This is an optimization exercise on Yosys and OpenROAD, whose aim is small area and a short achievable clock period, not a production implementation. Where RTL was checked, it was by simulation tests only, not by an equivalence proof against the original. The series may have gaps, and a smaller design here may also do less where the tests do not look. Only the layout flow was run in run 2; the RTL was not checked for function there. Power figures rest on the tool's default switching activity, not on a simulated workload.

==> design.v <==
module ALU(A, B, ALUFun, Sign, Z);
    input [31:0] A, B;
    input [5:0] ALUFun;
    input Sign;
    output reg [31:0] Z;
    wire [31:0] add_out, logic_out, shift_out;
    wire cmp_out;
    wire z, lt;
    ADD add(A, B, ALUFun[0], Sign, z, lt, add_out);
    CMP cmp(A[31], z, lt, ALUFun[3:1], cmp_out);
    LOGIC lgc(A, B, ALUFun[3:2], logic_out);
    SHIFT shift(A[4:0], B, ALUFun[1:0], shift_out);
    always@*
        case (ALUFun[5:4])
            2'b00: Z <= add_out;
            2'b01: Z <= logic_out;
            2'b10: Z <= shift_out;
            default: Z <= {31'b0, cmp_out};
        endcase
endmodule
module ADD(A, B, Fun, Sign, Z, LT, out);
    input [31:0] A, B;
    input Fun;  
    input Sign;
    output Z;
    output LT;
    output [31:0] out;
    assign out = Fun? A - B : A + B;
    assign Z = ~(|out);
    assign LT = (~Sign & (A[31] ^ B[31]))? B[31] : out[31];
endmodule
module CMP(A_31, Z, LT, Fun, out);
    input A_31;
    input Z;
    input LT;
    input [2:0] Fun;  
    output out;
    assign out =
        (Fun[2:0] == 3'b001)? Z :  
        (Fun[2:0] == 3'b000)? ~Z :  
        (Fun[2:0] == 3'b010)? LT:
        (Fun[2:0] == 3'b110)? A_31 | Z :
        (Fun[2:0] == 3'b101)? A_31 :
        ~ (A_31 | Z);
endmodule
module LOGIC(A, B, Fun, out);
    input [31:0] A, B;
    input [1:0] Fun;  
    output [31:0] out;
    assign out =
        (Fun[1:0] == 2'b10)? A & B :
        (Fun[1:0] == 2'b11)? A | B :
        (Fun[1:0] == 2'b01)? A ^ B :
        ~(A | B);
endmodule
module SHIFT(Shamt, B, Fun, out);
    input [4:0] Shamt;  
    input [31:0] B;
    input [1:0] Fun;  
    output [31:0] out;
    wire [31:0] sll_1, sll_2, sll_4, sll_8, sll_16;
    wire [31:0] srl_1, srl_2, srl_4, srl_8, srl_16;
    wire [31:0] sra_1, sra_2, sra_4, sra_8, sra_16;
    assign sll_1 = Shamt[0]? {B[30:0], 1'b0} : B;
    assign sll_2 = Shamt[1]? {sll_1[29:0], 2'b0} : sll_1;
    assign sll_4 = Shamt[2]? {sll_2[27:0], 4'b0} : sll_2;
    assign sll_8 = Shamt[3]? {sll_4[23:0], 8'b0} : sll_4;
    assign sll_16 = Shamt[4]? {sll_8[15:0], 16'b0} : sll_8;
    assign srl_1 = Shamt[0]? {1'b0, B[31:1]} : B;
    assign srl_2 = Shamt[1]? {2'b0, srl_1[31:2]} : srl_1;
    assign srl_4 = Shamt[2]? {4'b0, srl_2[31:4]} : srl_2;
    assign srl_8 = Shamt[3]? {8'b0, srl_4[31:8]} : srl_4;
    assign srl_16 = Shamt[4]? {16'b0, srl_8[31:16]} : srl_8;
    assign sra_1 = Shamt[0]? {{1{B[31]}}, B[31:1]} : B;
    assign sra_2 = Shamt[1]? {{2{B[31]}}, sra_1[31:2]} : sra_1;
    assign sra_4 = Shamt[2]? {{4{B[31]}}, sra_2[31:4]} : sra_2;
    assign sra_8 = Shamt[3]? {{8{B[31]}}, sra_4[31:8]} : sra_4;
    assign sra_16 = Shamt[4]? {{16{B[31]}}, sra_8[31:16]} : sra_8;
    assign out =
        (Fun[1:0] == 2'b00)? sll_16 :
        (Fun[1:0] == 2'b01)? srl_16 :
        sra_16;
endmodule
module Control(OpCode, Funct, IRQ,
    PCSrc, Sign, RegWrite, RegDst, 
    MemRead, MemWrite, MemtoReg, 
    ALUSrc1, ALUSrc2, ExtOp, LuOp, B, J, ALUFun);
    input [5:0] OpCode;
    input [5:0] Funct;
    input IRQ;  
    output [2:0] PCSrc;
    output Sign;
    output RegWrite;
    output [1:0] RegDst;
    output MemRead;
    output MemWrite;
    output [1:0] MemtoReg;
    output ALUSrc1;
    output ALUSrc2;
    output ExtOp;
    output LuOp;
    output reg [5:0] ALUFun;
    output B;
    output J;
    wire exception;
    assign exception = 
        (OpCode == 6'h00 ||
         OpCode == 6'h01 ||
         OpCode == 6'h02 ||
         OpCode == 6'h03 ||
         OpCode == 6'h04 ||
         OpCode == 6'h05 ||
         OpCode == 6'h06 ||
         OpCode == 6'h07 ||
         OpCode == 6'h08 ||
         OpCode == 6'h09 ||
         OpCode == 6'h0a ||
         OpCode == 6'h0b ||
         OpCode == 6'h0c ||
         OpCode == 6'h0f ||
         OpCode == 6'h23 ||
         OpCode == 6'h2b) ? 1'b0 : 1'b1;
    assign PCSrc[2:0] =
        IRQ? 3'b100 :
        exception? 3'b101 :
        (OpCode == 6'h02 ||  
         OpCode == 6'h03)? 3'b010:  
        (OpCode == 6'h00 && (Funct == 6'h08 ||  
                             Funct == 6'h09))? 3'b011:  
        3'b000;
    assign B = 
        (OpCode == 6'h04 ||  
         OpCode == 6'h05 ||  
         OpCode == 6'h06 ||  
         OpCode == 6'h07 ||  
         OpCode == 6'h01);
    assign J = 
        (OpCode == 6'h02 ||  
         OpCode == 6'h03 ||  
        (OpCode == 6'h00 && (Funct == 6'h08 ||  
                             Funct == 6'h09)));  
    assign Sign = 
    	((OpCode == 6'h00 && Funct == 6'h2b) ||  
    	 OpCode == 6'h0b)? 1'b0:  
    	1'b1;
    assign RegWrite =
        (IRQ || exception)? 1'b1:
        (OpCode == 6'h2b ||  
         OpCode == 6'h04 ||  
         OpCode == 6'h05 ||  
         OpCode == 6'h06 ||  
         OpCode == 6'h07 ||  
         OpCode == 6'h01 ||  
         OpCode == 6'h02 ||  
        (OpCode == 6'h00 && Funct == 6'h08))? 1'b0:  
        1'b1;
    assign RegDst[1:0] =
        (IRQ || exception)? 2'b11:
        (OpCode == 6'h03)? 2'b10:  
        (OpCode == 6'h00)? 2'b01:  
        2'b00;
    assign MemRead =
        (OpCode == 6'h23)? 1'b1:  
        1'b0;
    assign MemWrite =
        (OpCode == 6'h2b)? 1'b1:  
        1'b0;
    assign MemtoReg =
        IRQ? 2'b11 :
        (exception ||
        OpCode == 6'h03 ||  
        (OpCode == 6'h00 && Funct == 6'h09))? 2'b10:  
        (OpCode == 6'h23)? 2'b01:  
        2'b00;
    assign ALUSrc1 = 
        (OpCode == 6'h00 && (Funct == 6'h00 ||  
                             Funct == 6'h02 ||  
                             Funct == 6'h03))? 1'b1:  
        1'b0;
    assign ALUSrc2 =
        (OpCode == 6'h00 ||  
         OpCode == 6'h04 ||  
         OpCode == 6'h05 ||  
         OpCode == 6'h06 ||  
         OpCode == 6'h07 ||  
         OpCode == 6'h01)? 1'b0:  
        1'b1;
    assign ExtOp =
        (OpCode == 6'h0c)? 1'b0:  
        1'b1;
    assign LuOp =
        (OpCode == 6'h0f)? 1'b1:  
        1'b0;
    reg [5:0] ALUFunTmp;
    always@(*)
        case(Funct)
            6'h22: ALUFunTmp[5:0] <= 6'b000001;  
            6'h23: ALUFunTmp[5:0] <= 6'b000001;  
            6'h24: ALUFunTmp[5:0] <= 6'b011000;  
            6'h25: ALUFunTmp[5:0] <= 6'b011110;  
            6'h26: ALUFunTmp[5:0] <= 6'b010110;  
            6'h27: ALUFunTmp[5:0] <= 6'b010001;  
            6'h00: ALUFunTmp[5:0] <= 6'b100000;  
            6'h02: ALUFunTmp[5:0] <= 6'b100001;  
            6'h03: ALUFunTmp[5:0] <= 6'b100011;  
            6'h2a: ALUFunTmp[5:0] <= 6'b110101;  
            6'h2b: ALUFunTmp[5:0] <= 6'b110101;  
            default: ALUFunTmp[5:0] <= 6'b000000;
        endcase
    always@(*)
        case(OpCode)
            6'h00: ALUFun[5:0] <= ALUFunTmp;  
            6'h0c: ALUFun[5:0] <= 6'b011000;  
            6'h0a: ALUFun[5:0] <= 6'b110101;  
            6'h0b: ALUFun[5:0] <= 6'b110101;  
            6'h04: ALUFun[5:0] <= 6'b110011;  
            6'h05: ALUFun[5:0] <= 6'b110001;  
            6'h06: ALUFun[5:0] <= 6'b111101;  
            6'h07: ALUFun[5:0] <= 6'b111111;  
            6'h01: ALUFun[5:0] <= 6'b111011;  
            default: ALUFun[5:0] <= 6'b000000;
        endcase
endmodule
module hazard_detection_unit(ID_EX_MemRead,
							ID_EX_RegisterRt,
							IF_ID_RegisterRs,
							IF_ID_RegisterRt,
							stall);
input ID_EX_MemRead;
input [4:0] ID_EX_RegisterRt,IF_ID_RegisterRs,IF_ID_RegisterRt;
output stall;
assign stall = ( ID_EX_MemRead & ( (ID_EX_RegisterRt == IF_ID_RegisterRs) | (ID_EX_RegisterRt == IF_ID_RegisterRt) ) )? 1'b0 : 1'b1;
endmodule
module flush_detection_units(EX_B,
							EX_ALUOut,
							ID_J,
							IF_Flush,
							ID_Flush);
	input EX_B;
	input EX_ALUOut;
	input ID_J;
	output IF_Flush;
	output ID_Flush;
	assign IF_Flush = (ID_J | (EX_B & EX_ALUOut));
	assign ID_Flush = EX_B & EX_ALUOut;
endmodule
module bypassing_unit(ID_EX_RegisterRs,
					  ID_EX_RegisterRt,
					  EX_MEM_RegisterRd,
					  EX_MEM_RegWrite,
					  MEM_WB_RegisterRd,
					  MEM_WB_RegWrite,
					  ForwardA,
					  ForwardB);
input [4:0] ID_EX_RegisterRs,ID_EX_RegisterRt,EX_MEM_RegisterRd,MEM_WB_RegisterRd;
input EX_MEM_RegWrite,MEM_WB_RegWrite;
output [1:0] ForwardA,ForwardB;
assign ForwardA =    
					( EX_MEM_RegWrite & (EX_MEM_RegisterRd != 5'b0) & (EX_MEM_RegisterRd == ID_EX_RegisterRs) )? 2'b10:
					( MEM_WB_RegWrite & (MEM_WB_RegisterRd != 5'b0) 
						& (MEM_WB_RegisterRd == ID_EX_RegisterRs) )? 2'b01:
					2'b00;
assign ForwardB =	 
					( EX_MEM_RegWrite & (EX_MEM_RegisterRd != 5'b0) & (EX_MEM_RegisterRd == ID_EX_RegisterRt) )? 2'b10:
					( MEM_WB_RegWrite & (MEM_WB_RegisterRd != 5'b0) 
						& (MEM_WB_RegisterRd == ID_EX_RegisterRt) )? 2'b01: 
					2'b00;
endmodule
module RegFile (reset,clk,addr1,data1,addr2,data2,wr,addr3,data3);
input reset,clk;
input wr;
input [4:0] addr1,addr2,addr3;
output [31:0] data1,data2;
input [31:0] data3;
reg [31:0] RF_DATA[31:1];
integer i;
wire byp1 = wr && (addr3 != 5'b0) && (addr3 == addr1);
wire byp2 = wr && (addr3 != 5'b0) && (addr3 == addr2);
assign data1=(addr1==5'b0)?32'b0:byp1?data3:RF_DATA[addr1];	 
assign data2=(addr2==5'b0)?32'b0:byp2?data3:RF_DATA[addr2];
always@(negedge reset or posedge clk) begin
	if(~reset) begin
		for(i=1;i<32;i=i+1) RF_DATA[i]<=32'b0;
	end
	else begin
		if(wr && addr3) RF_DATA[addr3] <= data3;
	end
end
endmodule
module IF_ID_Register(sysclk,reset,IF_Flush,
					IF_ID_Write,IF_PC_plus_4,IF_Instruction,
					ID_Instruction,ID_PC_plus_4);
	input sysclk,reset;
	input IF_Flush;
	input IF_ID_Write;		 
	input [31:0] IF_Instruction;
	input [31:0] IF_PC_plus_4;
	output reg [31:0] ID_Instruction;
	output reg [31:0] ID_PC_plus_4;
	always @(posedge sysclk or negedge reset) begin
		if (~reset) begin
			ID_Instruction <= 32'b0;
		end
		else begin
			if(IF_Flush)	
				ID_Instruction <= 32'b0;
			else begin
				if(IF_ID_Write)		
					ID_Instruction <= IF_Instruction;
			end
			ID_PC_plus_4 <= IF_PC_plus_4;
		end
	end
endmodule
module ID_EX_Register(sysclk,
					reset,
					wholeSignal,
					IF_ID_RegisterRs,
					IF_ID_RegisterRt,
					IF_ID_RegisterRd,
					input_DataBusA,
					ID_ConBA,
					ID_PC_plus_4,
					ID_DataBusB,
					ID_ALUSrc2,
					ID_LUOut,
					ID_IRQ,
					ID_branchIRQ,
					EX_ctrlSignal,
					WB_ctrlSignal,
					MEM_ctrlSignal,
					Rs,Rt,Rd,
					output_DataBusA,
					EX_ConBA,
					EX_PC_plus_4,
					EX_DataBusB,
					EX_ALUSrc2,
					EX_LUOut,
					EX_IRQ,
					EX_branchIRQ);
	input sysclk,reset;		
	input [15:0] wholeSignal;	 
	input [4:0] IF_ID_RegisterRs,IF_ID_RegisterRt,IF_ID_RegisterRd;
	input [31:0] input_DataBusA; 
	input [31:0] ID_ConBA,ID_PC_plus_4,ID_DataBusB;
	input ID_ALUSrc2;
	input [31:0] ID_LUOut;
	input ID_IRQ;
	input [1:0] ID_branchIRQ;
	output reg [31:0] EX_ConBA,EX_PC_plus_4;
	output reg [10:0] EX_ctrlSignal;
	output reg [1:0] MEM_ctrlSignal;
	output reg [2:0] WB_ctrlSignal;
	output reg [4:0] Rs,Rt,Rd;
	output reg [31:0] output_DataBusA,EX_DataBusB;
	output reg EX_ALUSrc2;
	output reg [31:0] EX_LUOut;
	output reg EX_IRQ;
	output reg [1:0] EX_branchIRQ;
	always @(posedge sysclk or negedge reset) begin
		if (~reset) begin
			EX_ctrlSignal <= 11'b0;
			MEM_ctrlSignal <= 2'b0;
			WB_ctrlSignal <= 3'b0;
			Rs <= 5'b0;
			Rt <= 5'b0; 
			Rd <= 5'b0;
			output_DataBusA <= 32'b0;
			EX_ConBA <= 32'b0;
			EX_DataBusB <= 32'b0;
			EX_ALUSrc2 <= 0;
			EX_LUOut <= 32'b0;
			EX_IRQ <= 1'b0;
			EX_branchIRQ <= 2'b0;
		end
		else begin
			EX_ctrlSignal <= wholeSignal[10:0];
			MEM_ctrlSignal <= wholeSignal[12:11];
			WB_ctrlSignal <= wholeSignal[15:13];
			Rs <= IF_ID_RegisterRs;
			Rt <= IF_ID_RegisterRt;
			Rd <= IF_ID_RegisterRd;
			output_DataBusA <= input_DataBusA;
			EX_ConBA <= ID_ConBA;
			EX_PC_plus_4 <= ID_PC_plus_4;
			EX_DataBusB <= ID_DataBusB;
			EX_ALUSrc2 <= ID_ALUSrc2;
			EX_LUOut <= ID_LUOut;
			EX_IRQ <= ID_IRQ;
			EX_branchIRQ <= ID_branchIRQ;
		end
	end
endmodule
module EX_MEM_Register(sysclk,
						reset,
						ID_EX_WB_ctrlSignal,
						ID_EX_MEM_ctrlSignal,
						EX_DataBusB,
						EX_ALUOut,
						EX_AddrC,
						EX_PC_plus_4,
						EX_IRQ,
						EX_branchIRQ,
						EX_B,
						MEM_ALUOut,
						WB_ctrlSignal,
						MEM_ctrlSignal,
						EX_MEM_RegisterRd,
						MEM_DataBusB,
						MEM_PC_plus_4,
						MEM_IRQ,
						MEM_branchIRQ,
						MEM_B);
	input sysclk,reset;		
	input [1:0] ID_EX_MEM_ctrlSignal;
	input [2:0] ID_EX_WB_ctrlSignal;
	input [31:0] EX_DataBusB,EX_ALUOut,EX_PC_plus_4;
	input [4:0] EX_AddrC;
	input EX_IRQ;
	input [1:0] EX_branchIRQ;
	input EX_B;
	output reg [31:0] MEM_ALUOut,MEM_DataBusB;
	output reg [31:0] MEM_PC_plus_4;
	output reg [1:0] MEM_ctrlSignal;
	output reg [2:0] WB_ctrlSignal;
	output reg [4:0] EX_MEM_RegisterRd;
	output reg MEM_IRQ;
	output reg [1:0] MEM_branchIRQ;
	output reg MEM_B;
	always @(posedge sysclk or negedge reset) begin
		if (~reset) begin
			EX_MEM_RegisterRd <= 5'b0;
			MEM_ALUOut <= 32'b0;
			MEM_DataBusB <= 32'b0;
			MEM_ctrlSignal <= 2'b0;
			WB_ctrlSignal <= 3'b0;
			MEM_IRQ <= 1'b0;
			MEM_branchIRQ <= 2'b0;
			MEM_B <= 1'b0;
		end
		else begin
			EX_MEM_RegisterRd <= EX_AddrC;
			MEM_ALUOut <= EX_ALUOut;
			MEM_DataBusB <= EX_DataBusB;
			MEM_ctrlSignal <= ID_EX_MEM_ctrlSignal;
			WB_ctrlSignal <= ID_EX_WB_ctrlSignal;
			MEM_PC_plus_4 <= EX_PC_plus_4;
			MEM_IRQ <= EX_IRQ;
			MEM_branchIRQ <= EX_branchIRQ;
			MEM_B <= EX_B;
		end
	end
endmodule
module MEM_WB_Register(sysclk,
						reset,
						MEM_RegWrite,
						MEM_DataBusC,
						EX_MEM_RegisterRd,
						MEM_IRQ,
						WB_RegWrite,
						WB_DataBusC,
						MEM_WB_RegisterRd,
						WB_IRQ);
	input sysclk,reset;	
	input MEM_RegWrite;
	input [31:0] MEM_DataBusC;
	input [4:0] EX_MEM_RegisterRd;
	input MEM_IRQ;
	output reg WB_RegWrite;
	output reg [31:0] WB_DataBusC;
	output reg [4:0] MEM_WB_RegisterRd;
	output reg WB_IRQ;
	always @(posedge sysclk or negedge reset) begin
		if (~reset) begin
			WB_RegWrite <= 1'b0;
			MEM_WB_RegisterRd <= 5'b0;
			WB_DataBusC <= 32'b0;
			WB_IRQ <= 0;
		end
		else begin
			WB_RegWrite <= MEM_RegWrite;
			MEM_WB_RegisterRd <= EX_MEM_RegisterRd;
			WB_DataBusC <= MEM_DataBusC;
			WB_IRQ <= MEM_IRQ;
		end
	end
endmodule
module PipelineCpu (reset, clk, PerData, IRQ, MEM_MemRead, MEM_MemWrite, MEM_ALUOut, MEM_DataBusB, PC_31,
                    PC, IF_Instruction);
    input reset;
    input clk;
    input IRQ;
    output [31:0] MEM_ALUOut;
    parameter ILLOP = 32'h80000004;  
    parameter XADR = 32'h80000008;  
    wire ID_Flush,IF_Flush;
    wire stall;
    output reg [31:0] PC;
    reg [31:0] PC_next;
    always @(posedge clk or negedge reset) begin
        if (~reset)
            PC <= 32'h80000000;
        else if(stall)
            PC <= PC_next;
    end
    output PC_31;
    assign PC_31 = PC[31];
    wire [31:0] PC_plus_4;
    assign PC_plus_4 = {PC[31], PC[30:0] + 31'd4};
    input [31:0] IF_Instruction;
    wire [31:0] ID_Instruction;
    wire [31:0] ID_PC_plus_4;
    IF_ID_Register RegisterI(.sysclk(clk),
                            .reset(reset),
                            .IF_Flush(IF_Flush | IRQ),
                            .IF_ID_Write(stall),
                            .IF_PC_plus_4(PC_plus_4),
                            .IF_Instruction(IF_Instruction),
                            .ID_Instruction(ID_Instruction),
                            .ID_PC_plus_4(ID_PC_plus_4));
    wire [31:0] DataBusA;
    wire [31:0] DataBusB;
    wire [31:0] WB_DataBusC;
    wire [4:0] Rd;
    wire [4:0] Rt;
    wire [4:0] Rs;
    wire [4:0] Shamt;
    wire [15:0] Imm16;
    wire [25:0] ID_JT;
    wire [5:0] OpCode;
    wire [5:0] Funct;
    assign Rd = ID_Instruction[15:11];
    assign Rt = ID_Instruction[20:16];
    assign Rs = ID_Instruction[25:21];
    assign Imm16 = ID_Instruction[15:0];
    assign ID_JT = ID_Instruction[25:0];
    assign Shamt = ID_Instruction[10:6];
    assign OpCode = ID_Instruction[31:26];
    assign Funct = ID_Instruction[5:0];
    wire [2:0] Initial_PCSrc;
    wire [1:0] RegDst;
    wire RegWrite;
    wire ALUSrc1;
    wire ALUSrc2;
    wire [5:0] ALUFun;
    wire Sign;
    wire MemWrite;
    wire MemRead;
    wire [1:0] MemtoReg;
    wire ExtOp;
    wire LUOp;
    wire B;
    wire J;
    Control ctrl(
        .OpCode(OpCode),
        .Funct(Funct),
        .IRQ(IRQ),
        .PCSrc(Initial_PCSrc),
        .ALUSrc1(ALUSrc1),
        .ALUSrc2(ALUSrc2),
        .RegDst(RegDst),
        .RegWrite(RegWrite),
        .ALUFun(ALUFun),
        .Sign(Sign),
        .MemWrite(MemWrite),
        .MemRead(MemRead),
        .MemtoReg(MemtoReg),
        .ExtOp(ExtOp),
        .LuOp(LUOp),
        .B(B),
        .J(J));
    wire [2:0] WB_ctrlSignal;
    wire [1:0] MEM_ctrlSignal;
    wire [10:0] EX_ctrlSignal;
    wire [15:0] whole_ctrlSignal;
    assign EX_ctrlSignal = {B,J,Sign,ALUFun,RegDst};
    assign MEM_ctrlSignal = {MemRead,MemWrite};
    assign WB_ctrlSignal = {MemtoReg,RegWrite};
    assign whole_ctrlSignal = {WB_ctrlSignal,MEM_ctrlSignal,EX_ctrlSignal};
    wire [15:0] sent_to_Register_ctrlSignal;
    wire [4:0] ID_EX_RegisterRt;
    wire ID_EX_MemRead;
    hazard_detection_unit hazard_unit(.ID_EX_MemRead(ID_EX_MemRead),
                                    .ID_EX_RegisterRt(ID_EX_RegisterRt),
                                    .IF_ID_RegisterRs(Rs),
                                    .IF_ID_RegisterRt(Rt),
                                    .stall(stall));
    assign sent_to_Register_ctrlSignal = (~stall | ID_Flush | IRQ)?  16'b0 : whole_ctrlSignal;
    wire [4:0] MEM_WB_RegisterRd;
    wire MEM_WB_RegWrite;
    wire WB_IRQ;
    RegFile rgf(
        .reset(reset),
        .clk(clk),
        .addr1(Rs),
        .data1(DataBusA),
        .addr2(Rt),
        .data2(DataBusB),
        .wr(MEM_WB_RegWrite | WB_IRQ),
        .addr3(MEM_WB_RegisterRd),
        .data3(WB_DataBusC));
    wire [31:0] Ext_out;  
    assign Ext_out = {ExtOp? {16{Imm16[15]}} : 16'h0000, Imm16};
    wire [31:0] LUOut;  
    assign LUOut = (LUOp)? {Imm16, 16'h0000} : Ext_out;
    wire [31:0] ID_ConBA;
    assign ID_ConBA = {ID_PC_plus_4[31], ID_PC_plus_4[30:0] + {Ext_out[28:0], 2'b00}};
    wire [31:0] ID_processed_DataBusA; 
    assign ID_processed_DataBusA = (ALUSrc1)? {27'b0, Shamt} : DataBusA;
    wire [31:0] Branch;  
    wire [2:0] PCSrc;
    wire EX_B;
    wire EX_J;
    wire MEM_B;
    assign PCSrc = (EX_B & ~IRQ)?3'b001 : Initial_PCSrc;
    always@*
        case (PCSrc[2:0])
            3'b100: PC_next <= ILLOP;                   
            3'b001: PC_next <= Branch;
            3'b000: PC_next <= PC_plus_4;
            3'b010: PC_next <= {PC_plus_4[31:28], ID_JT, 2'b00};
            3'b011: PC_next <= DataBusA;
            default: PC_next <= XADR;
        endcase
    wire [31:0] ALUOut;
    wire [1:0] ID_branchIRQ;
    assign ID_branchIRQ = (EX_B & ALUOut[0]) ? 2'b01 :
    						(EX_J | (MEM_B & MEM_ALUOut[0]) )? 2'b10 : 2'b00;
    wire [10:0] EX_EX_ctrlSignal;
    wire [1:0] EX_MEM_ctrlSignal;
    wire [2:0] EX_WB_ctrlSignal;
    wire [31:0] EX_processed_DataBusA; 
    wire [4:0] ID_EX_RegisterRs,ID_EX_RegisterRd;
    wire [31:0] EX_ConBA,EX_PC_plus_4;
    wire [31:0] EX_DataBusA,EX_DataBusB;
    wire EX_ALUSrc2;
    wire [31:0] EX_LUOut;
    wire EX_IRQ;
    wire [1:0] EX_branchIRQ;
    ID_EX_Register RegisterII(.sysclk(clk),
                              .reset(reset),
                              .wholeSignal(sent_to_Register_ctrlSignal),
                              .IF_ID_RegisterRs(Rs),
                              .IF_ID_RegisterRt(Rt),
                              .IF_ID_RegisterRd(Rd),
                              .input_DataBusA(ID_processed_DataBusA),
                              .ID_ConBA(ID_ConBA),
                              .ID_PC_plus_4(ID_PC_plus_4),
                              .ID_DataBusB(DataBusB),
                              .ID_ALUSrc2(ALUSrc2),      
                              .ID_LUOut(LUOut),
                              .ID_IRQ(IRQ),
                              .ID_branchIRQ(ID_branchIRQ),
                              .EX_ctrlSignal(EX_EX_ctrlSignal),
                              .WB_ctrlSignal(EX_WB_ctrlSignal),
                              .MEM_ctrlSignal(EX_MEM_ctrlSignal),
                              .Rs(ID_EX_RegisterRs),
                              .Rt(ID_EX_RegisterRt),
                              .Rd(ID_EX_RegisterRd),
                              .output_DataBusA(EX_processed_DataBusA),
                              .EX_ConBA(EX_ConBA),
                              .EX_PC_plus_4(EX_PC_plus_4),
                              .EX_DataBusB(EX_DataBusB),
                              .EX_ALUSrc2(EX_ALUSrc2),
                              .EX_LUOut(EX_LUOut),
                              .EX_IRQ(EX_IRQ),
                              .EX_branchIRQ(EX_branchIRQ));
    assign EX_J = EX_EX_ctrlSignal[9];
    assign EX_B = EX_EX_ctrlSignal[10];
    wire [1:0] EX_RegDst;
    assign EX_RegDst = EX_EX_ctrlSignal[1:0];
    wire [5:0] EX_ALUFun;
    assign EX_ALUFun = EX_EX_ctrlSignal[7:2];
    wire EX_Sign;
    assign EX_Sign = EX_EX_ctrlSignal[8];
    assign ID_EX_MemRead = EX_MEM_ctrlSignal[1];
    wire [1:0] ForwardA,ForwardB;
    wire [4:0] EX_MEM_RegisterRd;
    wire EX_MEM_RegWrite;
    bypassing_unit Bypassing(.ID_EX_RegisterRs(ID_EX_RegisterRs),
                             .ID_EX_RegisterRt(ID_EX_RegisterRt),
                             .EX_MEM_RegisterRd(EX_MEM_RegisterRd),
                             .EX_MEM_RegWrite(EX_MEM_RegWrite),
                             .MEM_WB_RegisterRd(MEM_WB_RegisterRd),
                             .MEM_WB_RegWrite(MEM_WB_RegWrite),
                             .ForwardA(ForwardA),
                             .ForwardB(ForwardB));
    flush_detection_units flush_unit(.EX_B(EX_B),
                                     .EX_ALUOut(ALUOut[0]),
                                     .ID_J(J),
                                     .IF_Flush(IF_Flush),
                                     .ID_Flush(ID_Flush));
    reg [31:0] input_A;
    wire [31:0] input_B;
    always@*
        case (ForwardA[1:0])
            2'b00: input_A <= EX_processed_DataBusA;
            2'b01: input_A <= WB_DataBusC;
            2'b10: input_A <= MEM_ALUOut;
            default: input_A <= 5'b0;
        endcase
    wire [31:0] forwarding_DataBusB;
    assign forwarding_DataBusB = 
        (ForwardB == 2'b00)? EX_DataBusB:
        (ForwardB == 2'b01)? WB_DataBusC:
        (ForwardB == 2'b10)? MEM_ALUOut:
        5'b0;
    assign input_B = (EX_ALUSrc2)? EX_LUOut : forwarding_DataBusB;
    assign Branch = ALUOut[0]? EX_ConBA : PC_plus_4;
    ALU alu(
    	.A(input_A),
    	.B(input_B),
    	.ALUFun(EX_ALUFun),
    	.Sign(EX_Sign),
    	.Z(ALUOut));
    parameter Xp = 5'd26;  
    parameter Ra = 5'd31;  
    reg [4:0] EX_AddrC;
    always@*
        case (EX_RegDst[1:0])
            2'b00: EX_AddrC <= EX_IRQ? Xp : ID_EX_RegisterRt; 
            2'b01: EX_AddrC <= ID_EX_RegisterRd;
            2'b10: EX_AddrC <= Ra;
            default: EX_AddrC <= Xp;
        endcase
    wire [2:0] MEM_WB_ctrlSignal;
    wire [1:0] MEM_MEM_ctrlSignal;
    output [31:0] MEM_DataBusB;
    wire [31:0] MEM_PC_plus_4;
    wire MEM_IRQ;
    wire [1:0] MEM_branchIRQ;
    EX_MEM_Register RegisterIII(.sysclk(clk),
                                .reset(reset),
                                .ID_EX_WB_ctrlSignal(EX_WB_ctrlSignal),
                                .ID_EX_MEM_ctrlSignal(EX_MEM_ctrlSignal),
                                .EX_ALUOut(ALUOut),
                                .EX_AddrC(EX_AddrC),
                                .EX_DataBusB(forwarding_DataBusB),
                                .EX_PC_plus_4(EX_PC_plus_4),
                                .EX_IRQ(EX_IRQ),
                                .EX_branchIRQ(EX_branchIRQ),
                                .EX_B(EX_B),
                                .MEM_ALUOut(MEM_ALUOut),
                                .WB_ctrlSignal(MEM_WB_ctrlSignal),
                                .MEM_ctrlSignal(MEM_MEM_ctrlSignal),
                                .EX_MEM_RegisterRd(EX_MEM_RegisterRd),       
                                .MEM_DataBusB(MEM_DataBusB),
                                .MEM_PC_plus_4(MEM_PC_plus_4),
                                .MEM_IRQ(MEM_IRQ),
                                .MEM_branchIRQ(MEM_branchIRQ),
                                .MEM_B(MEM_B));
    output MEM_MemWrite;
    assign MEM_MemWrite = MEM_MEM_ctrlSignal[0];
    output MEM_MemRead;
    assign MEM_MemRead = MEM_MEM_ctrlSignal[1];
    assign EX_MEM_RegWrite = MEM_WB_ctrlSignal[0];
    wire [31:0] DataOut;
    input [31:0] PerData;
    assign DataOut = PerData;
    reg [31:0] interruption_target;
    always@*
        case (MEM_branchIRQ[1:0])
            2'b00: interruption_target <= MEM_PC_plus_4 - 32'd4;
            2'b01: interruption_target <= MEM_PC_plus_4 - 32'd8;
            default: interruption_target <= EX_PC_plus_4 - 32'd4;
        endcase
    reg [31:0] DataBusC;
    wire [1:0] MEM_MemtoReg = MEM_WB_ctrlSignal[2:1];
    wire MEM_RegWrite = MEM_WB_ctrlSignal[0];
    always@*
        case (MEM_MemtoReg[1:0])
            2'b00: DataBusC <= MEM_IRQ? interruption_target : MEM_ALUOut;
            2'b01: DataBusC <= DataOut;
            2'b10: DataBusC <= MEM_PC_plus_4;
            default: DataBusC <= interruption_target;
        endcase
    MEM_WB_Register  RegisterIV(.sysclk(clk),
                                .reset(reset),
                                .MEM_RegWrite(MEM_RegWrite),
                                .MEM_DataBusC(DataBusC),
                                .EX_MEM_RegisterRd(EX_MEM_RegisterRd),
                                .MEM_IRQ(MEM_IRQ),
                                .WB_RegWrite(MEM_WB_RegWrite),
                                .WB_DataBusC(WB_DataBusC),
                                .MEM_WB_RegisterRd(MEM_WB_RegisterRd),
                                .WB_IRQ(WB_IRQ));
endmodule
module mips_pipe (
    input         clk,
    input         rst_n,
    input         irq,
    output [31:0] imem_addr,
    input  [31:0] imem_data,
    output        dmem_re,
    output        dmem_we,
    output [31:0] dmem_addr,
    output [31:0] dmem_wdata,
    input  [31:0] dmem_rdata
);
    wire pc_31;
    PipelineCpu cpu (
        .reset(rst_n),
        .clk(clk),
        .PerData(dmem_rdata),
        .IRQ(irq & ~pc_31),
        .MEM_MemRead(dmem_re),
        .MEM_MemWrite(dmem_we),
        .MEM_ALUOut(dmem_addr),
        .MEM_DataBusB(dmem_wdata),
        .PC_31(pc_31),
        .PC(imem_addr),
        .IF_Instruction(imem_data));
endmodule
==> run.sh <==
#!/bin/bash
# synth_recipe.tcl (not shown) runs the flow's synth.tcl, then flattens the netlist and writes it again
# the make line also repeats each setting of config.mk as NAME=value (left out here)
make -C /OpenROAD-flow-scripts/flow DESIGN_CONFIG=/design/flow/config.mk WORK_HOME=/design/flow/orfs CLKGATE_MAP_FILE= SYNTH_SCRIPT=/design/flow/synth_recipe.tcl finish
==> config.mk <==
export PLATFORM = sky130hd
export DESIGN_NAME = mips_pipe
export DESIGN_NICKNAME = mips_pipe
export VERILOG_FILES = /design/flow/design.v
export SDC_FILE = /design/flow/constraint.sdc
export NUM_CORES = 8
export LEC_CHECK = 0
export CAP_MARGIN = 20
export CORE_MARGIN = 2
export CORE_UTILIZATION = 40
export SLEW_MARGIN = 20
==> constraint.sdc <==
create_clock -name core_clock -period 10.5 [get_ports {clk}]
set_input_delay 2.1000 -clock core_clock [delete_from_list [all_inputs] [get_ports {clk}]]
set_output_delay 2.1000 -clock core_clock [all_outputs]
set_load 0.01 [all_outputs]
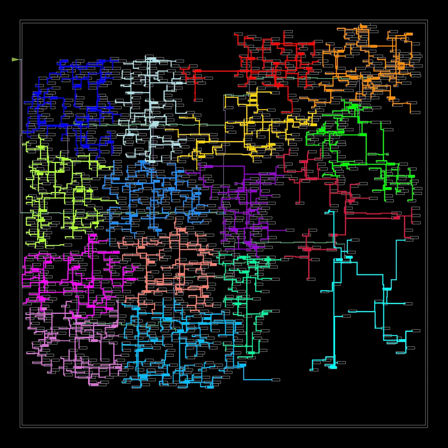
Figure 1: run 1, CTS result over the die.
FFs & Latches: 1,432
Num CTS Buffers: 159
clk sinks: 1,432

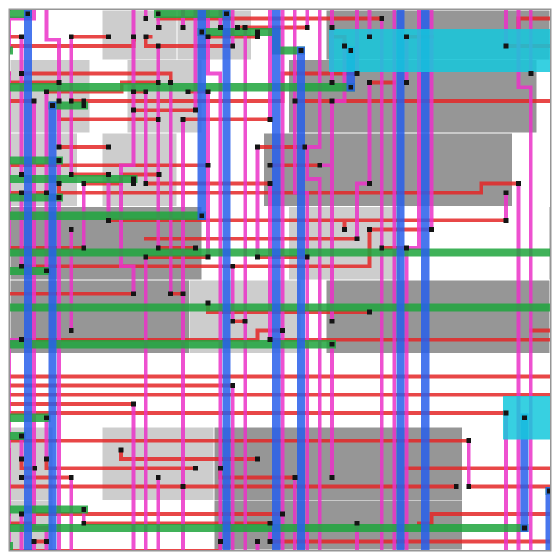
Figure 2: run 1, zoomed window.
Window x 216 to 236, y 126 to 146 µm. Cells in grey, sequential cells in the stronger grey; small squares are vias.
[blue] M4
[cyan] M5
[magenta] M2
[red] M1
[green] M3
sequential cells in the window: 8
cells with their middle in the window: 19
netlist names of flops here include: cpu.rgf.RF_DATA (8)
most frequent: dfrtp_1 (8), a22oi_1 (5), mux2_2 (5)

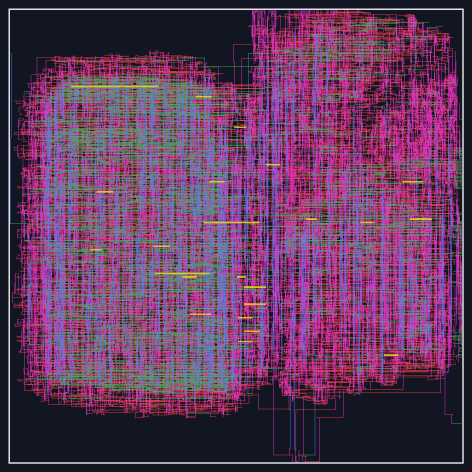
Figure 3: run 1, wiring by layer.
(1 px per µm)
[red] M1 | wire length: 145 mm
[green] M3 | wire length: 55.7 mm
[yellow] M5 | wire length: 474 µm
[magenta] M2 | wire length: 162 mm
[blue] M4 | wire length: 36.0 mm
gr usage total: 0.379
drt total wl: 399 mm
WL/cell: 38.6 µm
via total after detailed routing: 73,500

==> impl_results.md, run 1 <==
- Initial antenna violation count: 43
- Post-synthesis register bit count: 1,432
- CTS clk-pin slew, worst paths: 60 ps
- CTS Hold Bufs: 0
- Min-delay src: cpu.RegisterII.EX_branchIRQ[1]
- RSZ-0062 raised after global routing: false
- Vias in the first global route: 70,100
- Met3 Wirelength: 55.7 mm
- Status: complete, no violations
- Layout Skew: 81.1 ps
- Routing usage on met2: 0.534
- Max FO, Critical Path: 18
- Setup crit end kind: register
- Critical path data arrival time: 10,740 ps
- Detail Route met2 WL: 162 mm
- Crit path top cell by count: and3_1
- CP delay by family, top: compound AO/OA/AOI/OAI gates
- PwrDens: 351 nW/µm²
- PnR worst setup slack: 483 ps
- Synthesized netlist net count: 7,822
- Required @ worst endpoint: 11,220 ps
- Startpoint Class: register
- Post-synthesis sequential area ratio: 0.452
- Reg2reg setup slack: 480 ps
- Gr ovfl total: 0
- Least-Margin Pin Slew: 1340 ps
- CP startpoint: cpu.RegisterIV.MEM_WB_RegisterRd[3]
- CTS resizes: 0
- Hold path endpoint: cpu.RegisterIII.MEM_branchIRQ[1]
- Synthesis Warnings: 9
- Max reg flops: 992
- Worst path slowest cell: dfrtp_1
- Reg-to-Reg Start: cpu.RegisterIV.MEM_WB_RegisterRd[3]
- Post-Route M1 WL: 145 mm
- Port buffer count: 164
- CP peak stage delay: 710 ps
- First-pass GRT wire length: 551 mm
- Syn Inst Count: 7,626
- Post-synthesis cell area: 80,400 µm²
- Area contributors post-synth: dfrtp_1, mux2_2, a22oi_1
- Leakage power: 38.4 nW
- WHS Path Cells: 0
- Core Box Area: 200,000 µm²
- Worst Hold Class: reg2reg
- Met1 Track Usage GR: 0.472
- Most frequent cells in the layout: dfrtp_1, mux2_2, a22oi_1
- Initial Util: 0.402
- Fin cells: 10,300
- Rel. slew slack: 0.0983
- Register area: 36,300 µm²
- Max Root-Sink Buffers: 3
- Largest register by flop count: cpu.rgf.RF_DATA
- DR pass1 iterations: 10
- Pre-CTS WS: 433 ps
- Top_reg_cell synth: dfrtp_1
- DIE AREA: 204,000 µm²
- Grt peak-use layer: met2
- Top-count cell post-synth: dfrtp_1
- TritonCTS clock tree: done
- Crit path time final: 10,020 ps
- Worst path bufs/invs: 1
- H-tree level count: 4
- Crit. path cell count: 30
- Synth async-reset ratio: 0.933
- Die H: 452 µm
- Fmax: 0.0998 GHz
- Final net count: 7,724
- Post-synth EDFFs: 96
- Pins Over Slew Limit: 0
- Synthesized area per cell: 10.5 µm²
- Routed Antenna Nets: 0
- Post-synthesis cell type count: 99
- Top Metal Used: met5
- Path type of the worst setup path: reg2reg
- Terminus of the critical flop-to-flop path: cpu.PC[15]
- FILL cells: 18,500
- Top cell type by total area after synthesis: dfrtp_1
- I/O pin cnt: 165
- Crit path to: cpu.PC[15]
- Post-Route Utilization: 0.458
- Vias per cell: 7.11
- Final Setup Violations: 0
- GP Congestion: 1.02
- Most common cell after layout, fill and taps aside: dfrtp_1
- Setup_tns: 0 ps
- Dpl hpwl: 247 mm
- Period Utilization, post-route: 0.954
- GRT met3 Usage: 0.147
- Clk root buf: clkbuf_16
- Share of cells above drive strength 1: 0.232
- Post-CTS Setup Bufs: 0
- Max rail drop VDD: 0.000195 V
- Die Wd: 452 µm
- Yosys top cell area share: 0.416
- Top post-synthesis cells by count: dfrtp_1, mux2_2, a22oi_1, clkbuf_1, nor2_1
- Num rows: 164
- Max Cap Viol: 0
- Initial drt markers: 13,100
- Clock latency at the later pin of the worst-skew pair: 890 ps
- Worst reg2reg path depth: 30
- Largest net degree at the start of global routing: 163
- Power consumption: 32.1 mW
## run 1: per-stage QoR
| stage | hold WS [ps] | cell area, µm² |
|---|---|---|
| after CTS | 353 | 91300 |
| final | 352 | 91400 |
| after detailed placement | 339 | 85600 |
| after floorplan | 331 | 80400 |
| after global routing | 366 | 91400 |
| after global placement | 339 | 85600 |
## run 1: final cells by class
type                       instances  area share
sequential                      1432       0.398
tap                             2656      0.0364
antenna                           18    0.000493
timing repair buffer             459      0.0435
clock inverter                    77      0.0117
clock buffer                     216      0.0501
multi-input combinational       5341       0.455
inverter                         135     0.00554
## run 1: power by group
part | internal [mW] | leakage, nW | switching, mW | total (mW)
Combinational | 5.54 | 17.5 | 10.4 | 15.9
Sequential | 7.75 | 18.1 | 2.38 | 10.1
Clock | 3.49 | 2.76 | 2.59 | 6.07
Total | 16.8 | 38.4 | 15.3 | 32.1
## run 1: logic make-up (layout without fill, tap and decap cells)
logic type,after synthesis,after routing,synth area share
buffers and inverters,853,887,0.0417
DFF,1432,1432,0.452
and+or+nand+nor,1635,1635,0.0992
muxes,1312,1312,0.182
other,0,18,0
adders and majority gates,129,129,0.0203
AOI/OAI and AO/OA,2071,2071,0.183
xor gates and xnor gates,194,194,0.0214
Figure 4. Metal 4 (run 1).
(1 px per µm) Supply wires on this layer in grey. Cells faint in the background.
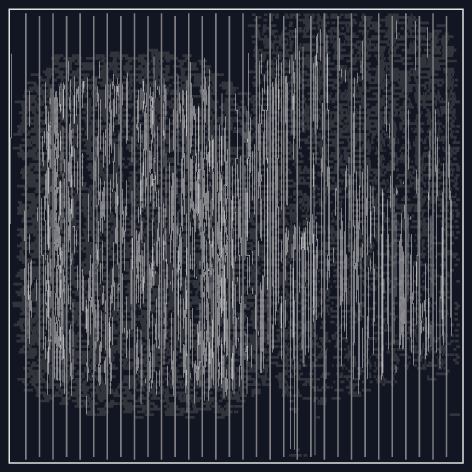

## Run 2: files that changed since run 1, shown whole
==> design.v <==
module RegFile (
    input         clk,
    input         rst_n,
    input         we,
    input  [4:0]  wa,
    input  [31:0] wd,
    input  [4:0]  ra1,
    output [31:0] rd1,
    input  [4:0]  ra2,
    output [31:0] rd2
);
    wire [31:0] q [1:31];
    wire [31:1] valid;
    wire [31:1] sel1, sel2;
    genvar g;
    generate
        for (g = 1; g < 32; g = g + 1) begin : r
            reg [31:0] d;
            reg v;
            wire wr = we && (wa == g);
            always @(posedge clk)
                if (wr) d <= wd;
            always @(posedge clk or negedge rst_n)
                if (~rst_n) v <= 1'b0;
                else if (wr) v <= 1'b1;
            assign valid[g] = v;
            assign q[g] = d;
            assign sel1[g] = valid[g] && (ra1 == g);
            assign sel2[g] = valid[g] && (ra2 == g);
        end
    endgenerate
    reg [31:0] r1, r2;
    integer i;
    always @* begin
        r1 = 32'b0;
        r2 = 32'b0;
        for (i = 1; i < 32; i = i + 1) begin
            r1 = r1 | ({32{sel1[i]}} & q[i]);
            r2 = r2 | ({32{sel2[i]}} & q[i]);
        end
    end
    assign rd1 = r1;
    assign rd2 = r2;
endmodule
module mips_pipe (
    input         clk,
    input         rst_n,
    input         irq,
    output [31:0] imem_addr,
    input  [31:0] imem_data,
    output        dmem_re,
    output        dmem_we,
    output [31:0] dmem_addr,
    output [31:0] dmem_wdata,
    input  [31:0] dmem_rdata
);
    reg  [31:0] PC;
    reg  [31:0] ID_I;         
    reg  [31:0] ID_PC4;       
    reg         EX_B, EX_J, EX_re, EX_we, EX_wr, EX_link, EX_IRQ;
    reg  [2:0]  EX_bt;        
    reg  [3:0]  EX_op;        
    reg         EX_fwdA, EX_fwdB, EX_fwdS;
    reg  [1:0]  EX_bIRQ;
    reg  [4:0]  EX_Rt, EX_dst;
    reg  [31:0] EX_A, EX_Bv, EX_P;
    reg         MEM_re, MEM_we, MEM_wr, MEM_link, MEM_IRQ, MEM_tk;
    reg  [4:0]  MEM_dst;
    reg  [31:0] MEM_ALUOut, MEM_X;
    wire [31:0] PC4 = {PC[31], PC[30:0] + 31'd4};
    wire IRQ = irq & ~PC[31];
    wire [5:0] op = ID_I[31:26];
    wire [5:0] fn = ID_I[5:0];
    wire [4:0] Rs = ID_I[25:21];
    wire [4:0] Rt = ID_I[20:16];
    wire [4:0] Rd = ID_I[15:11];
    wire [15:0] imm = ID_I[15:0];
    wire opR   = op == 6'h00;
    wire opJ   = op == 6'h02;
    wire opJAL = op == 6'h03;
    wire opLW  = op == 6'h23;
    wire opSW  = op == 6'h2b;
    wire opB   = op == 6'h01 || op == 6'h04 || op == 6'h05 || op == 6'h06 || op == 6'h07;
    wire opANDI = op == 6'h0c;
    wire opLUI  = op == 6'h0f;
    wire opSLTI = op == 6'h0a || op == 6'h0b;
    wire opI    = op == 6'h08 || op == 6'h09 || opSLTI || opANDI || opLUI;
    wire exc = ~(opR | opJ | opJAL | opLW | opSW | opB | opI);
    wire fJR   = opR && fn == 6'h08;
    wire fJALR = opR && fn == 6'h09;
    wire isJ   = opJ | opJAL | fJR | fJALR;
    wire fSH   = opR && (fn == 6'h00 || fn == 6'h02 || fn == 6'h03);    
    wire srcImm = ~(opR | opB);                                           
    wire regWrite = exc | ~(opSW | opB | opJ | fJR);
    wire link = exc | opJAL | fJALR;
    wire [4:0] dst = exc ? 5'd26 : opJAL ? 5'd31 : opR ? Rd : Rt;
    localparam OP_ADD = 4'd0, OP_SUB = 4'd1, OP_AND = 4'd2, OP_OR = 4'd3,
               OP_XOR = 4'd4, OP_NOR = 4'd5, OP_SLL = 4'd6, OP_SRL = 4'd7,
               OP_SRA = 4'd8, OP_SLT = 4'd9, OP_SLTU = 4'd10;
    reg [3:0] aluop;
    always @* begin
        aluop = OP_ADD;
        if (opR)
            case (fn)
                6'h22, 6'h23: aluop = OP_SUB;
                6'h24: aluop = OP_AND;
                6'h25: aluop = OP_OR;
                6'h26: aluop = OP_XOR;
                6'h27: aluop = OP_NOR;
                6'h00: aluop = OP_SLL;
                6'h02: aluop = OP_SRL;
                6'h03: aluop = OP_SRA;
                6'h2a: aluop = OP_SLT;
                6'h2b: aluop = OP_SLTU;
                default: aluop = OP_ADD;
            endcase
        else if (opANDI) aluop = OP_AND;
        else if (op == 6'h0a) aluop = OP_SLT;
        else if (op == 6'h0b) aluop = OP_SLTU;
    end
    wire [2:0] bt = (op == 6'h04) ? 3'd0 : (op == 6'h05) ? 3'd1 :
                    (op == 6'h06) ? 3'd2 : (op == 6'h07) ? 3'd3 : 3'd4;
    wire [31:0] rf1, rf2;
    wire [31:0] DataBusC;
    wire        rf_we = MEM_wr | MEM_IRQ;
    RegFile rgf (
        .clk(clk), .rst_n(rst_n),
        .we(rf_we), .wa(MEM_dst), .wd(DataBusC),
        .ra1(Rs), .rd1(rf1),
        .ra2(Rt), .rd2(rf2));
    wire bypA = MEM_wr && MEM_dst == Rs;
    wire bypB = MEM_wr && MEM_dst == Rt;
    wire [31:0] valA = bypA ? DataBusC : fSH ? {27'b0, ID_I[10:6]} : rf1;
    wire [31:0] valB = bypB ? DataBusC : rf2;
    wire [31:0] ext = {opANDI ? 16'h0000 : {16{imm[15]}}, imm};
    wire [31:0] luout = opLUI ? {imm, 16'h0000} : ext;
    wire [31:0] conba = {ID_PC4[31], ID_PC4[30:0] + {ext[28:0], 2'b00}};
    wire hazard = EX_re && (EX_Rt == Rs || EX_Rt == Rt);
    wire cond;
    wire taken = EX_B & cond;
    wire kill = hazard | taken | IRQ;
    reg [31:0] PC_base;
    always @* begin
        if (IRQ)       PC_base = 32'h80000004;
        else if (EX_B) PC_base = PC4;
        else if (exc)  PC_base = 32'h80000008;
        else if (opJ | opJAL) PC_base = {PC4[31:28], ID_I[25:0], 2'b00};
        else if (fJR | fJALR) PC_base = rf1;
        else           PC_base = PC4;
    end
    wire [31:0] PC_next = (taken & ~IRQ) ? EX_P : PC_base;
    always @(posedge clk or negedge rst_n) begin
        if (~rst_n)
            PC <= 32'h80000000;
        else if (~hazard)
            PC <= PC_next;
    end
    always @(posedge clk or negedge rst_n) begin
        if (~rst_n)
            ID_I <= 32'b0;
        else if (isJ | taken | IRQ)
            ID_I <= 32'b0;
        else if (~hazard)
            ID_I <= imem_data;
    end
    always @(posedge clk)
        ID_PC4 <= PC4;
    always @(posedge clk or negedge rst_n) begin
        if (~rst_n) begin
            EX_B <= 1'b0; EX_J <= 1'b0; EX_re <= 1'b0; EX_we <= 1'b0;
            EX_wr <= 1'b0; EX_link <= 1'b0; EX_IRQ <= 1'b0;
        end else begin
            EX_B    <= ~kill & opB;
            EX_J    <= ~kill & isJ;
            EX_re   <= ~kill & opLW;
            EX_we   <= ~kill & opSW;
            EX_wr   <= ~kill & regWrite & (dst != 5'd0);
            EX_link <= ~kill & link;
            EX_IRQ  <= IRQ;
        end
    end
    wire MEM_tk_n;
    always @(posedge clk) begin
        EX_op   <= aluop;
        EX_bt   <= bt;
        EX_bIRQ <= taken ? 2'b01 : (EX_J | MEM_tk) ? 2'b10 : 2'b00;
        EX_Rt   <= Rt;
        EX_dst  <= IRQ ? 5'd26 : dst;
        EX_fwdA <= EX_wr && EX_dst == Rs;
        EX_fwdB <= EX_wr && EX_dst == Rt && ~srcImm;
        EX_fwdS <= EX_wr && EX_dst == Rt;
        EX_A    <= valA;
        EX_Bv   <= srcImm ? luout : valB;
        EX_P    <= IRQ ? ID_PC4 : opSW ? valB : opB ? conba : ID_PC4;
    end
    wire [31:0] A  = EX_fwdA ? MEM_ALUOut : EX_A;
    wire [31:0] Bo = EX_fwdB ? MEM_ALUOut : EX_Bv;
    wire sub = EX_op == OP_SUB || EX_op == OP_SLT || EX_op == OP_SLTU;
    wire [32:0] sum = {A, 1'b1} + {Bo ^ {32{sub}}, sub};
    wire [31:0] s = sum[32:1];
    wire lt = (EX_op == OP_SLTU && (A[31] ^ Bo[31])) ? Bo[31] : s[31];
    wire isSLL = EX_op == OP_SLL;
    wire [31:0] shin;
    wire [31:0] shout;
    genvar k;
    generate
        for (k = 0; k < 32; k = k + 1) begin : rv
            assign shin[k] = isSLL ? Bo[31 - k] : Bo[k];
        end
    endgenerate
    wire fill = (EX_op == OP_SRA) & Bo[31];
    wire [63:0] shx = {{32{fill}}, shin} >> A[4:0];
    generate
        for (k = 0; k < 32; k = k + 1) begin : rv2
            assign shout[k] = isSLL ? shx[31 - k] : shx[k];
        end
    endgenerate
    reg [31:0] res;
    always @* begin
        case (EX_op)
            OP_AND:  res = A & Bo;
            OP_OR:   res = A | Bo;
            OP_XOR:  res = A ^ Bo;
            OP_NOR:  res = ~(A | Bo);
            OP_SLL, OP_SRL, OP_SRA: res = shout;
            OP_SLT, OP_SLTU: res = {31'b0, lt};
            default: res = s;
        endcase
    end
    wire eq = A == Bo;
    assign cond = (EX_bt == 3'd0) ? eq :
                  (EX_bt == 3'd1) ? ~eq :
                  (EX_bt == 3'd2) ? (A[31] | eq) :
                  (EX_bt == 3'd3) ? ~(A[31] | eq) :
                  A[31];
    wire [31:0] irq_tgt = (EX_bIRQ == 2'b00) ? EX_P - 32'd4 :
                          (EX_bIRQ == 2'b01) ? EX_P - 32'd8 :
                          ID_PC4 - 32'd4;
    wire [31:0] stdata = EX_fwdS ? MEM_ALUOut : EX_P;
    always @(posedge clk or negedge rst_n) begin
        if (~rst_n) begin
            MEM_re <= 1'b0; MEM_we <= 1'b0; MEM_wr <= 1'b0;
            MEM_IRQ <= 1'b0; MEM_tk <= 1'b0;
        end else begin
            MEM_re  <= EX_re;
            MEM_we  <= EX_we;
            MEM_wr  <= EX_wr;
            MEM_IRQ <= EX_IRQ;
            MEM_tk  <= taken;
        end
    end
    always @(posedge clk) begin
        MEM_link   <= EX_link;
        MEM_dst    <= EX_dst;
        MEM_ALUOut <= res;
        MEM_X      <= EX_we ? stdata : EX_IRQ ? irq_tgt : EX_P;
    end
    assign DataBusC = (MEM_link | MEM_IRQ) ? MEM_X :
                      MEM_re ? dmem_rdata : MEM_ALUOut;
    assign imem_addr  = PC;
    assign dmem_re    = MEM_re;
    assign dmem_we    = MEM_we;
    assign dmem_addr  = MEM_ALUOut;
    assign dmem_wdata = MEM_X;
endmodule
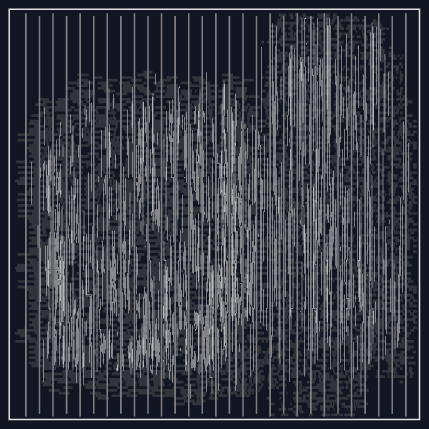
Figure 5: run 2, metal 4.
(1 px per µm) Supply wires on this layer in grey. Cells faint in the background.
longest straight run: 212 µm
wire length on this layer: 32.3 mm
nets with wire on the layer: 375
via total after detailed routing: 59,900
drt total wl: 346 mm

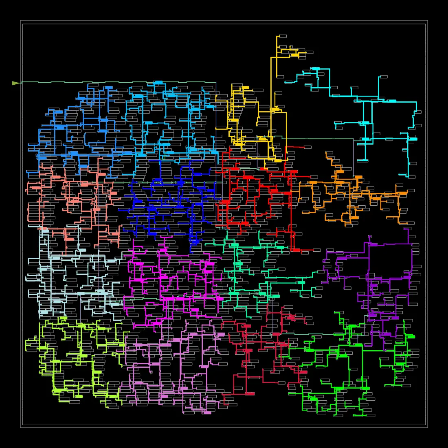
Figure 6: run 2, CTS result over the die.
clk root buf: clkbuf_16
FFs & Latches: 1,319
clk sinks: 1,319
Num CTS Buffers: 144
H-tree level count: 4

==> impl_results.md, run 2 <==
- Pins Over Slew Limit: 0 (unchanged)
- Register area: 36,900 µm² (was 36,300 µm²)
- Top_reg_cell synth: edfxtp_1 (was dfrtp_1)
- Terminus of the critical flop-to-flop path: MEM_ALUOut[0] (was cpu.PC[15])
- Fraction of area in multi-input gates: 0.362 (was 0.455)
- Initial drt markers: 13,400 (was 13,100)
- Max Cap Viol: 0 (unchanged)
- Largest net degree at the start of global routing: 77 (was 163)
- Final Setup Violations: 0 (unchanged)
- Seq pwr share: 0.383 (was 0.315)
- GP Congestion: 0.999 (was 1.02)
- Die H: 409 µm (was 452 µm)
- Critical path data arrival time: 5980 ps (was 10,740 ps)
- PnR worst setup slack: 5240 ps (was 483 ps)
- Required @ worst endpoint: 11,220 ps (about the same)
- Synthesized area per cell: 11.3 µm² (was 10.5 µm²)
- Layout clock area frac: 0.0634 (was 0.0617)
- Post-Route Utilization: 0.463 (was 0.458)
- Max FO, Critical Path: 33 (was 18)
- CP startpoint: EX_fwdA (was cpu.RegisterIV.MEM_WB_RegisterRd[3])
- Top Metal Used: met5 (unchanged)
- Top post-synthesis cells by count: edfxtp_1, a22oi_1, nand2_1, clkbuf_1, nor2_1 (was dfrtp_1, mux2_2, a22oi_1, clkbuf_1, nor2_1)
- Seq area share: 0.490 (was 0.398)
- TritonCTS clock tree: done (unchanged)
- Most common cell after layout, fill and taps aside: edfxtp_1 (was dfrtp_1)
- Post-synthesis cell area: 65,600 µm² (was 80,400 µm²)
- Pre-CTS WS: 5430 ps (was 433 ps)
- Tapcells: 2,175 (was 2,656)
- Post-CTS Setup Bufs: 0 (unchanged)
- Data buffer area share: 0.0432 (was 0.0435)
- Synth async-reset ratio: 0.0811 (was 0.933)
- WHS Path Cells: 0 (unchanged)
- N_diodes: 25 (was 18)
- Worst Hold Class: reg2reg (unchanged)
- Sw frac: 0.412 (was 0.478)
- Power consumption: 21.2 mW (was 32.1 mW)
- Leakage power: 27.5 nW (was 38.4 nW)
- RSZ-0062 raised after global routing: false (unchanged)
- Synthesis Warnings: 2 (was 9)
- Most frequent cells in the layout: edfxtp_1, a22oi_1, nand2_1 (was dfrtp_1, mux2_2, a22oi_1)
- DR pass1 iterations: 14 (was 10)
- Clock buffer count: 189 (was 216)
- DIE AREA: 167,000 µm² (was 204,000 µm²)
- Fin cells: 8,182 (was 10,300)
- Hold path endpoint: MEM_dst[1] (was cpu.RegisterIII.MEM_branchIRQ[1])
- Dpl cell area: 70,400 µm² (was 85,600 µm²)
- Clock latency at the later pin of the worst-skew pair: 830 ps (was 890 ps)
- Grt peak-use layer: met2 (unchanged)
- Gr ovfl total: 0 (unchanged)
- Fmax: 0.190 GHz (was 0.0998 GHz)
- Fin Hold WS: 407 ps (was 352 ps)
- Post-synth EDFFs: 992 (was 96)
- Top cell category: sequential cells (was multi-input combinational cells)
- Post-synthesis sequential area ratio: 0.562 (was 0.452)
- CTS clk-pin slew, worst paths: 70 ps (was 60 ps)
- Pwr top: registers (was combinational logic)
- Post-Route M1 WL: 116 mm (was 145 mm)
- Top-count cell post-synth: edfxtp_1 (was dfrtp_1)
- Post-synthesis register bit count: 1,319 (was 1,432)
- Rel. slew slack: 0.105 (was 0.0983)
- Area contributors post-synth: edfxtp_1, a22oi_1, dfxtp_1 (was dfrtp_1, mux2_2, a22oi_1)
- I/O pin cnt: 165 (unchanged)
- Cell-internal power: 12.5 mW (was 16.8 mW)
- Routed Antenna Nets: 0 (unchanged)
- Worst reg2reg path depth: 14 (was 30)
- Status: complete, no violations (unchanged)
- Max Root-Sink Buffers: 3 (unchanged)
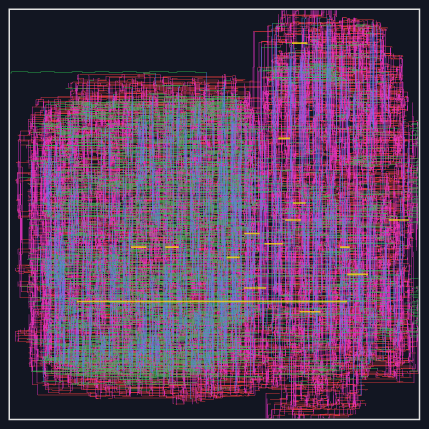
Figure 7: run 2, wiring by layer.
(1 px per µm)
[magenta] M2 | wire length: 141 mm
[green] M3 | wire length: 56.0 mm
[blue] M4 | wire length: 32.3 mm
[red] M1 | wire length: 116 mm
[yellow] M5 | wire length: 471 µm
WL/cell: 42.3 µm
gr usage total: 0.399

==> run 2: cell types whose count changed after synthesis, moves of 71 or more <==
cell / previous run / this run
nor2_1: 464 / 294
a221oi_1: 204 / 106
a22oi_1: 587 / 714
edfxtp_1: 96 / 992
dfxtp_1: 0 / 220
o21ai_0: 259 / 186
nand4_1: 169 / 64
mux2_2: 1004 / 43
a21oi_1: 369 / 275
dfrtp_1: 1335 / 106
and3_1: 31 / 189
mux2i_1: 285 / 214
clkbuf_1: 585 / 350
nand2_1: 341 / 426
==> run 2: critical path, stage by stage (launching register included) <==
cell	delay, ps
dfxtp_2	310
buf_4	510
mux2i_4	320
buf_4	380
clkinv_1	660
ha_1	620
a21oi_1	180
nor2_1	50
a2111oi_0	650
nand3_1	230
o211a_1	290
nor2_1	220
o311ai_0	220
mux2_2	310
o221ai_1	150
==> run 2: cells by family after synthesis <==
logic type / count (synthesis) / share of synthesized area
xor gates and xnor gates: 171 / 0.0228
and+or+nand+nor: 1599 / 0.124
DFF: 1319 / 0.562
muxes: 263 / 0.0421
buffers and inverters: 544 / 0.0325
adders and majority gates: 129 / 0.0247
AOI/OAI and AO/OA: 1761 / 0.192
Figure 8. Zoomed window (run 2).
Window x 194 to 214, y 113 to 133 µm. Cells in grey, sequential cells in the stronger grey; small squares are vias.
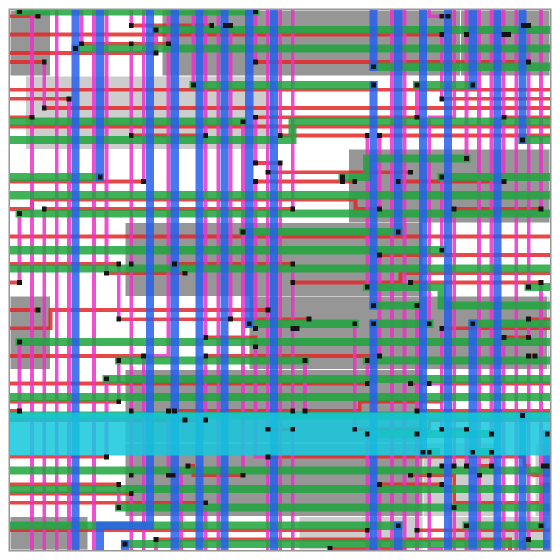

--- run 3 (changed files replaced; the others as in run 2) ---
==> design.v <==
module RegFile (
    input         clk,
    input         rst_n,
    input         we,
    input  [4:0]  wa,
    input  [31:0] wd,
    input  [4:0]  ra1,
    output [31:0] rd1,
    input  [4:0]  ra2,
    output [31:0] rd2
);
    wire [31:0] q [1:31];
    wire [31:1] valid;
    wire [31:1] sel1, sel2;
    genvar g;
    generate
        for (g = 1; g < 32; g = g + 1) begin : r
            reg [31:0] d;
            reg v;
            wire wr = we && (wa == g);
            always @(posedge clk)
                if (wr) d <= wd;
            always @(posedge clk or negedge rst_n)
                if (~rst_n) v <= 1'b0;
                else if (wr) v <= 1'b1;
            assign valid[g] = v;
            assign q[g] = d;
            assign sel1[g] = valid[g] && (ra1 == g);
            assign sel2[g] = valid[g] && (ra2 == g);
        end
    endgenerate
    reg [31:0] r1, r2;
    integer i;
    always @* begin
        r1 = 32'b0;
        r2 = 32'b0;
        for (i = 1; i < 32; i = i + 1) begin
            r1 = r1 | ({32{sel1[i]}} & q[i]);
            r2 = r2 | ({32{sel2[i]}} & q[i]);
        end
    end
    assign rd1 = r1;
    assign rd2 = r2;
endmodule
module mips_pipe (
    input         clk,
    input         rst_n,
    input         irq,
    output [31:0] imem_addr,
    input  [31:0] imem_data,
    output        dmem_re,
    output        dmem_we,
    output [31:0] dmem_addr,
    output [31:0] dmem_wdata,
    input  [31:0] dmem_rdata
);
    reg  [31:0] PC;
    reg  [31:0] ID_I;         
    reg  [31:0] ID_PC4;       
    reg         EX_B, EX_J, EX_re, EX_we, EX_wr, EX_link, EX_IRQ;
    reg         EX_beq, EX_bne, EX_blez, EX_bgtz, EX_bltz;
    reg         EX_ssum, EX_sand, EX_sor, EX_sxor, EX_snor, EX_ssh, EX_sslt;
    reg         EX_sub, EX_sltu, EX_sll, EX_sra;
    reg  [1:0]  EX_bIRQ;
    reg  [4:0]  EX_Rt, EX_dst;
    reg  [31:0] EX_A, EX_Bv, EX_P;
    reg         MEM_re, MEM_we, MEM_wr, MEM_link, MEM_IRQ, MEM_tk;
    reg  [4:0]  MEM_dst;
    reg  [31:0] MEM_ALUOut, MEM_X;
    wire [31:0] PC4 = {PC[31], PC[30:0] + 31'd4};
    wire IRQ = irq & ~PC[31];
    wire [5:0] op = ID_I[31:26];
    wire [5:0] fn = ID_I[5:0];
    wire [4:0] Rs = ID_I[25:21];
    wire [4:0] Rt = ID_I[20:16];
    wire [4:0] Rd = ID_I[15:11];
    wire [15:0] imm = ID_I[15:0];
    wire opR    = op == 6'h00;
    wire opJ    = op == 6'h02;
    wire opJAL  = op == 6'h03;
    wire opLW   = op == 6'h23;
    wire opSW   = op == 6'h2b;
    wire opBEQ  = op == 6'h04;
    wire opBNE  = op == 6'h05;
    wire opBLEZ = op == 6'h06;
    wire opBGTZ = op == 6'h07;
    wire opBLTZ = op == 6'h01;
    wire opB    = opBEQ | opBNE | opBLEZ | opBGTZ | opBLTZ;
    wire opANDI = op == 6'h0c;
    wire opLUI  = op == 6'h0f;
    wire opSLTI = op == 6'h0a;
    wire opSLTIU = op == 6'h0b;
    wire opI    = op == 6'h08 || op == 6'h09 || opSLTI || opSLTIU || opANDI || opLUI;
    wire exc = ~(opR | opJ | opJAL | opLW | opSW | opB | opI);
    wire fJR   = opR && fn == 6'h08;
    wire fJALR = opR && fn == 6'h09;
    wire isJ   = opJ | opJAL | fJR | fJALR;
    wire fSH   = opR && (fn == 6'h00 || fn == 6'h02 || fn == 6'h03);    
    wire srcImm = ~(opR | opB);                                           
    wire regWrite = exc | ~(opSW | opB | opJ | fJR);
    wire link = exc | opJAL | fJALR;
    wire [4:0] dst = exc ? 5'd26 : opJAL ? 5'd31 : opR ? Rd : Rt;
    wire rSUB  = opR && (fn == 6'h22 || fn == 6'h23);
    wire rAND  = opR && fn == 6'h24;
    wire rOR   = opR && fn == 6'h25;
    wire rXOR  = opR && fn == 6'h26;
    wire rNOR  = opR && fn == 6'h27;
    wire rSLL  = opR && fn == 6'h00;
    wire rSRA  = opR && fn == 6'h03;
    wire rSLT  = opR && fn == 6'h2a;
    wire rSLTU = opR && fn == 6'h2b;
    wire aAND  = rAND | opANDI;
    wire aSLT  = rSLT | rSLTU | opSLTI | opSLTIU;
    wire aSLTU = rSLTU | opSLTIU;
    wire aSUM  = ~(aAND | rOR | rXOR | rNOR | fSH | aSLT);
    wire [31:0] rf1, rf2;
    wire [31:0] DataBusC;
    wire        rf_we = MEM_wr | MEM_IRQ;
    RegFile rgf (
        .clk(clk), .rst_n(rst_n),
        .we(rf_we), .wa(MEM_dst), .wd(DataBusC),
        .ra1(Rs), .rd1(rf1),
        .ra2(Rt), .rd2(rf2));
    wire bypA = MEM_wr && MEM_dst == Rs;
    wire bypB = MEM_wr && MEM_dst == Rt;
    wire [31:0] valA = bypA ? DataBusC : fSH ? {27'b0, ID_I[10:6]} : rf1;
    wire [31:0] valB = bypB ? DataBusC : rf2;
    wire [31:0] res;
    wire fwdA = EX_wr && EX_dst == Rs;
    wire fwdB = EX_wr && EX_dst == Rt;
    wire [31:0] opA  = fwdA ? res : valA;
    wire [31:0] rtv  = fwdB ? res : valB;
    wire [31:0] ext = {opANDI ? 16'h0000 : {16{imm[15]}}, imm};
    wire [31:0] luout = opLUI ? {imm, 16'h0000} : ext;
    wire [31:0] conba = {ID_PC4[31], ID_PC4[30:0] + {ext[28:0], 2'b00}};
    wire hazard = EX_re && (EX_Rt == Rs || EX_Rt == Rt);
    wire taken;
    wire kill = hazard | taken | IRQ;
    reg [31:0] PC_base;
    always @* begin
        if (IRQ)       PC_base = 32'h80000004;
        else if (EX_B) PC_base = PC4;
        else if (exc)  PC_base = 32'h80000008;
        else if (opJ | opJAL) PC_base = {PC4[31:28], ID_I[25:0], 2'b00};
        else if (fJR | fJALR) PC_base = rf1;
        else           PC_base = PC4;
    end
    wire [31:0] PC_next = (taken & ~IRQ) ? EX_P : PC_base;
    always @(posedge clk or negedge rst_n) begin
        if (~rst_n)
            PC <= 32'h80000000;
        else if (~hazard)
            PC <= PC_next;
    end
    always @(posedge clk or negedge rst_n) begin
        if (~rst_n)
            ID_I <= 32'b0;
        else if (isJ | taken | IRQ)
            ID_I <= 32'b0;
        else if (~hazard)
            ID_I <= imem_data;
    end
    always @(posedge clk)
        ID_PC4 <= PC4;
    always @(posedge clk or negedge rst_n) begin
        if (~rst_n) begin
            EX_B <= 1'b0; EX_J <= 1'b0; EX_re <= 1'b0; EX_we <= 1'b0;
            EX_wr <= 1'b0; EX_IRQ <= 1'b0;
            EX_beq <= 1'b0; EX_bne <= 1'b0; EX_blez <= 1'b0;
            EX_bgtz <= 1'b0; EX_bltz <= 1'b0;
        end else begin
            EX_B    <= ~kill & opB;
            EX_J    <= ~kill & isJ;
            EX_re   <= ~kill & opLW;
            EX_we   <= ~kill & opSW;
            EX_wr   <= ~kill & regWrite & (dst != 5'd0);
            EX_IRQ  <= IRQ;
            EX_beq  <= ~kill & opBEQ;
            EX_bne  <= ~kill & opBNE;
            EX_blez <= ~kill & opBLEZ;
            EX_bgtz <= ~kill & opBGTZ;
            EX_bltz <= ~kill & opBLTZ;
        end
    end
    always @(posedge clk) begin
        EX_link <= link;
        EX_ssum <= aSUM;
        EX_sand <= aAND;
        EX_sor  <= rOR;
        EX_sxor <= rXOR;
        EX_snor <= rNOR;
        EX_ssh  <= fSH;
        EX_sslt <= aSLT;
        EX_sub  <= rSUB | aSLT;
        EX_sltu <= aSLTU;
        EX_sll  <= rSLL;
        EX_sra  <= rSRA;
        EX_bIRQ <= taken ? 2'b01 : (EX_J | MEM_tk) ? 2'b10 : 2'b00;
        EX_Rt   <= Rt;
        EX_dst  <= IRQ ? 5'd26 : dst;
        EX_A    <= opA;
        EX_Bv   <= srcImm ? luout : rtv;
        EX_P    <= IRQ ? ID_PC4 : opSW ? rtv : opB ? conba : ID_PC4;
    end
    wire [31:0] A = EX_A;
    wire [31:0] B = EX_Bv;
    wire [32:0] sum = {A, 1'b1} + {B ^ {32{EX_sub}}, EX_sub};
    wire [31:0] s = sum[32:1];
    wire lt = (EX_sltu && (A[31] ^ B[31])) ? B[31] : s[31];
    wire [31:0] shin;
    wire [31:0] shout;
    genvar k;
    generate
        for (k = 0; k < 32; k = k + 1) begin : rv
            assign shin[k] = EX_sll ? B[31 - k] : B[k];
        end
    endgenerate
    wire fill = EX_sra & B[31];
    wire [63:0] shx = {{32{fill}}, shin} >> A[4:0];
    generate
        for (k = 0; k < 32; k = k + 1) begin : rv2
            assign shout[k] = EX_sll ? shx[31 - k] : shx[k];
        end
    endgenerate
    assign res = ({32{EX_ssum}} & s)
               | ({32{EX_sand}} & (A & B))
               | ({32{EX_sor}}  & (A | B))
               | ({32{EX_sxor}} & (A ^ B))
               | ({32{EX_snor}} & ~(A | B))
               | ({32{EX_ssh}}  & shout)
               | {31'b0, EX_sslt & lt};
    wire eq = A == B;
    assign taken = (EX_beq & eq) | (EX_bne & ~eq) | (EX_blez & (A[31] | eq)) |
                   (EX_bgtz & ~(A[31] | eq)) | (EX_bltz & A[31]);
    wire [31:0] tsrc = EX_bIRQ[1] ? ID_PC4 : EX_P;
    wire [31:0] irq_tgt = tsrc - ((EX_bIRQ == 2'b01) ? 32'd8 : 32'd4);
    always @(posedge clk or negedge rst_n) begin
        if (~rst_n) begin
            MEM_re <= 1'b0; MEM_we <= 1'b0; MEM_wr <= 1'b0;
            MEM_IRQ <= 1'b0; MEM_tk <= 1'b0;
        end else begin
            MEM_re  <= EX_re;
            MEM_we  <= EX_we;
            MEM_wr  <= EX_wr;
            MEM_IRQ <= EX_IRQ;
            MEM_tk  <= taken;
        end
    end
    always @(posedge clk) begin
        MEM_link   <= EX_link;
        MEM_dst    <= EX_dst;
        MEM_ALUOut <= res;
        MEM_X      <= EX_IRQ ? irq_tgt : EX_P;
    end
    assign DataBusC = (MEM_link | MEM_IRQ) ? MEM_X :
                      MEM_re ? dmem_rdata : MEM_ALUOut;
    assign imem_addr  = PC;
    assign dmem_re    = MEM_re;
    assign dmem_we    = MEM_we;
    assign dmem_addr  = MEM_ALUOut;
    assign dmem_wdata = MEM_X;
endmodule
==> config.mk <==
export PLATFORM = sky130hd
export DESIGN_NAME = mips_pipe
export DESIGN_NICKNAME = mips_pipe
export VERILOG_FILES = /design/flow/design.v
export SDC_FILE = /design/flow/constraint.sdc
export NUM_CORES = 8
export LEC_CHECK = 0
export CAP_MARGIN = 20
export CORE_MARGIN = 2
export CORE_UTILIZATION = 40
export SETUP_SLACK_MARGIN = 5
export SLEW_MARGIN = 20
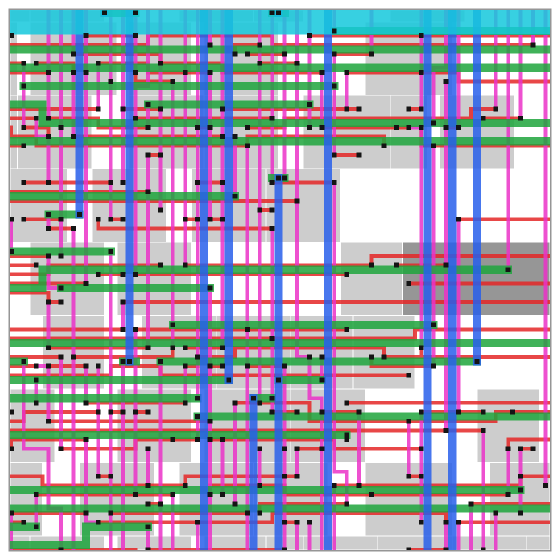
Figure 9: run 3, zoomed window.
Window x 192 to 212, y 111 to 131 µm. Cells in grey, sequential cells in the stronger grey; small squares are vias.
[green] M3
[blue] M4
[red] M1
[cyan] M5
[magenta] M2
sequential cells in the window: 1
most frequent: and3_2 (12), and3b_1 (5)
cells with their middle in the window: 33
netlist names of flops here include: rgf.r.v (1)

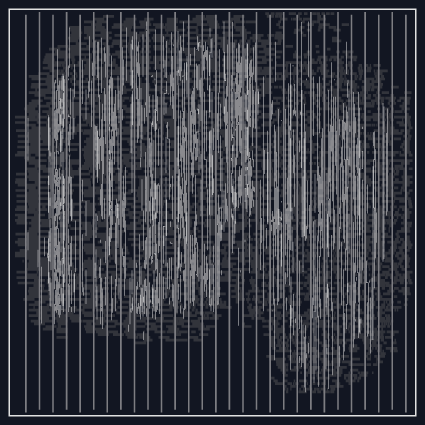
Figure 10: run 3, metal 4.
(1 px per µm) Supply wires on this layer in grey. Cells faint in the background.
main direction: vertical
longest straight run: 235 µm
wire length on this layer: 28.5 mm
share of all routed wire: 8.8%
drt total wl: 323 mm
via total after detailed routing: 57,600

==> impl_results.md, run 3 <==
- Met3 Wirelength: 55.7 mm (was 56.0 mm)
- Synth Area in Compound Gates: 0.209 (was 0.192)
- Initial antenna violation count: 27 (was 28)
- #MultiIn Comb: 3,478 (was 3,923)
- Post-synthesis cell area: 64,300 µm² (was 65,600 µm²)
- N_diodes: 10 (was 25)
- CP peak stage delay: 700 ps (was 660 ps)
- Pre-CTS WS: 5220 ps (was 5430 ps)
- PnR worst setup slack: 5390 ps (was 5240 ps)
- Yosys top cell area share: 0.463 (was 0.454)
- Top-count cell post-synth: edfxtp_1 (unchanged)
- FFs & Latches: 1,325 (was 1,319)
- Non-clk invs: 147 (was 102)
- Initial drt markers: 13,300 (was 13,400)
- Detail Route met2 WL: 130 mm (was 141 mm)
- GP Congestion: 0.999 (unchanged)
- Simple-gate share of the synthesized area: 0.0936 (was 0.124)
- Most common cell after layout, fill and taps aside: edfxtp_1 (unchanged)
- Largest net degree at the start of global routing: 74 (was 77)
- Required @ worst endpoint: 11,200 ps (was 11,220 ps)
- Post-synth EDFFs: 992 (unchanged)
- WHS Path Cells: 0 (unchanged)
- Status: complete, no violations (unchanged)
- Worst path slowest cell: dfxtp_1 (was clkinv_1)
- Vias in the first global route: 52,800 (was 55,600)
- Crit path top cell by count: a21oi_1
- Non-clk bufs: 359 (was 375)
- Final Setup Violations: 0 (unchanged)
- Fmax: 0.196 GHz (was 0.190 GHz)
- TritonCTS clock tree: done (unchanged)
- Power consumption: 20.9 mW (was 21.2 mW)
- Top Metal Used: met5 (unchanged)
- Vias per cell: 7.52 (was 7.32)
- Leakage power: 26.3 nW (was 27.5 nW)
- Top cell category: sequential cells (unchanged)
- Post-CTS Setup Bufs: 0 (unchanged)
- Core Box Area: 160,000 µm² (was 163,000 µm²)
- Fin cells: 7,659 (was 8,182)
- Crit path time final: 5110 ps (was 5260 ps)
- Die Wd: 405 µm (was 409 µm)
- Seq area share: 0.503 (was 0.490)
- Worst path bufs/invs: 2 (was 3)
- Pins Over Slew Limit: 0 (unchanged)
- Post-Route M1 WL: 109 mm (was 116 mm)
- Mux cell area share after synthesis: 0.0376 (was 0.0421)
- Layout Skew: 52.8 ps (was 49.3 ps)
- CTS resizes: 0 (unchanged)
- Synthesized area per cell: 11.9 µm² (was 11.3 µm²)
- PwrDens: 284 nW/µm² (was 282 nW/µm²)
- Setup crit end kind: register (unchanged)
- Dpl hpwl: 196 mm (was 209 mm)
- Synthesized netlist net count: 5,583 (was 5,982)
- CP cell instances: inv_1 -> ha_1 -> nor4_1 -> nand4_1 -> or4_1 -> a22o_1 -> or2_1 -> nor2_1 -> buf_4 -> and2_1 -> a21oi_1 -> a21oi_1 -> a2bb2oi_1 (was buf_4 -> mux2i_4 -> buf_4 -> clkinv_1 -> ha_1 -> a21oi_1 -> nor2_1 -> a2111oi_0 -> nand3_1 -> o211a_1 -> nor2_1 -> o311ai_0 -> mux2_2 -> o221ai_1)
- Clk root buf: clkbuf_16 (unchanged)
- Routed Antenna Nets: 0 (unchanged)
- Max Cap Viol: 0 (unchanged)
- Clk sinks: 1,325 (was 1,319)
- Clock buffer count: 184 (was 189)
- Terminus of the critical flop-to-flop path: PC[11] (was MEM_ALUOut[0])
- Final net count: 5,647 (was 6,061)
- Least-Margin Pin Slew: 1310 ps (was 1340 ps)
- Top cell type by total area after synthesis: edfxtp_1 (unchanged)
- Synth async-reset ratio: 0.0838 (was 0.0811)
- Met1 Track Usage GR: 0.465 (was 0.476)
- Post-synthesis register bit count: 1,325 (was 1,319)
- Max reg flops: 992 (unchanged)
- Synthesis Warnings: 2 (unchanged)
- Top_reg_cell synth: edfxtp_1 (unchanged)
- GRT met3 Usage: 0.176 (was 0.177)
- Max FO, Critical Path: 15 (was 33)
- Grt peak-use layer: met2 (unchanged)
- Tapcells: 2,086 (was 2,175)
- Post-synthesis cell type count: 91 (was 95)
- Syn Inst Count: 5,388 (was 5,786)
- Reg2reg setup slack: 5390 ps (was 5240 ps)
- Num CTS Buffers: 141 (was 144)
- Reg-to-Reg Start: EX_Bv[14] (was EX_fwdA)
- CTS Hold Bufs: 0 (unchanged)
- Setup_tns: 0 ps (unchanged)
- Die H: 405 µm (was 409 µm)
- Post-synthesis sequential area ratio: 0.576 (was 0.562)
- Period Utilization, post-route: 0.487 (was 0.501)
- Layout clock area frac: 0.0648 (was 0.0634)
- Routing usage on met2: 0.535 (was 0.569)
- First-pass GRT wire length: 434 mm (was 463 mm)
- Rel. slew slack: 0.123 (was 0.105)
- Startpoint Class: register (unchanged)
- H-tree level count: 4 (unchanged)
- Largest family of logic cells by synthesized area: compound AO/OA/AOI/OAI gates (unchanged)
- Clock latency at the later pin of the worst-skew pair: 830 ps (about the same)
- Dpl cell area: 68,700 µm² (was 70,400 µm²)
- Adder-cell share of the synthesized area: 0.0251 (was 0.0247)
- Top post-synthesis cells by count: edfxtp_1, a22oi_1, clkbuf_1, nand2_1, a21oi_1 (was edfxtp_1, a22oi_1, nand2_1, clkbuf_1, nor2_1)
- Data buffer area share: 0.0427 (was 0.0432)
- Initial Util: 0.402 (was 0.403)
- Gr ovfl total: 0 (unchanged)
- Register area: 37,000 µm² (was 36,900 µm²)
- Synth Area in XOR/XNOR: 0.0225 (was 0.0228)
- CTS clk-pin slew, worst paths: 60 ps (was 70 ps)
- Most frequent cells in the layout: edfxtp_1, a22oi_1, nand2_1 (unchanged)
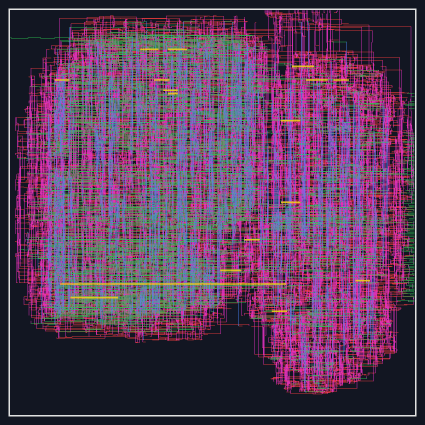
Figure 11: run 3, wiring by layer.
(1 px per µm)
[red] M1 | wire length: 109 mm
[yellow] M5 | wire length: 501 µm
[blue] M4 | wire length: 28.5 mm
[magenta] M2 | wire length: 130 mm
[green] M3 | wire length: 55.7 mm
gr usage total: 0.382
WL/cell: 42.2 µm

[run 3: changes by cell type after synthesis, moves of 46 or more]
cell	before	now
o21ai_0	186	123
a22o_1	83	252
and3_1	189	91
a22oi_1	714	516
mux2i_1	214	90
inv_1	97	143
a221oi_1	106	270
nand2_1	426	278
[run 3: cell families after synthesis]
family | Yosys count
compound gates | 1794
xor+xnor | 165
fa+ha+maj | 128
buf+inv | 585
flops | 1325
mux | 177
simple gates | 1214
[run 3: how the worst max path moves through the flow]
stage	startpoint	to	slack [ps]	cells after the start
after global routing	EX_A[2]	PC[7]	5290	13
after detailed placement	EX_A[2]	PC[11]	5220	13
after floorplan	EX_bIRQ[1]	MEM_X[31]	5570	22
after CTS	EX_A[2]	PC[17]	5200	13
after global placement	EX_A[2]	PC[11]	5090	13
final	EX_Bv[14]	PC[11]	5390	13
[run 3: power breakdown]
group | switching, mW | leakage [nW] | total (mW) | internal (mW)
Sequential | 0.826 | 12.3 | 7.99 | 7.16
Combinational | 5.49 | 11.6 | 7.67 | 2.18
Clock | 2.25 | 2.32 | 5.25 | 3.00
Total | 8.56 | 26.3 | 20.9 | 12.3
Figure 12. CTS result over the die (run 3).
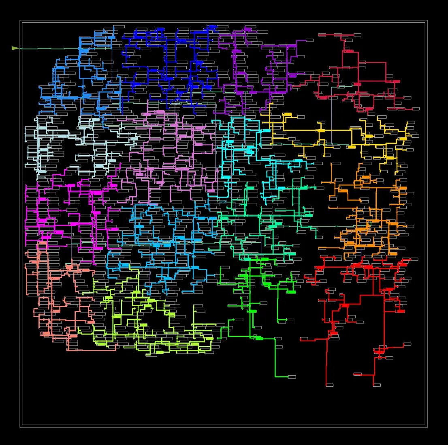

==> inputs of run 4 (changes only) <==
--- a/design.v
+++ b/design.v
@@ -63,3 +63,2 @@
     reg         EX_sub, EX_sltu, EX_sll, EX_sra;
-    reg  [1:0]  EX_bIRQ;
     reg  [4:0]  EX_Rt, EX_dst;
@@ -134,3 +133,4 @@
     wire [31:0] luout = opLUI ? {imm, 16'h0000} : ext;
-    wire [31:0] conba = {ID_PC4[31], ID_PC4[30:0] + {ext[28:0], 2'b00}};
+    wire [31:0] sext = {{16{imm[15]}}, imm};
+    wire [31:0] conba = {ID_PC4[31], ID_PC4[30:0] + {sext[28:0], 2'b00}};
     wire hazard = EX_re && (EX_Rt == Rs || EX_Rt == Rt);
@@ -184,12 +184,13 @@
     end
+    wire irq_next = ~taken & (EX_J | MEM_tk);
     always @(posedge clk) begin
-        EX_link <= link;
-        EX_ssum <= aSUM;
-        EX_sand <= aAND;
-        EX_sor  <= rOR;
-        EX_sxor <= rXOR;
-        EX_snor <= rNOR;
-        EX_ssh  <= fSH;
-        EX_sslt <= aSLT;
-        EX_sub  <= rSUB | aSLT;
+        EX_link <= link & ~IRQ;
+        EX_ssum <= aSUM | IRQ;
+        EX_sand <= aAND & ~IRQ;
+        EX_sor  <= rOR & ~IRQ;
+        EX_sxor <= rXOR & ~IRQ;
+        EX_snor <= rNOR & ~IRQ;
+        EX_ssh  <= fSH & ~IRQ;
+        EX_sslt <= aSLT & ~IRQ;
+        EX_sub  <= (rSUB | aSLT) & ~IRQ;
         EX_sltu <= aSLTU;
@@ -197,8 +198,7 @@
         EX_sra  <= rSRA;
-        EX_bIRQ <= taken ? 2'b01 : (EX_J | MEM_tk) ? 2'b10 : 2'b00;
         EX_Rt   <= Rt;
         EX_dst  <= IRQ ? 5'd26 : dst;
-        EX_A    <= opA;
-        EX_Bv   <= srcImm ? luout : rtv;
-        EX_P    <= IRQ ? ID_PC4 : opSW ? rtv : opB ? conba : ID_PC4;
+        EX_A    <= IRQ ? (irq_next ? PC4 : ID_PC4) : opA;
+        EX_Bv   <= IRQ ? {29'h1fffffff, ~taken, 2'b00} : srcImm ? luout : rtv;
+        EX_P    <= opSW ? rtv : opB ? conba : ID_PC4;
     end
@@ -234,4 +234,2 @@
                    (EX_bgtz & ~(A[31] | eq)) | (EX_bltz & A[31]);
-    wire [31:0] tsrc = EX_bIRQ[1] ? ID_PC4 : EX_P;
-    wire [31:0] irq_tgt = tsrc - ((EX_bIRQ == 2'b01) ? 32'd8 : 32'd4);
     always @(posedge clk or negedge rst_n) begin
@@ -252,6 +250,5 @@
         MEM_ALUOut <= res;
-        MEM_X      <= EX_IRQ ? irq_tgt : EX_P;
-    end
-    assign DataBusC = (MEM_link | MEM_IRQ) ? MEM_X :
-                      MEM_re ? dmem_rdata : MEM_ALUOut;
+        MEM_X      <= EX_P;
+    end
+    assign DataBusC = MEM_link ? MEM_X : MEM_re ? dmem_rdata : MEM_ALUOut;
     assign imem_addr  = PC;
==> flow/run.sh (new file) <==
#!/bin/bash
set -euo pipefail
MARGIN=${MARGIN:-6.8}
PORTBUF=${PORTBUF:-sky130_fd_sc_hd__buf_2}
bash standard.sh synth > log_synth.txt 2>&1
for step in floorplan place cts route finish; do
  bash standard.sh "SETUP_SLACK_MARGIN=$MARGIN" \
    "BUFFER_PORTS_ARGS=-buffer_cell $PORTBUF" $step > log_$step.txt 2>&1
done
test -f out/final.def
==> standard.sh (new file) <==
#!/bin/bash
# synth_recipe.tcl (not shown) runs the flow's synth.tcl, then flattens the netlist and writes it again
# the make line also repeats each setting of config.mk as NAME=value (left out here)
make -C /OpenROAD-flow-scripts/flow DESIGN_CONFIG=/design/flow/config.mk WORK_HOME=/design/flow/orfs CLKGATE_MAP_FILE= SYNTH_SCRIPT=/design/flow/synth_recipe.tcl "${@:-finish}"
--- a/config.mk
+++ b/config.mk
@@ -10,3 +10,4 @@
 export CORE_UTILIZATION = 40
-export SETUP_SLACK_MARGIN = 5
+export CTS_CLUSTER_DIAMETER = 100
+export CTS_CLUSTER_SIZE = 22
 export SLEW_MARGIN = 20
removed: run.sh
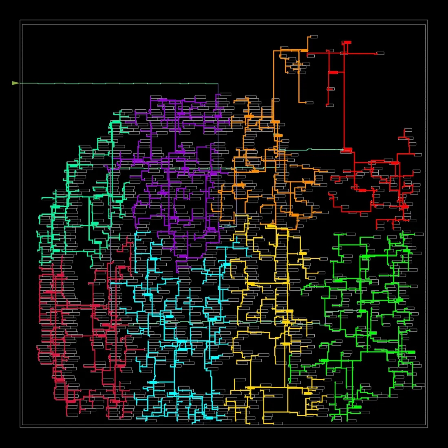
Figure 13: run 4, CTS result over the die.
H-tree level count: 3
clk sinks: 1,323
FFs & Latches: 1,323

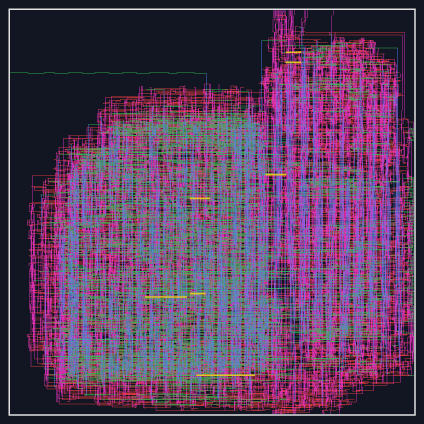
Figure 14: run 4, wiring by layer.
(1 px per µm)
[red] M1 | wire length: 109 mm
[blue] M4 | wire length: 35.1 mm
[yellow] M5 | wire length: 177 µm
[green] M3 | wire length: 57.3 mm
[magenta] M2 | wire length: 130 mm
via total after detailed routing: 57,900
gr usage total: 0.392
drt total wl: 332 mm
WL/cell: 43.7 µm

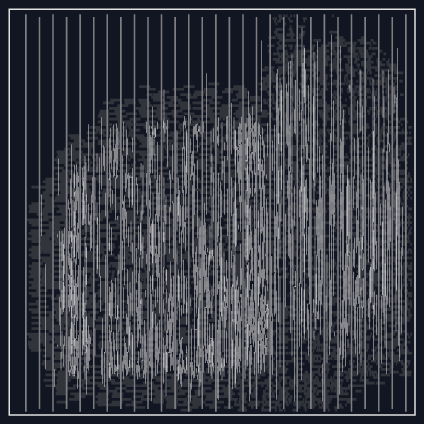
Figure 15: run 4, metal 4.
(1 px per µm) Supply wires on this layer in grey. Cells faint in the background.
wire length on this layer: 35.1 mm
main direction: vertical
share of all routed wire: 11%

==> impl_results.md, run 4 <==
- Reg2reg setup slack: 6550 ps (was 5390 ps)
- Hold Violations, Final: 0 (unchanged)
- Largest register by flop count: rgf.r.d (unchanged)
- Required @ worst endpoint: 11,120 ps (was 11,200 ps)
- Synthesized netlist net count: 5,571 (was 5,583)
- First-pass GRT wire length: 442 mm (was 434 mm)
- Crit. path cell count: 10 (was 13)
- Gr ovfl total: 0 (unchanged)
- Most common cell after layout, fill and taps aside: edfxtp_1 (unchanged)
- CTS Hold Bufs: 0 (unchanged)
- Yosys top cell area share: 0.465 (was 0.463)
- Leakage power: 26.5 nW (was 26.3 nW)
- FILL cells: 14,300 (about the same)
- Terminus of the critical flop-to-flop path: EX_Bv[12] (was PC[11])
- Post-synthesis register bit count: 1,323 (was 1,325)
- Core Box Area: 159,000 µm² (was 160,000 µm²)
- Reg-to-Reg Start: ID_I[17] (was EX_Bv[14])
- Num rows: 146 (was 147)
- Max FO, Critical Path: 21 (was 15)
- Top_reg_cell synth: edfxtp_1 (unchanged)
- Crit path to: EX_Bv[12] (was PC[11])
- Max reg flops: 992 (unchanged)
- Sw power: 9.19 mW (was 8.56 mW)
- Die H: 404 µm (was 405 µm)
- CP startpoint: ID_I[17] (was EX_Bv[14])
- Pre-CTS WS: 5420 ps (was 5220 ps)
- Synthesis Warnings: 2 (unchanged)
- Post-Route Utilization: 0.454 (was 0.460)
- Syn Inst Count: 5,379 (was 5,388)
- Synthesized area per cell: 11.9 µm² (about the same)
- Clock latency at the later pin of the worst-skew pair: 770 ps (was 830 ps)
- Mux cell area share after synthesis: 0.0450 (was 0.0376)
- Period Utilization, post-route: 0.376 (was 0.487)
- Hold path endpoint: MEM_link (unchanged)
- Clock share of power: 0.154 (was 0.251)
- Layout Skew: 67.2 ps (was 52.8 ps)
- Path type of the worst setup path: reg2reg (unchanged)
- Dpl cell area: 68,100 µm² (was 68,700 µm²)
- Post-synth EDFFs: 992 (unchanged)
- Worst path slowest cell: a31oi_2 (was dfxtp_1)
- I/O pin cnt: 165 (unchanged)
- Adder-cell share of the synthesized area: 0.0245 (was 0.0251)
- CTS clk-pin slew, worst paths: 110 ps (was 60 ps)
- CP peak stage delay: 600 ps (was 700 ps)
- Initial Util: 0.404 (was 0.402)
- Port buffer count: 164 (unchanged)
- Fin cells: 7,595 (was 7,659)
- Share of cells above drive strength 1: 0.183 (was 0.129)
- Clk root buf: clkbuf_16 (unchanged)
- Min-delay src: EX_link (unchanged)
- Final Setup Violations: 0 (unchanged)
- Top post-synthesis cells by count: edfxtp_1, a22oi_1, nand2_1, clkbuf_1, nor2_1 (was edfxtp_1, a22oi_1, clkbuf_1, nand2_1, a21oi_1)
- Crit path time final: 3950 ps (was 5110 ps)
- Final Cell Area: 72,000 µm² (was 73,600 µm²)
- Post-synthesis sequential area ratio: 0.577 (was 0.576)
- Worst Hold Class: reg2reg (unchanged)
- Synth Area in XOR/XNOR: 0.0179 (was 0.0225)
- Initial antenna violation count: 32 (was 27)
- Vias in the first global route: 53,100 (was 52,800)
- Final net count: 5,661 (was 5,647)
- Fin Hold WS: 330 ps (was 328 ps)
- Post-synthesis cell type count: 92 (was 91)
- Seq pwr share: 0.405 (was 0.382)
- Synth Area in Compound Gates: 0.194 (was 0.209)
- Dpl hpwl: 199 mm (was 196 mm)
- Cell-internal power: 11.3 mW (was 12.3 mW)
- RSZ-0062 raised after global routing: true (was false)
- DR pass1 iterations: 15 (was 13)
- Startpoint Class: register (unchanged)
- PnR worst setup slack: 6550 ps (was 5390 ps)
- Vias per cell: 7.63 (was 7.52)
- Critical path data arrival time: 4570 ps (was 5810 ps)
- Max rail drop VDD: 0.000240 V (was 0.000176 V)
- Fmax: 0.253 GHz (was 0.196 GHz)
- Max Root-Sink Buffers: 3 (unchanged)
- Register area: 37,100 µm² (was 37,000 µm²)
- Setup_tns: 0 ps (unchanged)
- Sw frac: 0.448 (was 0.410)
- Top-count cell post-synth: edfxtp_1 (unchanged)
- Rel. slew slack: 0.191 (was 0.123)
- Max Cap Viol: 0 (unchanged)
- PwrDens: 284 nW/µm² (about the same)
- Routed Antenna Nets: 0 (unchanged)
- WHS Path Cells: 0 (unchanged)
- Worst path bufs/invs: 1 (was 2)
- Setup crit end kind: register (unchanged)
- Worst reg2reg path depth: 10 (was 13)
- Power consumption: 20.5 mW (was 20.9 mW)
- Combinational fraction of design power: 0.441 (was 0.367)
- Simple-gate share of the synthesized area: 0.107 (was 0.0936)
- CP delay by family, top: simple AND/OR/NAND/NOR gates (unchanged)
- CP cell instances: nor3_1 -> and3_4 -> buf_4 -> a22oi_1 -> nand4_1 -> nor2_1 -> a31oi_2 -> nor2_1 -> o21a_1 -> nor2_1 (was inv_1 -> ha_1 -> nor4_1 -> nand4_1 -> or4_1 -> a22o_1 -> or2_1 -> nor2_1 -> buf_4 -> and2_1 -> a21oi_1 -> a21oi_1 -> a2bb2oi_1)
- Synth async-reset ratio: 0.0839 (was 0.0838)
- Largest net degree at the start of global routing: 85 (was 74)
- Largest family of logic cells by synthesized area: compound AO/OA/AOI/OAI gates (unchanged)
- Top cell type by total area after synthesis: edfxtp_1 (unchanged)
- GP Congestion: 1.05 (was 0.999)
- TritonCTS clock tree: done (unchanged)
- Die Wd: 404 µm (was 405 µm)
- DIE AREA: 163,000 µm² (was 164,000 µm²)
- Least-Margin Pin Slew: 1210 ps (was 1310 ps)
- Most frequent cells in the layout: edfxtp_1, a22oi_1, nand2_1 (unchanged)
- Pins Over Slew Limit: 0 (unchanged)
- Num CTS Buffers: 73 (was 141)
- Status: complete, no violations (unchanged)
- Post-synthesis cell area: 64,100 µm² (was 64,300 µm²)
- Crit path top cell by count: nor2_1 (was a21oi_1)
==> run 4: power groups by stage <==
stage / Sequential, mW / Combinational (mW) / Clock [mW]
4_1_cts: 8.22 / 8.23 / 3.13
2_1_floorplan: 7.82 / 4.34 / 0
6_report: 8.31 / 9.04 / 3.15
3_5_place_dp: 8.32 / 7.94 / 0
3_3_place_gp: 8.33 / 7.89 / 0
5_1_grt: 8.32 / 9.17 / 3.30
==> run 4: layout make-up <==
class                   count  area share
clock inverters            11     0.00257
flip-flops and latches   1323       0.515
repair buffers            428      0.0439
inverters                 139     0.00754
well taps                2072      0.0360
multi-input cells        3504       0.368
diodes                     29     0.00101
clock buffers              89      0.0265
==> run 4: metal layers <==
layer | up-vias | GRT usage | share of wire
met1 | 27800 | 0.469 | 0.33
met2 | 6533 | 0.541 | 0.39
met3 | 2019 | 0.183 | 0.17
met5 | - | 0.00149 | 0.00053
met4 | 14 | 0.303 | 0.11
li1 | 21600 | - | -
==> run 4: timing repair <==
item	in CTS	in global routing
pin swaps	8	22
setup buffers	20	31
endpoints found under the setup margin	180	141
cloned	1	4
resized for setup	208	136
Figure 16. Zoomed window (run 4).
Window x 192 to 212, y 111 to 131 µm. Cells in grey, sequential cells in the stronger grey; small squares are vias.
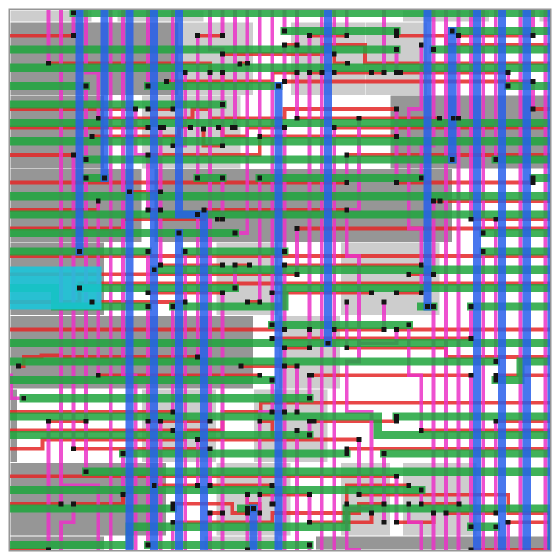

==> inputs of run 5 (changes only) <==
--- a/design.v
+++ b/design.v
@@ -6,5 +6,5 @@
     input  [31:0] wd,
-    input  [4:0]  ra1,
+    input  [11:0] ra1,
     output [31:0] rd1,
-    input  [4:0]  ra2,
+    input  [11:0] ra2,
     output [31:0] rd2
@@ -27,4 +27,4 @@
             assign q[g] = d;
-            assign sel1[g] = valid[g] && (ra1 == g);
-            assign sel2[g] = valid[g] && (ra2 == g);
+            assign sel1[g] = valid[g] && ra1[8 + g / 8] && ra1[g % 8];
+            assign sel2[g] = valid[g] && ra2[8 + g / 8] && ra2[g % 8];
         end
@@ -59,2 +59,3 @@
     reg  [31:0] ID_PC4;       
+    reg  [11:0] ID_rs, ID_rt;  
     reg         EX_B, EX_J, EX_re, EX_we, EX_wr, EX_link, EX_IRQ;
@@ -120,4 +121,4 @@
         .we(rf_we), .wa(MEM_dst), .wd(DataBusC),
-        .ra1(Rs), .rd1(rf1),
-        .ra2(Rt), .rd2(rf2));
+        .ra1(ID_rs), .rd1(rf1),
+        .ra2(ID_rt), .rd2(rf2));
     wire bypA = MEM_wr && MEM_dst == Rs;
@@ -164,2 +165,10 @@
         ID_PC4 <= PC4;
+    always @(posedge clk)
+        if (isJ | taken | IRQ) begin
+            ID_rs <= 12'b0;
+            ID_rt <= 12'b0;
+        end else if (~hazard) begin
+            ID_rs <= {4'b0001 << imem_data[25:24], 8'b00000001 << imem_data[23:21]};
+            ID_rt <= {4'b0001 << imem_data[20:19], 8'b00000001 << imem_data[18:16]};
+        end
     always @(posedge clk or negedge rst_n) begin
--- a/flow/run.sh
+++ b/flow/run.sh
@@ -2,3 +2,3 @@
 set -euo pipefail
-MARGIN=${MARGIN:-6.8}
+MARGIN=${MARGIN:-7.05}
 PORTBUF=${PORTBUF:-sky130_fd_sc_hd__buf_2}
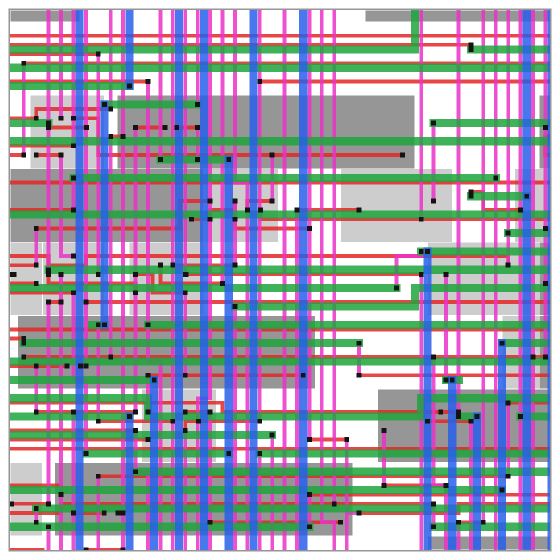
Figure 17: run 5, zoomed window.
Window x 192 to 212, y 111 to 131 µm. Cells in grey, sequential cells in the stronger grey; small squares are vias.
[green] M3
[magenta] M2
[red] M1
[blue] M4
netlist names of flops here include: rgf.r.d (5)
cells with their middle in the window: 14
most frequent: edfxtp_1 (5), a22oi_1 (4)
sequential cells in the window: 5

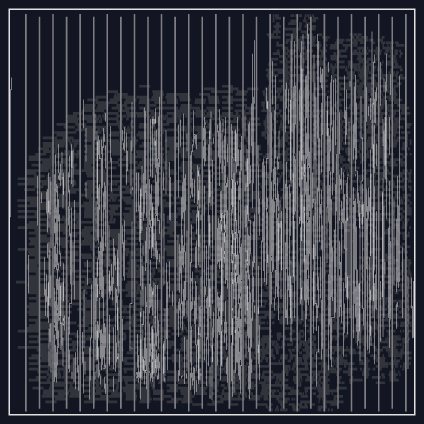
Figure 18: run 5, metal 4.
(1 px per µm) Supply wires on this layer in grey. Cells faint in the background.
main direction: vertical
nets with wire on the layer: 387
drt total wl: 336 mm
via total after detailed routing: 57,300

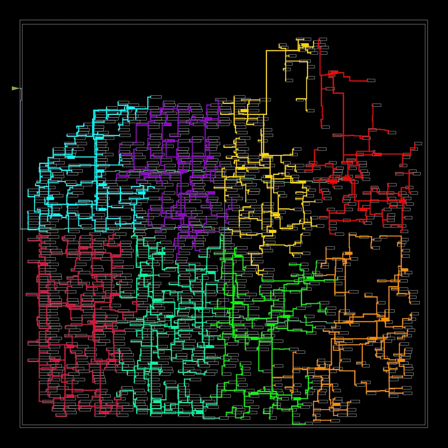
Figure 19: run 5, CTS result over the die.
FFs & Latches: 1,347
Num CTS Buffers: 73
clk sinks: 1,347

==> impl_results.md, run 5 <==
- Status: complete, no violations (unchanged)
- Power consumption: 20.6 mW (was 20.5 mW)
- Mux cell area share after synthesis: 0.0420 (was 0.0450)
- Max reg flops: 992 (unchanged)
- Worst reg2reg path depth: 10 (unchanged)
- Detail Route met2 WL: 135 mm (was 130 mm)
- Clock latency at the later pin of the worst-skew pair: 760 ps (was 770 ps)
- WL/cell: 44.3 µm (was 43.7 µm)
- First-pass GRT wire length: 444 mm (was 442 mm)
- Post-synth EDFFs: 992 (unchanged)
- Num rows: 146 (unchanged)
- Synthesized netlist net count: 5,505 (was 5,571)
- Pwr top: combinational logic (unchanged)
- Post-synthesis cell type count: 83 (was 92)
- Post-synthesis register bit count: 1,347 (was 1,323)
- Least-Margin Pin Slew: 1160 ps (was 1210 ps)
- Met3 Wirelength: 56.6 mm (was 57.3 mm)
- Area contributors post-synth: edfxtp_1, dfxtp_1, a22oi_1 (was edfxtp_1, a22oi_1, dfxtp_1)
- GP Congestion: 1.02 (was 1.05)
- DR pass1 iterations: 12 (was 15)
- Largest family of logic cells by synthesized area: compound AO/OA/AOI/OAI gates (unchanged)
- CP startpoint: ID_rt[8] (was ID_I[17])
- Core Box Area: 159,000 µm² (about the same)
- Clock share of power: 0.158 (was 0.154)
- Pins Over Slew Limit: 0 (unchanged)
- Syn Inst Count: 5,313 (was 5,379)
- Max rail drop VDD: 0.000285 V (was 0.000240 V)
- Terminus of the critical flop-to-flop path: EX_Bv[2] (was EX_Bv[12])
- Post-CTS Setup Bufs: 84 (was 20)
- Die H: 404 µm (about the same)
- Largest register by flop count: rgf.r.d (unchanged)
- Reg2reg setup slack: 6860 ps (was 6550 ps)
- TritonCTS clock tree: done (unchanged)
- Setup_tns: 0 ps (unchanged)
- Seq pwr share: 0.399 (was 0.405)
- CTS clk-pin slew, worst paths: 100 ps (was 110 ps)
- Share of cells above drive strength 1: 0.226 (was 0.183)
- Post-Route M1 WL: 110 mm (was 109 mm)
- Fmax: 0.274 GHz (was 0.253 GHz)
- Pre-CTS WS: 5210 ps (was 5420 ps)
- Vias in the first global route: 52,900 (was 53,100)
- Gr ovfl total: 0 (unchanged)
- Met1 Track Usage GR: 0.470 (was 0.469)
- Routed Antenna Nets: 0 (unchanged)
- Port buffer count: 164 (unchanged)
- Adder-cell share of the synthesized area: 0.0246 (was 0.0245)
- Sw frac: 0.427 (was 0.448)
- Post-synthesis sequential area ratio: 0.585 (was 0.577)
- Max FO, Critical Path: 19 (was 21)
- Simple-gate share of the synthesized area: 0.0901 (was 0.107)
- Crit path to: EX_Bv[2] (was EX_Bv[12])
- CTS resizes: 338 (was 208)
- Fin Hold WS: 347 ps (was 330 ps)
- Clock group power: 3.25 mW (was 3.15 mW)
- Initial antenna violation count: 21 (was 32)
- Worst Hold Class: reg2reg (unchanged)
- Period Utilization, post-route: 0.347 (was 0.376)
- Routing usage on met2: 0.556 (was 0.541)
- Fin cells: 7,585 (was 7,595)
- WHS Path Cells: 0 (unchanged)
- Hold path endpoint: MEM_link (unchanged)
- Die Wd: 404 µm (about the same)
- Cell-internal power: 11.8 mW (was 11.3 mW)
- Reg-to-Reg Start: ID_rt[8] (was ID_I[17])
- Min-delay src: EX_link (unchanged)
- Max Cap Viol: 0 (unchanged)
- Top cell type by total area after synthesis: edfxtp_1 (unchanged)
- Leakage power: 26.4 nW (was 26.5 nW)
- Path type of the worst setup path: reg2reg (unchanged)
- Top Metal Used: met5 (unchanged)
- Final Setup Violations: 0 (unchanged)
- Largest net degree at the start of global routing: 88 (was 85)
- Most common cell after layout, fill and taps aside: edfxtp_1 (unchanged)
- I/O pin cnt: 165 (unchanged)
- Initial drt markers: 12,800 (was 13,800)
- Critical path data arrival time: 4240 ps (was 4570 ps)
- P_seq: 8.22 mW (was 8.31 mW)
[run 5: cell count changes after synthesis, moves of 19 or more]
cell / change
a22oi_1: -183
nor4_1: -29
and3b_1: -19
a2111oi_0: -37
and3_1: -92
buf_2: -50
a221oi_1: +152
clkbuf_1: +100
and2_1: -23
nand3_1: -37
nand4_1: +63
dfxtp_1: +24
a22o_1: +120
a21oi_1: +57
[run 5: critical path, cell delays in order, from the launching register on]
cell      delay [ps]
dfxtp_1          550
and3_4           570
buf_4            640
a22o_1           250
a221oi_1          50
nand4_1          220
nor3_1           100
a21oi_1          440
a21oi_2          120
o21ai_1          190
a21boi_4         370
[run 5: final cells by class]
class / instances / area, µm²
fill: 14200 / 84500
clock buffer: 94 / 1950
timing repair buffer: 530 / 4380
timing repair inverter: 1 / 11.3
clock inverter: 16 / 263
antenna: 14 / 35.0
inverter: 135 / 551
tap: 2072 / 2590
multi-input combinational: 3376 / 26700
sequential: 1347 / 37600
Figure 20. Wiring by layer (run 5).
(1 px per µm)
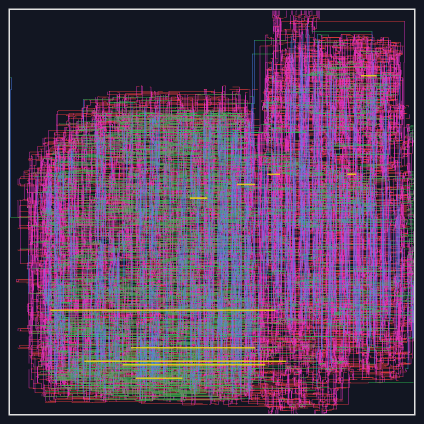

==> inputs of run 6 (changes only) <==
--- a/flow/run.sh
+++ b/flow/run.sh
@@ -2,3 +2,3 @@
 set -euo pipefail
-MARGIN=${MARGIN:-7.05}
+MARGIN=${MARGIN:-7.25}
 PORTBUF=${PORTBUF:-sky130_fd_sc_hd__buf_2}
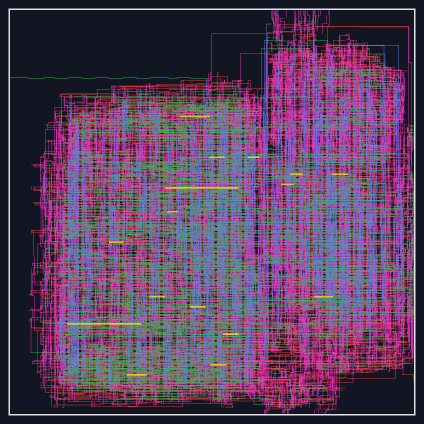
Figure 21: run 6, wiring by layer.
(1 px per µm)
[yellow] M5 | wire length: 347 µm
[blue] M4 | wire length: 36.3 mm
[magenta] M2 | wire length: 135 mm
[red] M1 | wire length: 114 mm
[green] M3 | wire length: 64.7 mm
WL/cell: 45.2 µm
drt total wl: 350 mm
gr usage total: 0.401
via total after detailed routing: 59,800

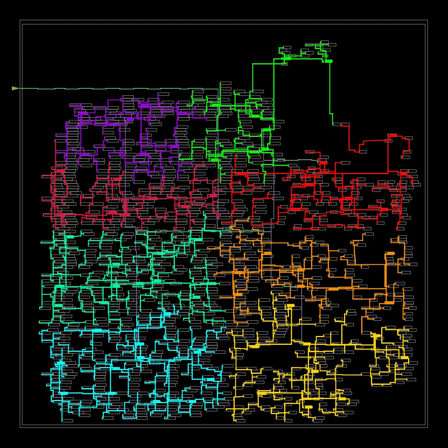
Figure 22: run 6, CTS result over the die.

==> impl_results.md, run 6 <==
- Status: complete, no violations (unchanged)
- Largest net degree at the start of global routing: 88 (unchanged)
- Post-synthesis cell type count: 83 (unchanged)
- Crit path time final: 3630 ps (was 3640 ps)
- CP cell instances: buf_6 -> buf_6 -> clkinv_8 -> ha_4 -> nor4_4 -> nand4_1 -> buf_6 -> or4_4 -> a22oi_2 -> buf_4 -> buf_6 -> o21ai_4 -> buf_12 -> mux2i_1 -> a222oi_1 (was and3_4 -> buf_4 -> a22o_1 -> a221oi_1 -> nand4_1 -> nor3_1 -> a21oi_1 -> a21oi_2 -> o21ai_1 -> a21boi_4)
- Fin Hold WS: 360 ps (was 347 ps)
- Synthesized area per cell: 12.0 µm² (unchanged)
- Final Cell Area: 77,700 µm² (was 74,100 µm²)
- Top_reg_cell synth: edfxtp_1 (unchanged)
- Leakage power: 27.6 nW (was 26.4 nW)
- Power consumption: 22.4 mW (was 20.6 mW)
- Max reg flops: 992 (unchanged)
- CP startpoint: EX_A[0] (was ID_rt[8])
- Layout Skew: 59.5 ps (was 63.9 ps)
- Die Wd: 404 µm (unchanged)
- Num CTS Buffers: 73 (unchanged)
- Post-synthesis register bit count: 1,347 (unchanged)
- Synth Area in XOR/XNOR: 0.0182 (unchanged)
- Post-synth EDFFs: 992 (unchanged)
- Initial Util: 0.404 (unchanged)
- Fmax: 0.276 GHz (was 0.274 GHz)
- Simple-gate share of the synthesized area: 0.0901 (unchanged)
- GP Congestion: 1.05 (was 1.02)
- Mux cell area share after synthesis: 0.0420 (unchanged)
- I/O pin cnt: 165 (unchanged)
- Setup_tns: 0 ps (unchanged)
- Top post-synthesis cells by count: edfxtp_1, a22oi_1, clkbuf_1, nand2_1, a221oi_1 (unchanged)
- Most common cell after layout, fill and taps aside: edfxtp_1 (unchanged)
- Worst Hold Class: reg2reg (unchanged)
- Adder-cell share of the synthesized area: 0.0246 (unchanged)
- RSZ-0062 raised after global routing: true (unchanged)
- Final net count: 5,798 (was 5,656)
- Most frequent cells in the layout: edfxtp_1, a22oi_1, buf_4 (was edfxtp_1, a22oi_1, nand2_1)
- Synthesis Warnings: 2 (unchanged)
- Largest family of logic cells by synthesized area: compound AO/OA/AOI/OAI gates (unchanged)
- First-pass GRT wire length: 451 mm (was 444 mm)
- Top Metal Used: met5 (unchanged)
- Worst path slowest cell: or4_4 (was buf_4)
- Path type of the worst setup path: reg2reg (unchanged)
- Dpl cell area: 67,600 µm² (about the same)
- Syn Inst Count: 5,313 (unchanged)
- Setup crit end kind: register (unchanged)
- Reg-to-Reg Start: EX_A[0] (was ID_rt[8])
- Share of cells above drive strength 1: 0.286 (was 0.226)
- Max Root-Sink Buffers: 3 (unchanged)
- Synth async-reset ratio: 0.0824 (unchanged)
- Initial drt markers: 13,500 (was 12,800)
- Max Cap Viol: 0 (unchanged)
- CP delay by family, top: simple AND/OR/NAND/NOR gates (was compound AO/OA/AOI/OAI gates)
- CTS Hold Bufs: 0 (unchanged)
- Post-Route Utilization: 0.490 (was 0.467)
- Detail Route met2 WL: 135 mm (about the same)
- Vias per cell: 7.72 (was 7.56)
- Yosys top cell area share: 0.465 (unchanged)
- Top-count cell post-synth: edfxtp_1 (unchanged)
- Crit path top cell by count: buf_6
- Met3 Wirelength: 64.7 mm (was 56.6 mm)
- Area contributors post-synth: edfxtp_1, dfxtp_1, a22oi_1 (unchanged)
- Core Box Area: 159,000 µm² (unchanged)
- Final Setup Violations: 0 (unchanged)
- Post-synthesis cell area: 64,000 µm² (unchanged)
- CP peak stage delay: 490 ps (was 640 ps)
- Post-Route M1 WL: 114 mm (was 110 mm)
- H-tree level count: 3 (unchanged)
- Fin cells: 7,737 (was 7,585)
- Least-Margin Pin Slew: 1170 ps (was 1160 ps)
- Largest register by flop count: rgf.r.d (unchanged)
- Clk sinks: 1,347 (unchanged)
- Dpl hpwl: 193 mm (was 198 mm)
- Top cell type by total area after synthesis: edfxtp_1 (unchanged)
- Post-synthesis sequential area ratio: 0.585 (unchanged)
- TritonCTS clock tree: done (unchanged)
- Num rows: 146 (unchanged)
- Max FO, Critical Path: 7 (was 19)
- Post-CTS Setup Bufs: 168 (was 84)
- Gr ovfl total: 0 (unchanged)
- Max rail drop VDD: 0.000375 V (was 0.000285 V)
- Clock latency at the later pin of the worst-skew pair: 760 ps (about the same)
- Required @ worst endpoint: 11,110 ps (was 11,090 ps)
- Routed Antenna Nets: 0 (unchanged)
- Min-delay src: EX_link (unchanged)
- DIE AREA: 163,000 µm² (unchanged)
- Clk root buf: clkbuf_16 (unchanged)
- Pins Over Slew Limit: 0 (unchanged)
- Period Utilization, post-route: 0.345 (was 0.347)
- CTS clk-pin slew, worst paths: 110 ps (was 100 ps)
- Vias in the first global route: 53,300 (was 52,900)
- PnR worst setup slack: 6870 ps (was 6860 ps)
- CTS resizes: 650 (was 338)
- Rel. slew slack: 0.217 (was 0.224)
- Initial antenna violation count: 29 (was 21)
- Port buffer count: 164 (unchanged)
- Worst path bufs/invs: 7 (was 1)
- PwrDens: 289 nW/µm² (was 278 nW/µm²)
- Critical path data arrival time: 4230 ps (was 4240 ps)
- Startpoint Class: register (unchanged)
- Die H: 404 µm (unchanged)
- DRC: 0 (unchanged)
- Synth Area in Compound Gates: 0.204 (unchanged)
- Hold Violations, Final: 0 (unchanged)
- DR pass1 iterations: 13 (was 12)
- Pre-CTS WS: 5500 ps (was 5210 ps)
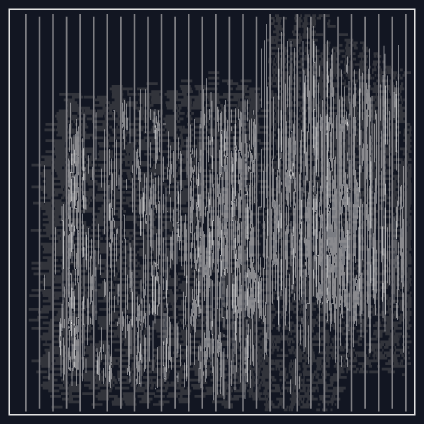
Figure 23: run 6, metal 4.
(1 px per µm) Supply wires on this layer in grey. Cells faint in the background.
main direction: vertical
share of all routed wire: 10%
longest straight run: 196 µm
wire length on this layer: 36.3 mm

## run 6: cell counts after synthesis
No cell type changed its count.
## run 6: worst paths after layout
check                      endpoint  slack (ps)  cells after the start
max                         EX_A[0]        6870                     15
max in group asynchronous    PC[25]        8000                      2
min in group asynchronous  ID_I[15]        1300                      1
max reg2reg                 EX_A[0]        6870                     15
min reg2reg                MEM_link         360                      0
min                        MEM_link         360                      0
## run 6: area by class of cell
cell class,count,area [µm²]
diodes,24,60.1
well taps,2072,2590
fillers,13800,80900
flip-flops and latches,1347,37800
clock inverters,12,224
multi-input cells,3396,28300
repair buffers,653,6290
clock buffers,98,1930
inverters,135,556
## run 6: logic make-up after synthesis
| kind of cell | count (synthesis) |
|---|---|
| compound gates | 1743 |
| xor+xnor | 133 |
| fa+ha+maj | 125 |
| buf+inv | 592 |
| flops | 1347 |
| mux | 203 |
| simple gates | 1170 |
## run 6: report_power, final
| group | switching (mW) | internal [mW] |
|---|---|---|
| combinational | 6.77 | 3.97 |
| clock | 1.89 | 1.36 |
| sequential | 1.09 | 7.34 |
## run 6: layer usage
layer	GRT usage	vias to the layer above
met2	0.552	6839
met5	0.00416	-
met3	0.198	2071
li1	-	21900
met4	0.305	33
met1	0.477	28900
Figure 24. Zoomed window (run 6).
Window x 192 to 212, y 111 to 131 µm. Cells in grey, sequential cells in the stronger grey; small squares are vias.
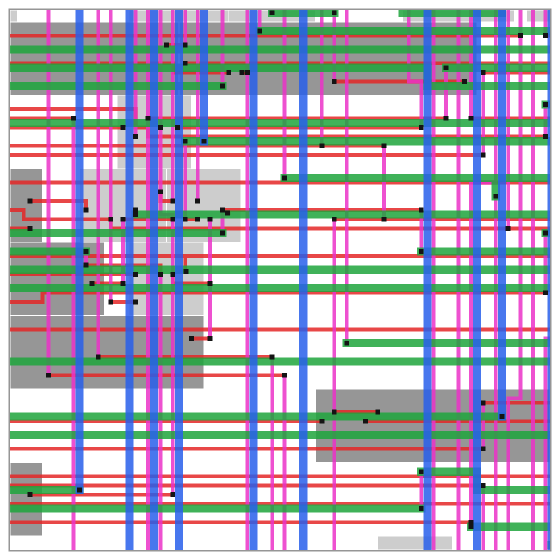

==> inputs of run 7 (changes only) <==
--- a/flow/run.sh
+++ b/flow/run.sh
@@ -2,3 +2,3 @@
 set -euo pipefail
-MARGIN=${MARGIN:-7.25}
+MARGIN=${MARGIN:-6.75}
 PORTBUF=${PORTBUF:-sky130_fd_sc_hd__buf_2}
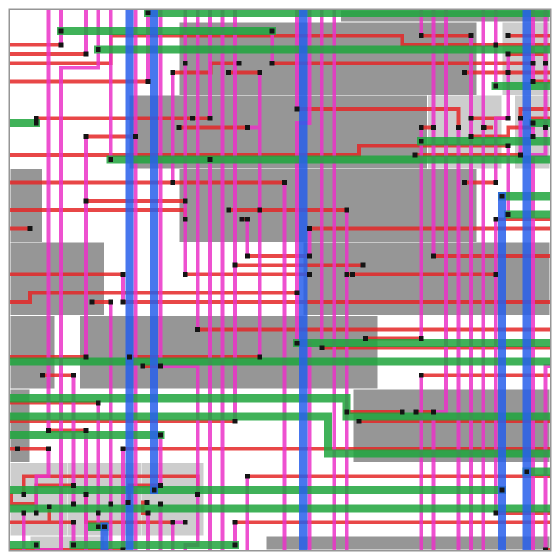
Figure 25: run 7, zoomed window.
Window x 192 to 212, y 111 to 131 µm. Cells in grey, sequential cells in the stronger grey; small squares are vias.
[red] M1
[magenta] M2
[green] M3
[blue] M4
sequential cells in the window: 6
netlist names of flops here include: rgf.r.d (6)
cells with their middle in the window: 11
most frequent: edfxtp_1 (6), a22oi_1 (4), nand4_1 (1)

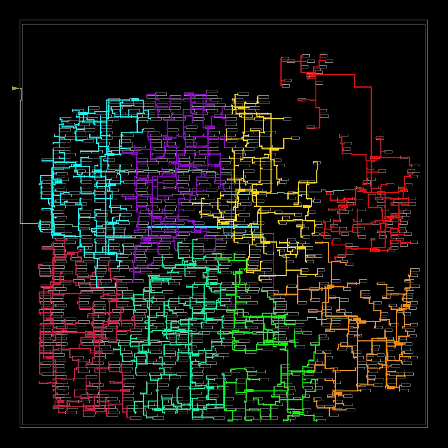
Figure 26: run 7, CTS result over the die.
Num CTS Buffers: 72

==> impl_results.md, run 7 <==
- Worst reg2reg path depth: 11 (was 15)
- WL/cell: 43.5 µm (was 45.2 µm)
- Max reg flops: 992 (unchanged)
- Reg-to-Reg Start: EX_Bv[9] (was EX_A[0])
- CTS Hold Bufs: 0 (unchanged)
- Status: complete, no violations (unchanged)
- Combinational cell power: 7.71 mW (was 10.7 mW)
- Top Metal Used: met5 (unchanged)
- Vias per cell: 7.57 (was 7.72)
- Hold path endpoint: MEM_X[14] (was MEM_link)
- Synth async-reset ratio: 0.0824 (unchanged)
- Routing usage on met2: 0.539 (was 0.552)
- Yosys top cell area share: 0.465 (unchanged)
- Crit path to: EX_Bv[4] (was EX_A[0])
- Max rail drop VDD: 0.000179 V (was 0.000375 V)
- WHS Path Cells: 0 (unchanged)
- PwrDens: 271 nW/µm² (was 289 nW/µm²)
- First-pass GRT wire length: 431 mm (was 451 mm)
- CTS clk-pin slew, worst paths: 90 ps (was 110 ps)
- Vias in the first global route: 51,500 (was 53,300)
- Post-CTS Setup Bufs: 15 (was 168)
- Syn Inst Count: 5,313 (unchanged)
- Met3 Wirelength: 54.9 mm (was 64.7 mm)
- Synthesized netlist net count: 5,505 (unchanged)
- Clock share of power: 0.167 (was 0.145)
- Gr ovfl total: 0 (unchanged)
- Dpl cell area: 67,600 µm² (about the same)
- CTS resizes: 69 (was 650)
- Pre-CTS WS: 5640 ps (was 5500 ps)
- Final net count: 5,514 (was 5,798)
- Post-Route Utilization: 0.446 (was 0.490)
- Hold Violations, Final: 0 (unchanged)
- Final Cell Area: 70,800 µm² (was 77,700 µm²)
- Max Cap Viol: 0 (unchanged)
- Top-count cell post-synth: edfxtp_1 (unchanged)
- Min-delay src: EX_P[14] (was EX_link)
- CP peak stage delay: 720 ps (was 490 ps)
- Startpoint Class: register (unchanged)
- Worst path slowest cell: dfxtp_1 (was or4_4)
- Pwr top: registers (was combinational logic)
- Worst path bufs/invs: 1 (was 7)
- Die Wd: 404 µm (unchanged)
- Num rows: 146 (unchanged)
- Period Utilization, post-route: 0.374 (was 0.345)
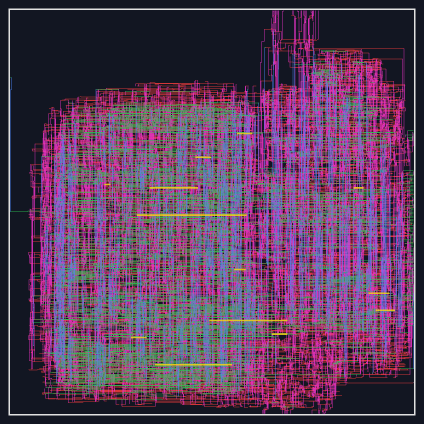
Figure 27: run 7, wiring by layer.
(1 px per µm)
[red] M1 | wire length: 107 mm
[magenta] M2 | wire length: 131 mm
[yellow] M5 | wire length: 422 µm
[blue] M4 | wire length: 30.8 mm
[green] M3 | wire length: 54.9 mm
via total after detailed routing: 56,400
gr usage total: 0.382

[run 7: changes by cell type in the layout (fill, tap and decap cells not counted), sizes merged, moves of 2 or more]
cell,previous run,this run
nand3,178,176
nand2b,18,16
buf,637,384
o21ai,168,152
bufbuf,6,2
clkbuf,108,102
diode,24,18
clkinv,6,4
[run 7: worst register-to-register path: cells and delay by family (launching register included)]
family,cells,cell delay [ps]
AOI/OAI and AO/OA,4,1630
DFF,1,720
and+or+nand+nor,3,540
muxes,3,670
buffers and inverters,1,260
[run 7: logic make-up after synthesis]
family	Yosys count	synth area share
AOI/OAI and AO/OA	1743	0.204
adders and majority gates	125	0.0246
muxes	203	0.0420
DFF	1347	0.585
and+or+nand+nor	1170	0.0901
xor gates and xnor gates	133	0.0182
buffers and inverters	592	0.0356
[run 7: layout make-up]
class                           instances  area, µm²  share of cell area
Sequential cell                      1347      37500               0.530
Multi-Input combinational cell       3374      25200               0.356
Timing Repair Buffer                  391       2760              0.0390
Tap cell                             2072       2590              0.0366
Clock buffer                           97       1940              0.0274
Inverter                              135        526             0.00743
Clock inverter                         11        168             0.00237
Antenna cell                           18       45.0            0.000637
Timing Repair inverter                  1       5.00           0.0000707

-- what the ideal ports hide --
The results above use ideal ports. As a check the final layouts listed here were re-extracted and re-timed, cells and wires unchanged. Step 1 assumes that a clkbuf_16 drives the clock port and a buf_2 every other input. Step 2 times the ports against the registers' clock, not the clock port: input delays grow and output delays shrink by t, the midpoint of the rising clock arrivals with the driver on. Three values: ideal, step 1, step 2; two values: the first two.
run | t, ns | setup slack, ns | hold slack, ns | clock arrival spread, ns | pins driven straight from the clock port
run 1 | 0.930 | 0.483 / 0.483 / 0.483 | 0.352 / 0.352 / 0.352 | 0.086 / 0.086 | 1
run 2 | 0.879 | 5.243 / 5.243 / 5.243 | 0.407 / 0.407 / 0.407 | 0.052 / 0.051 | 1
run 3 | 0.889 | 5.387 / 5.387 / 5.082 | 0.328 / 0.328 / 0.328 | 0.055 / 0.054 | 1
run 4 | 0.813 | 6.548 / 6.548 / 6.105 | 0.330 / 0.330 / 0.330 | 0.068 / 0.068 | 1
run 5 | 0.803 | 6.856 / 6.826 / 6.285 | 0.347 / 0.347 / 0.347 | 0.066 / 0.067 | 1
run 6 | 0.801 | 6.873 / 6.857 / 6.267 | 0.360 / 0.360 / 0.360 | 0.066 / 0.066 | 1
run 7 | 0.829 | 6.570 / 6.570 / 5.988 | 0.360 / 0.360 / 0.360 | 0.031 / 0.030 | 1
After both steps setup and hold are still met in every run listed. For run 6, which loses most, drivers alone change the setup slack by -0.016 ns; drivers and shift together by -0.606 ns.
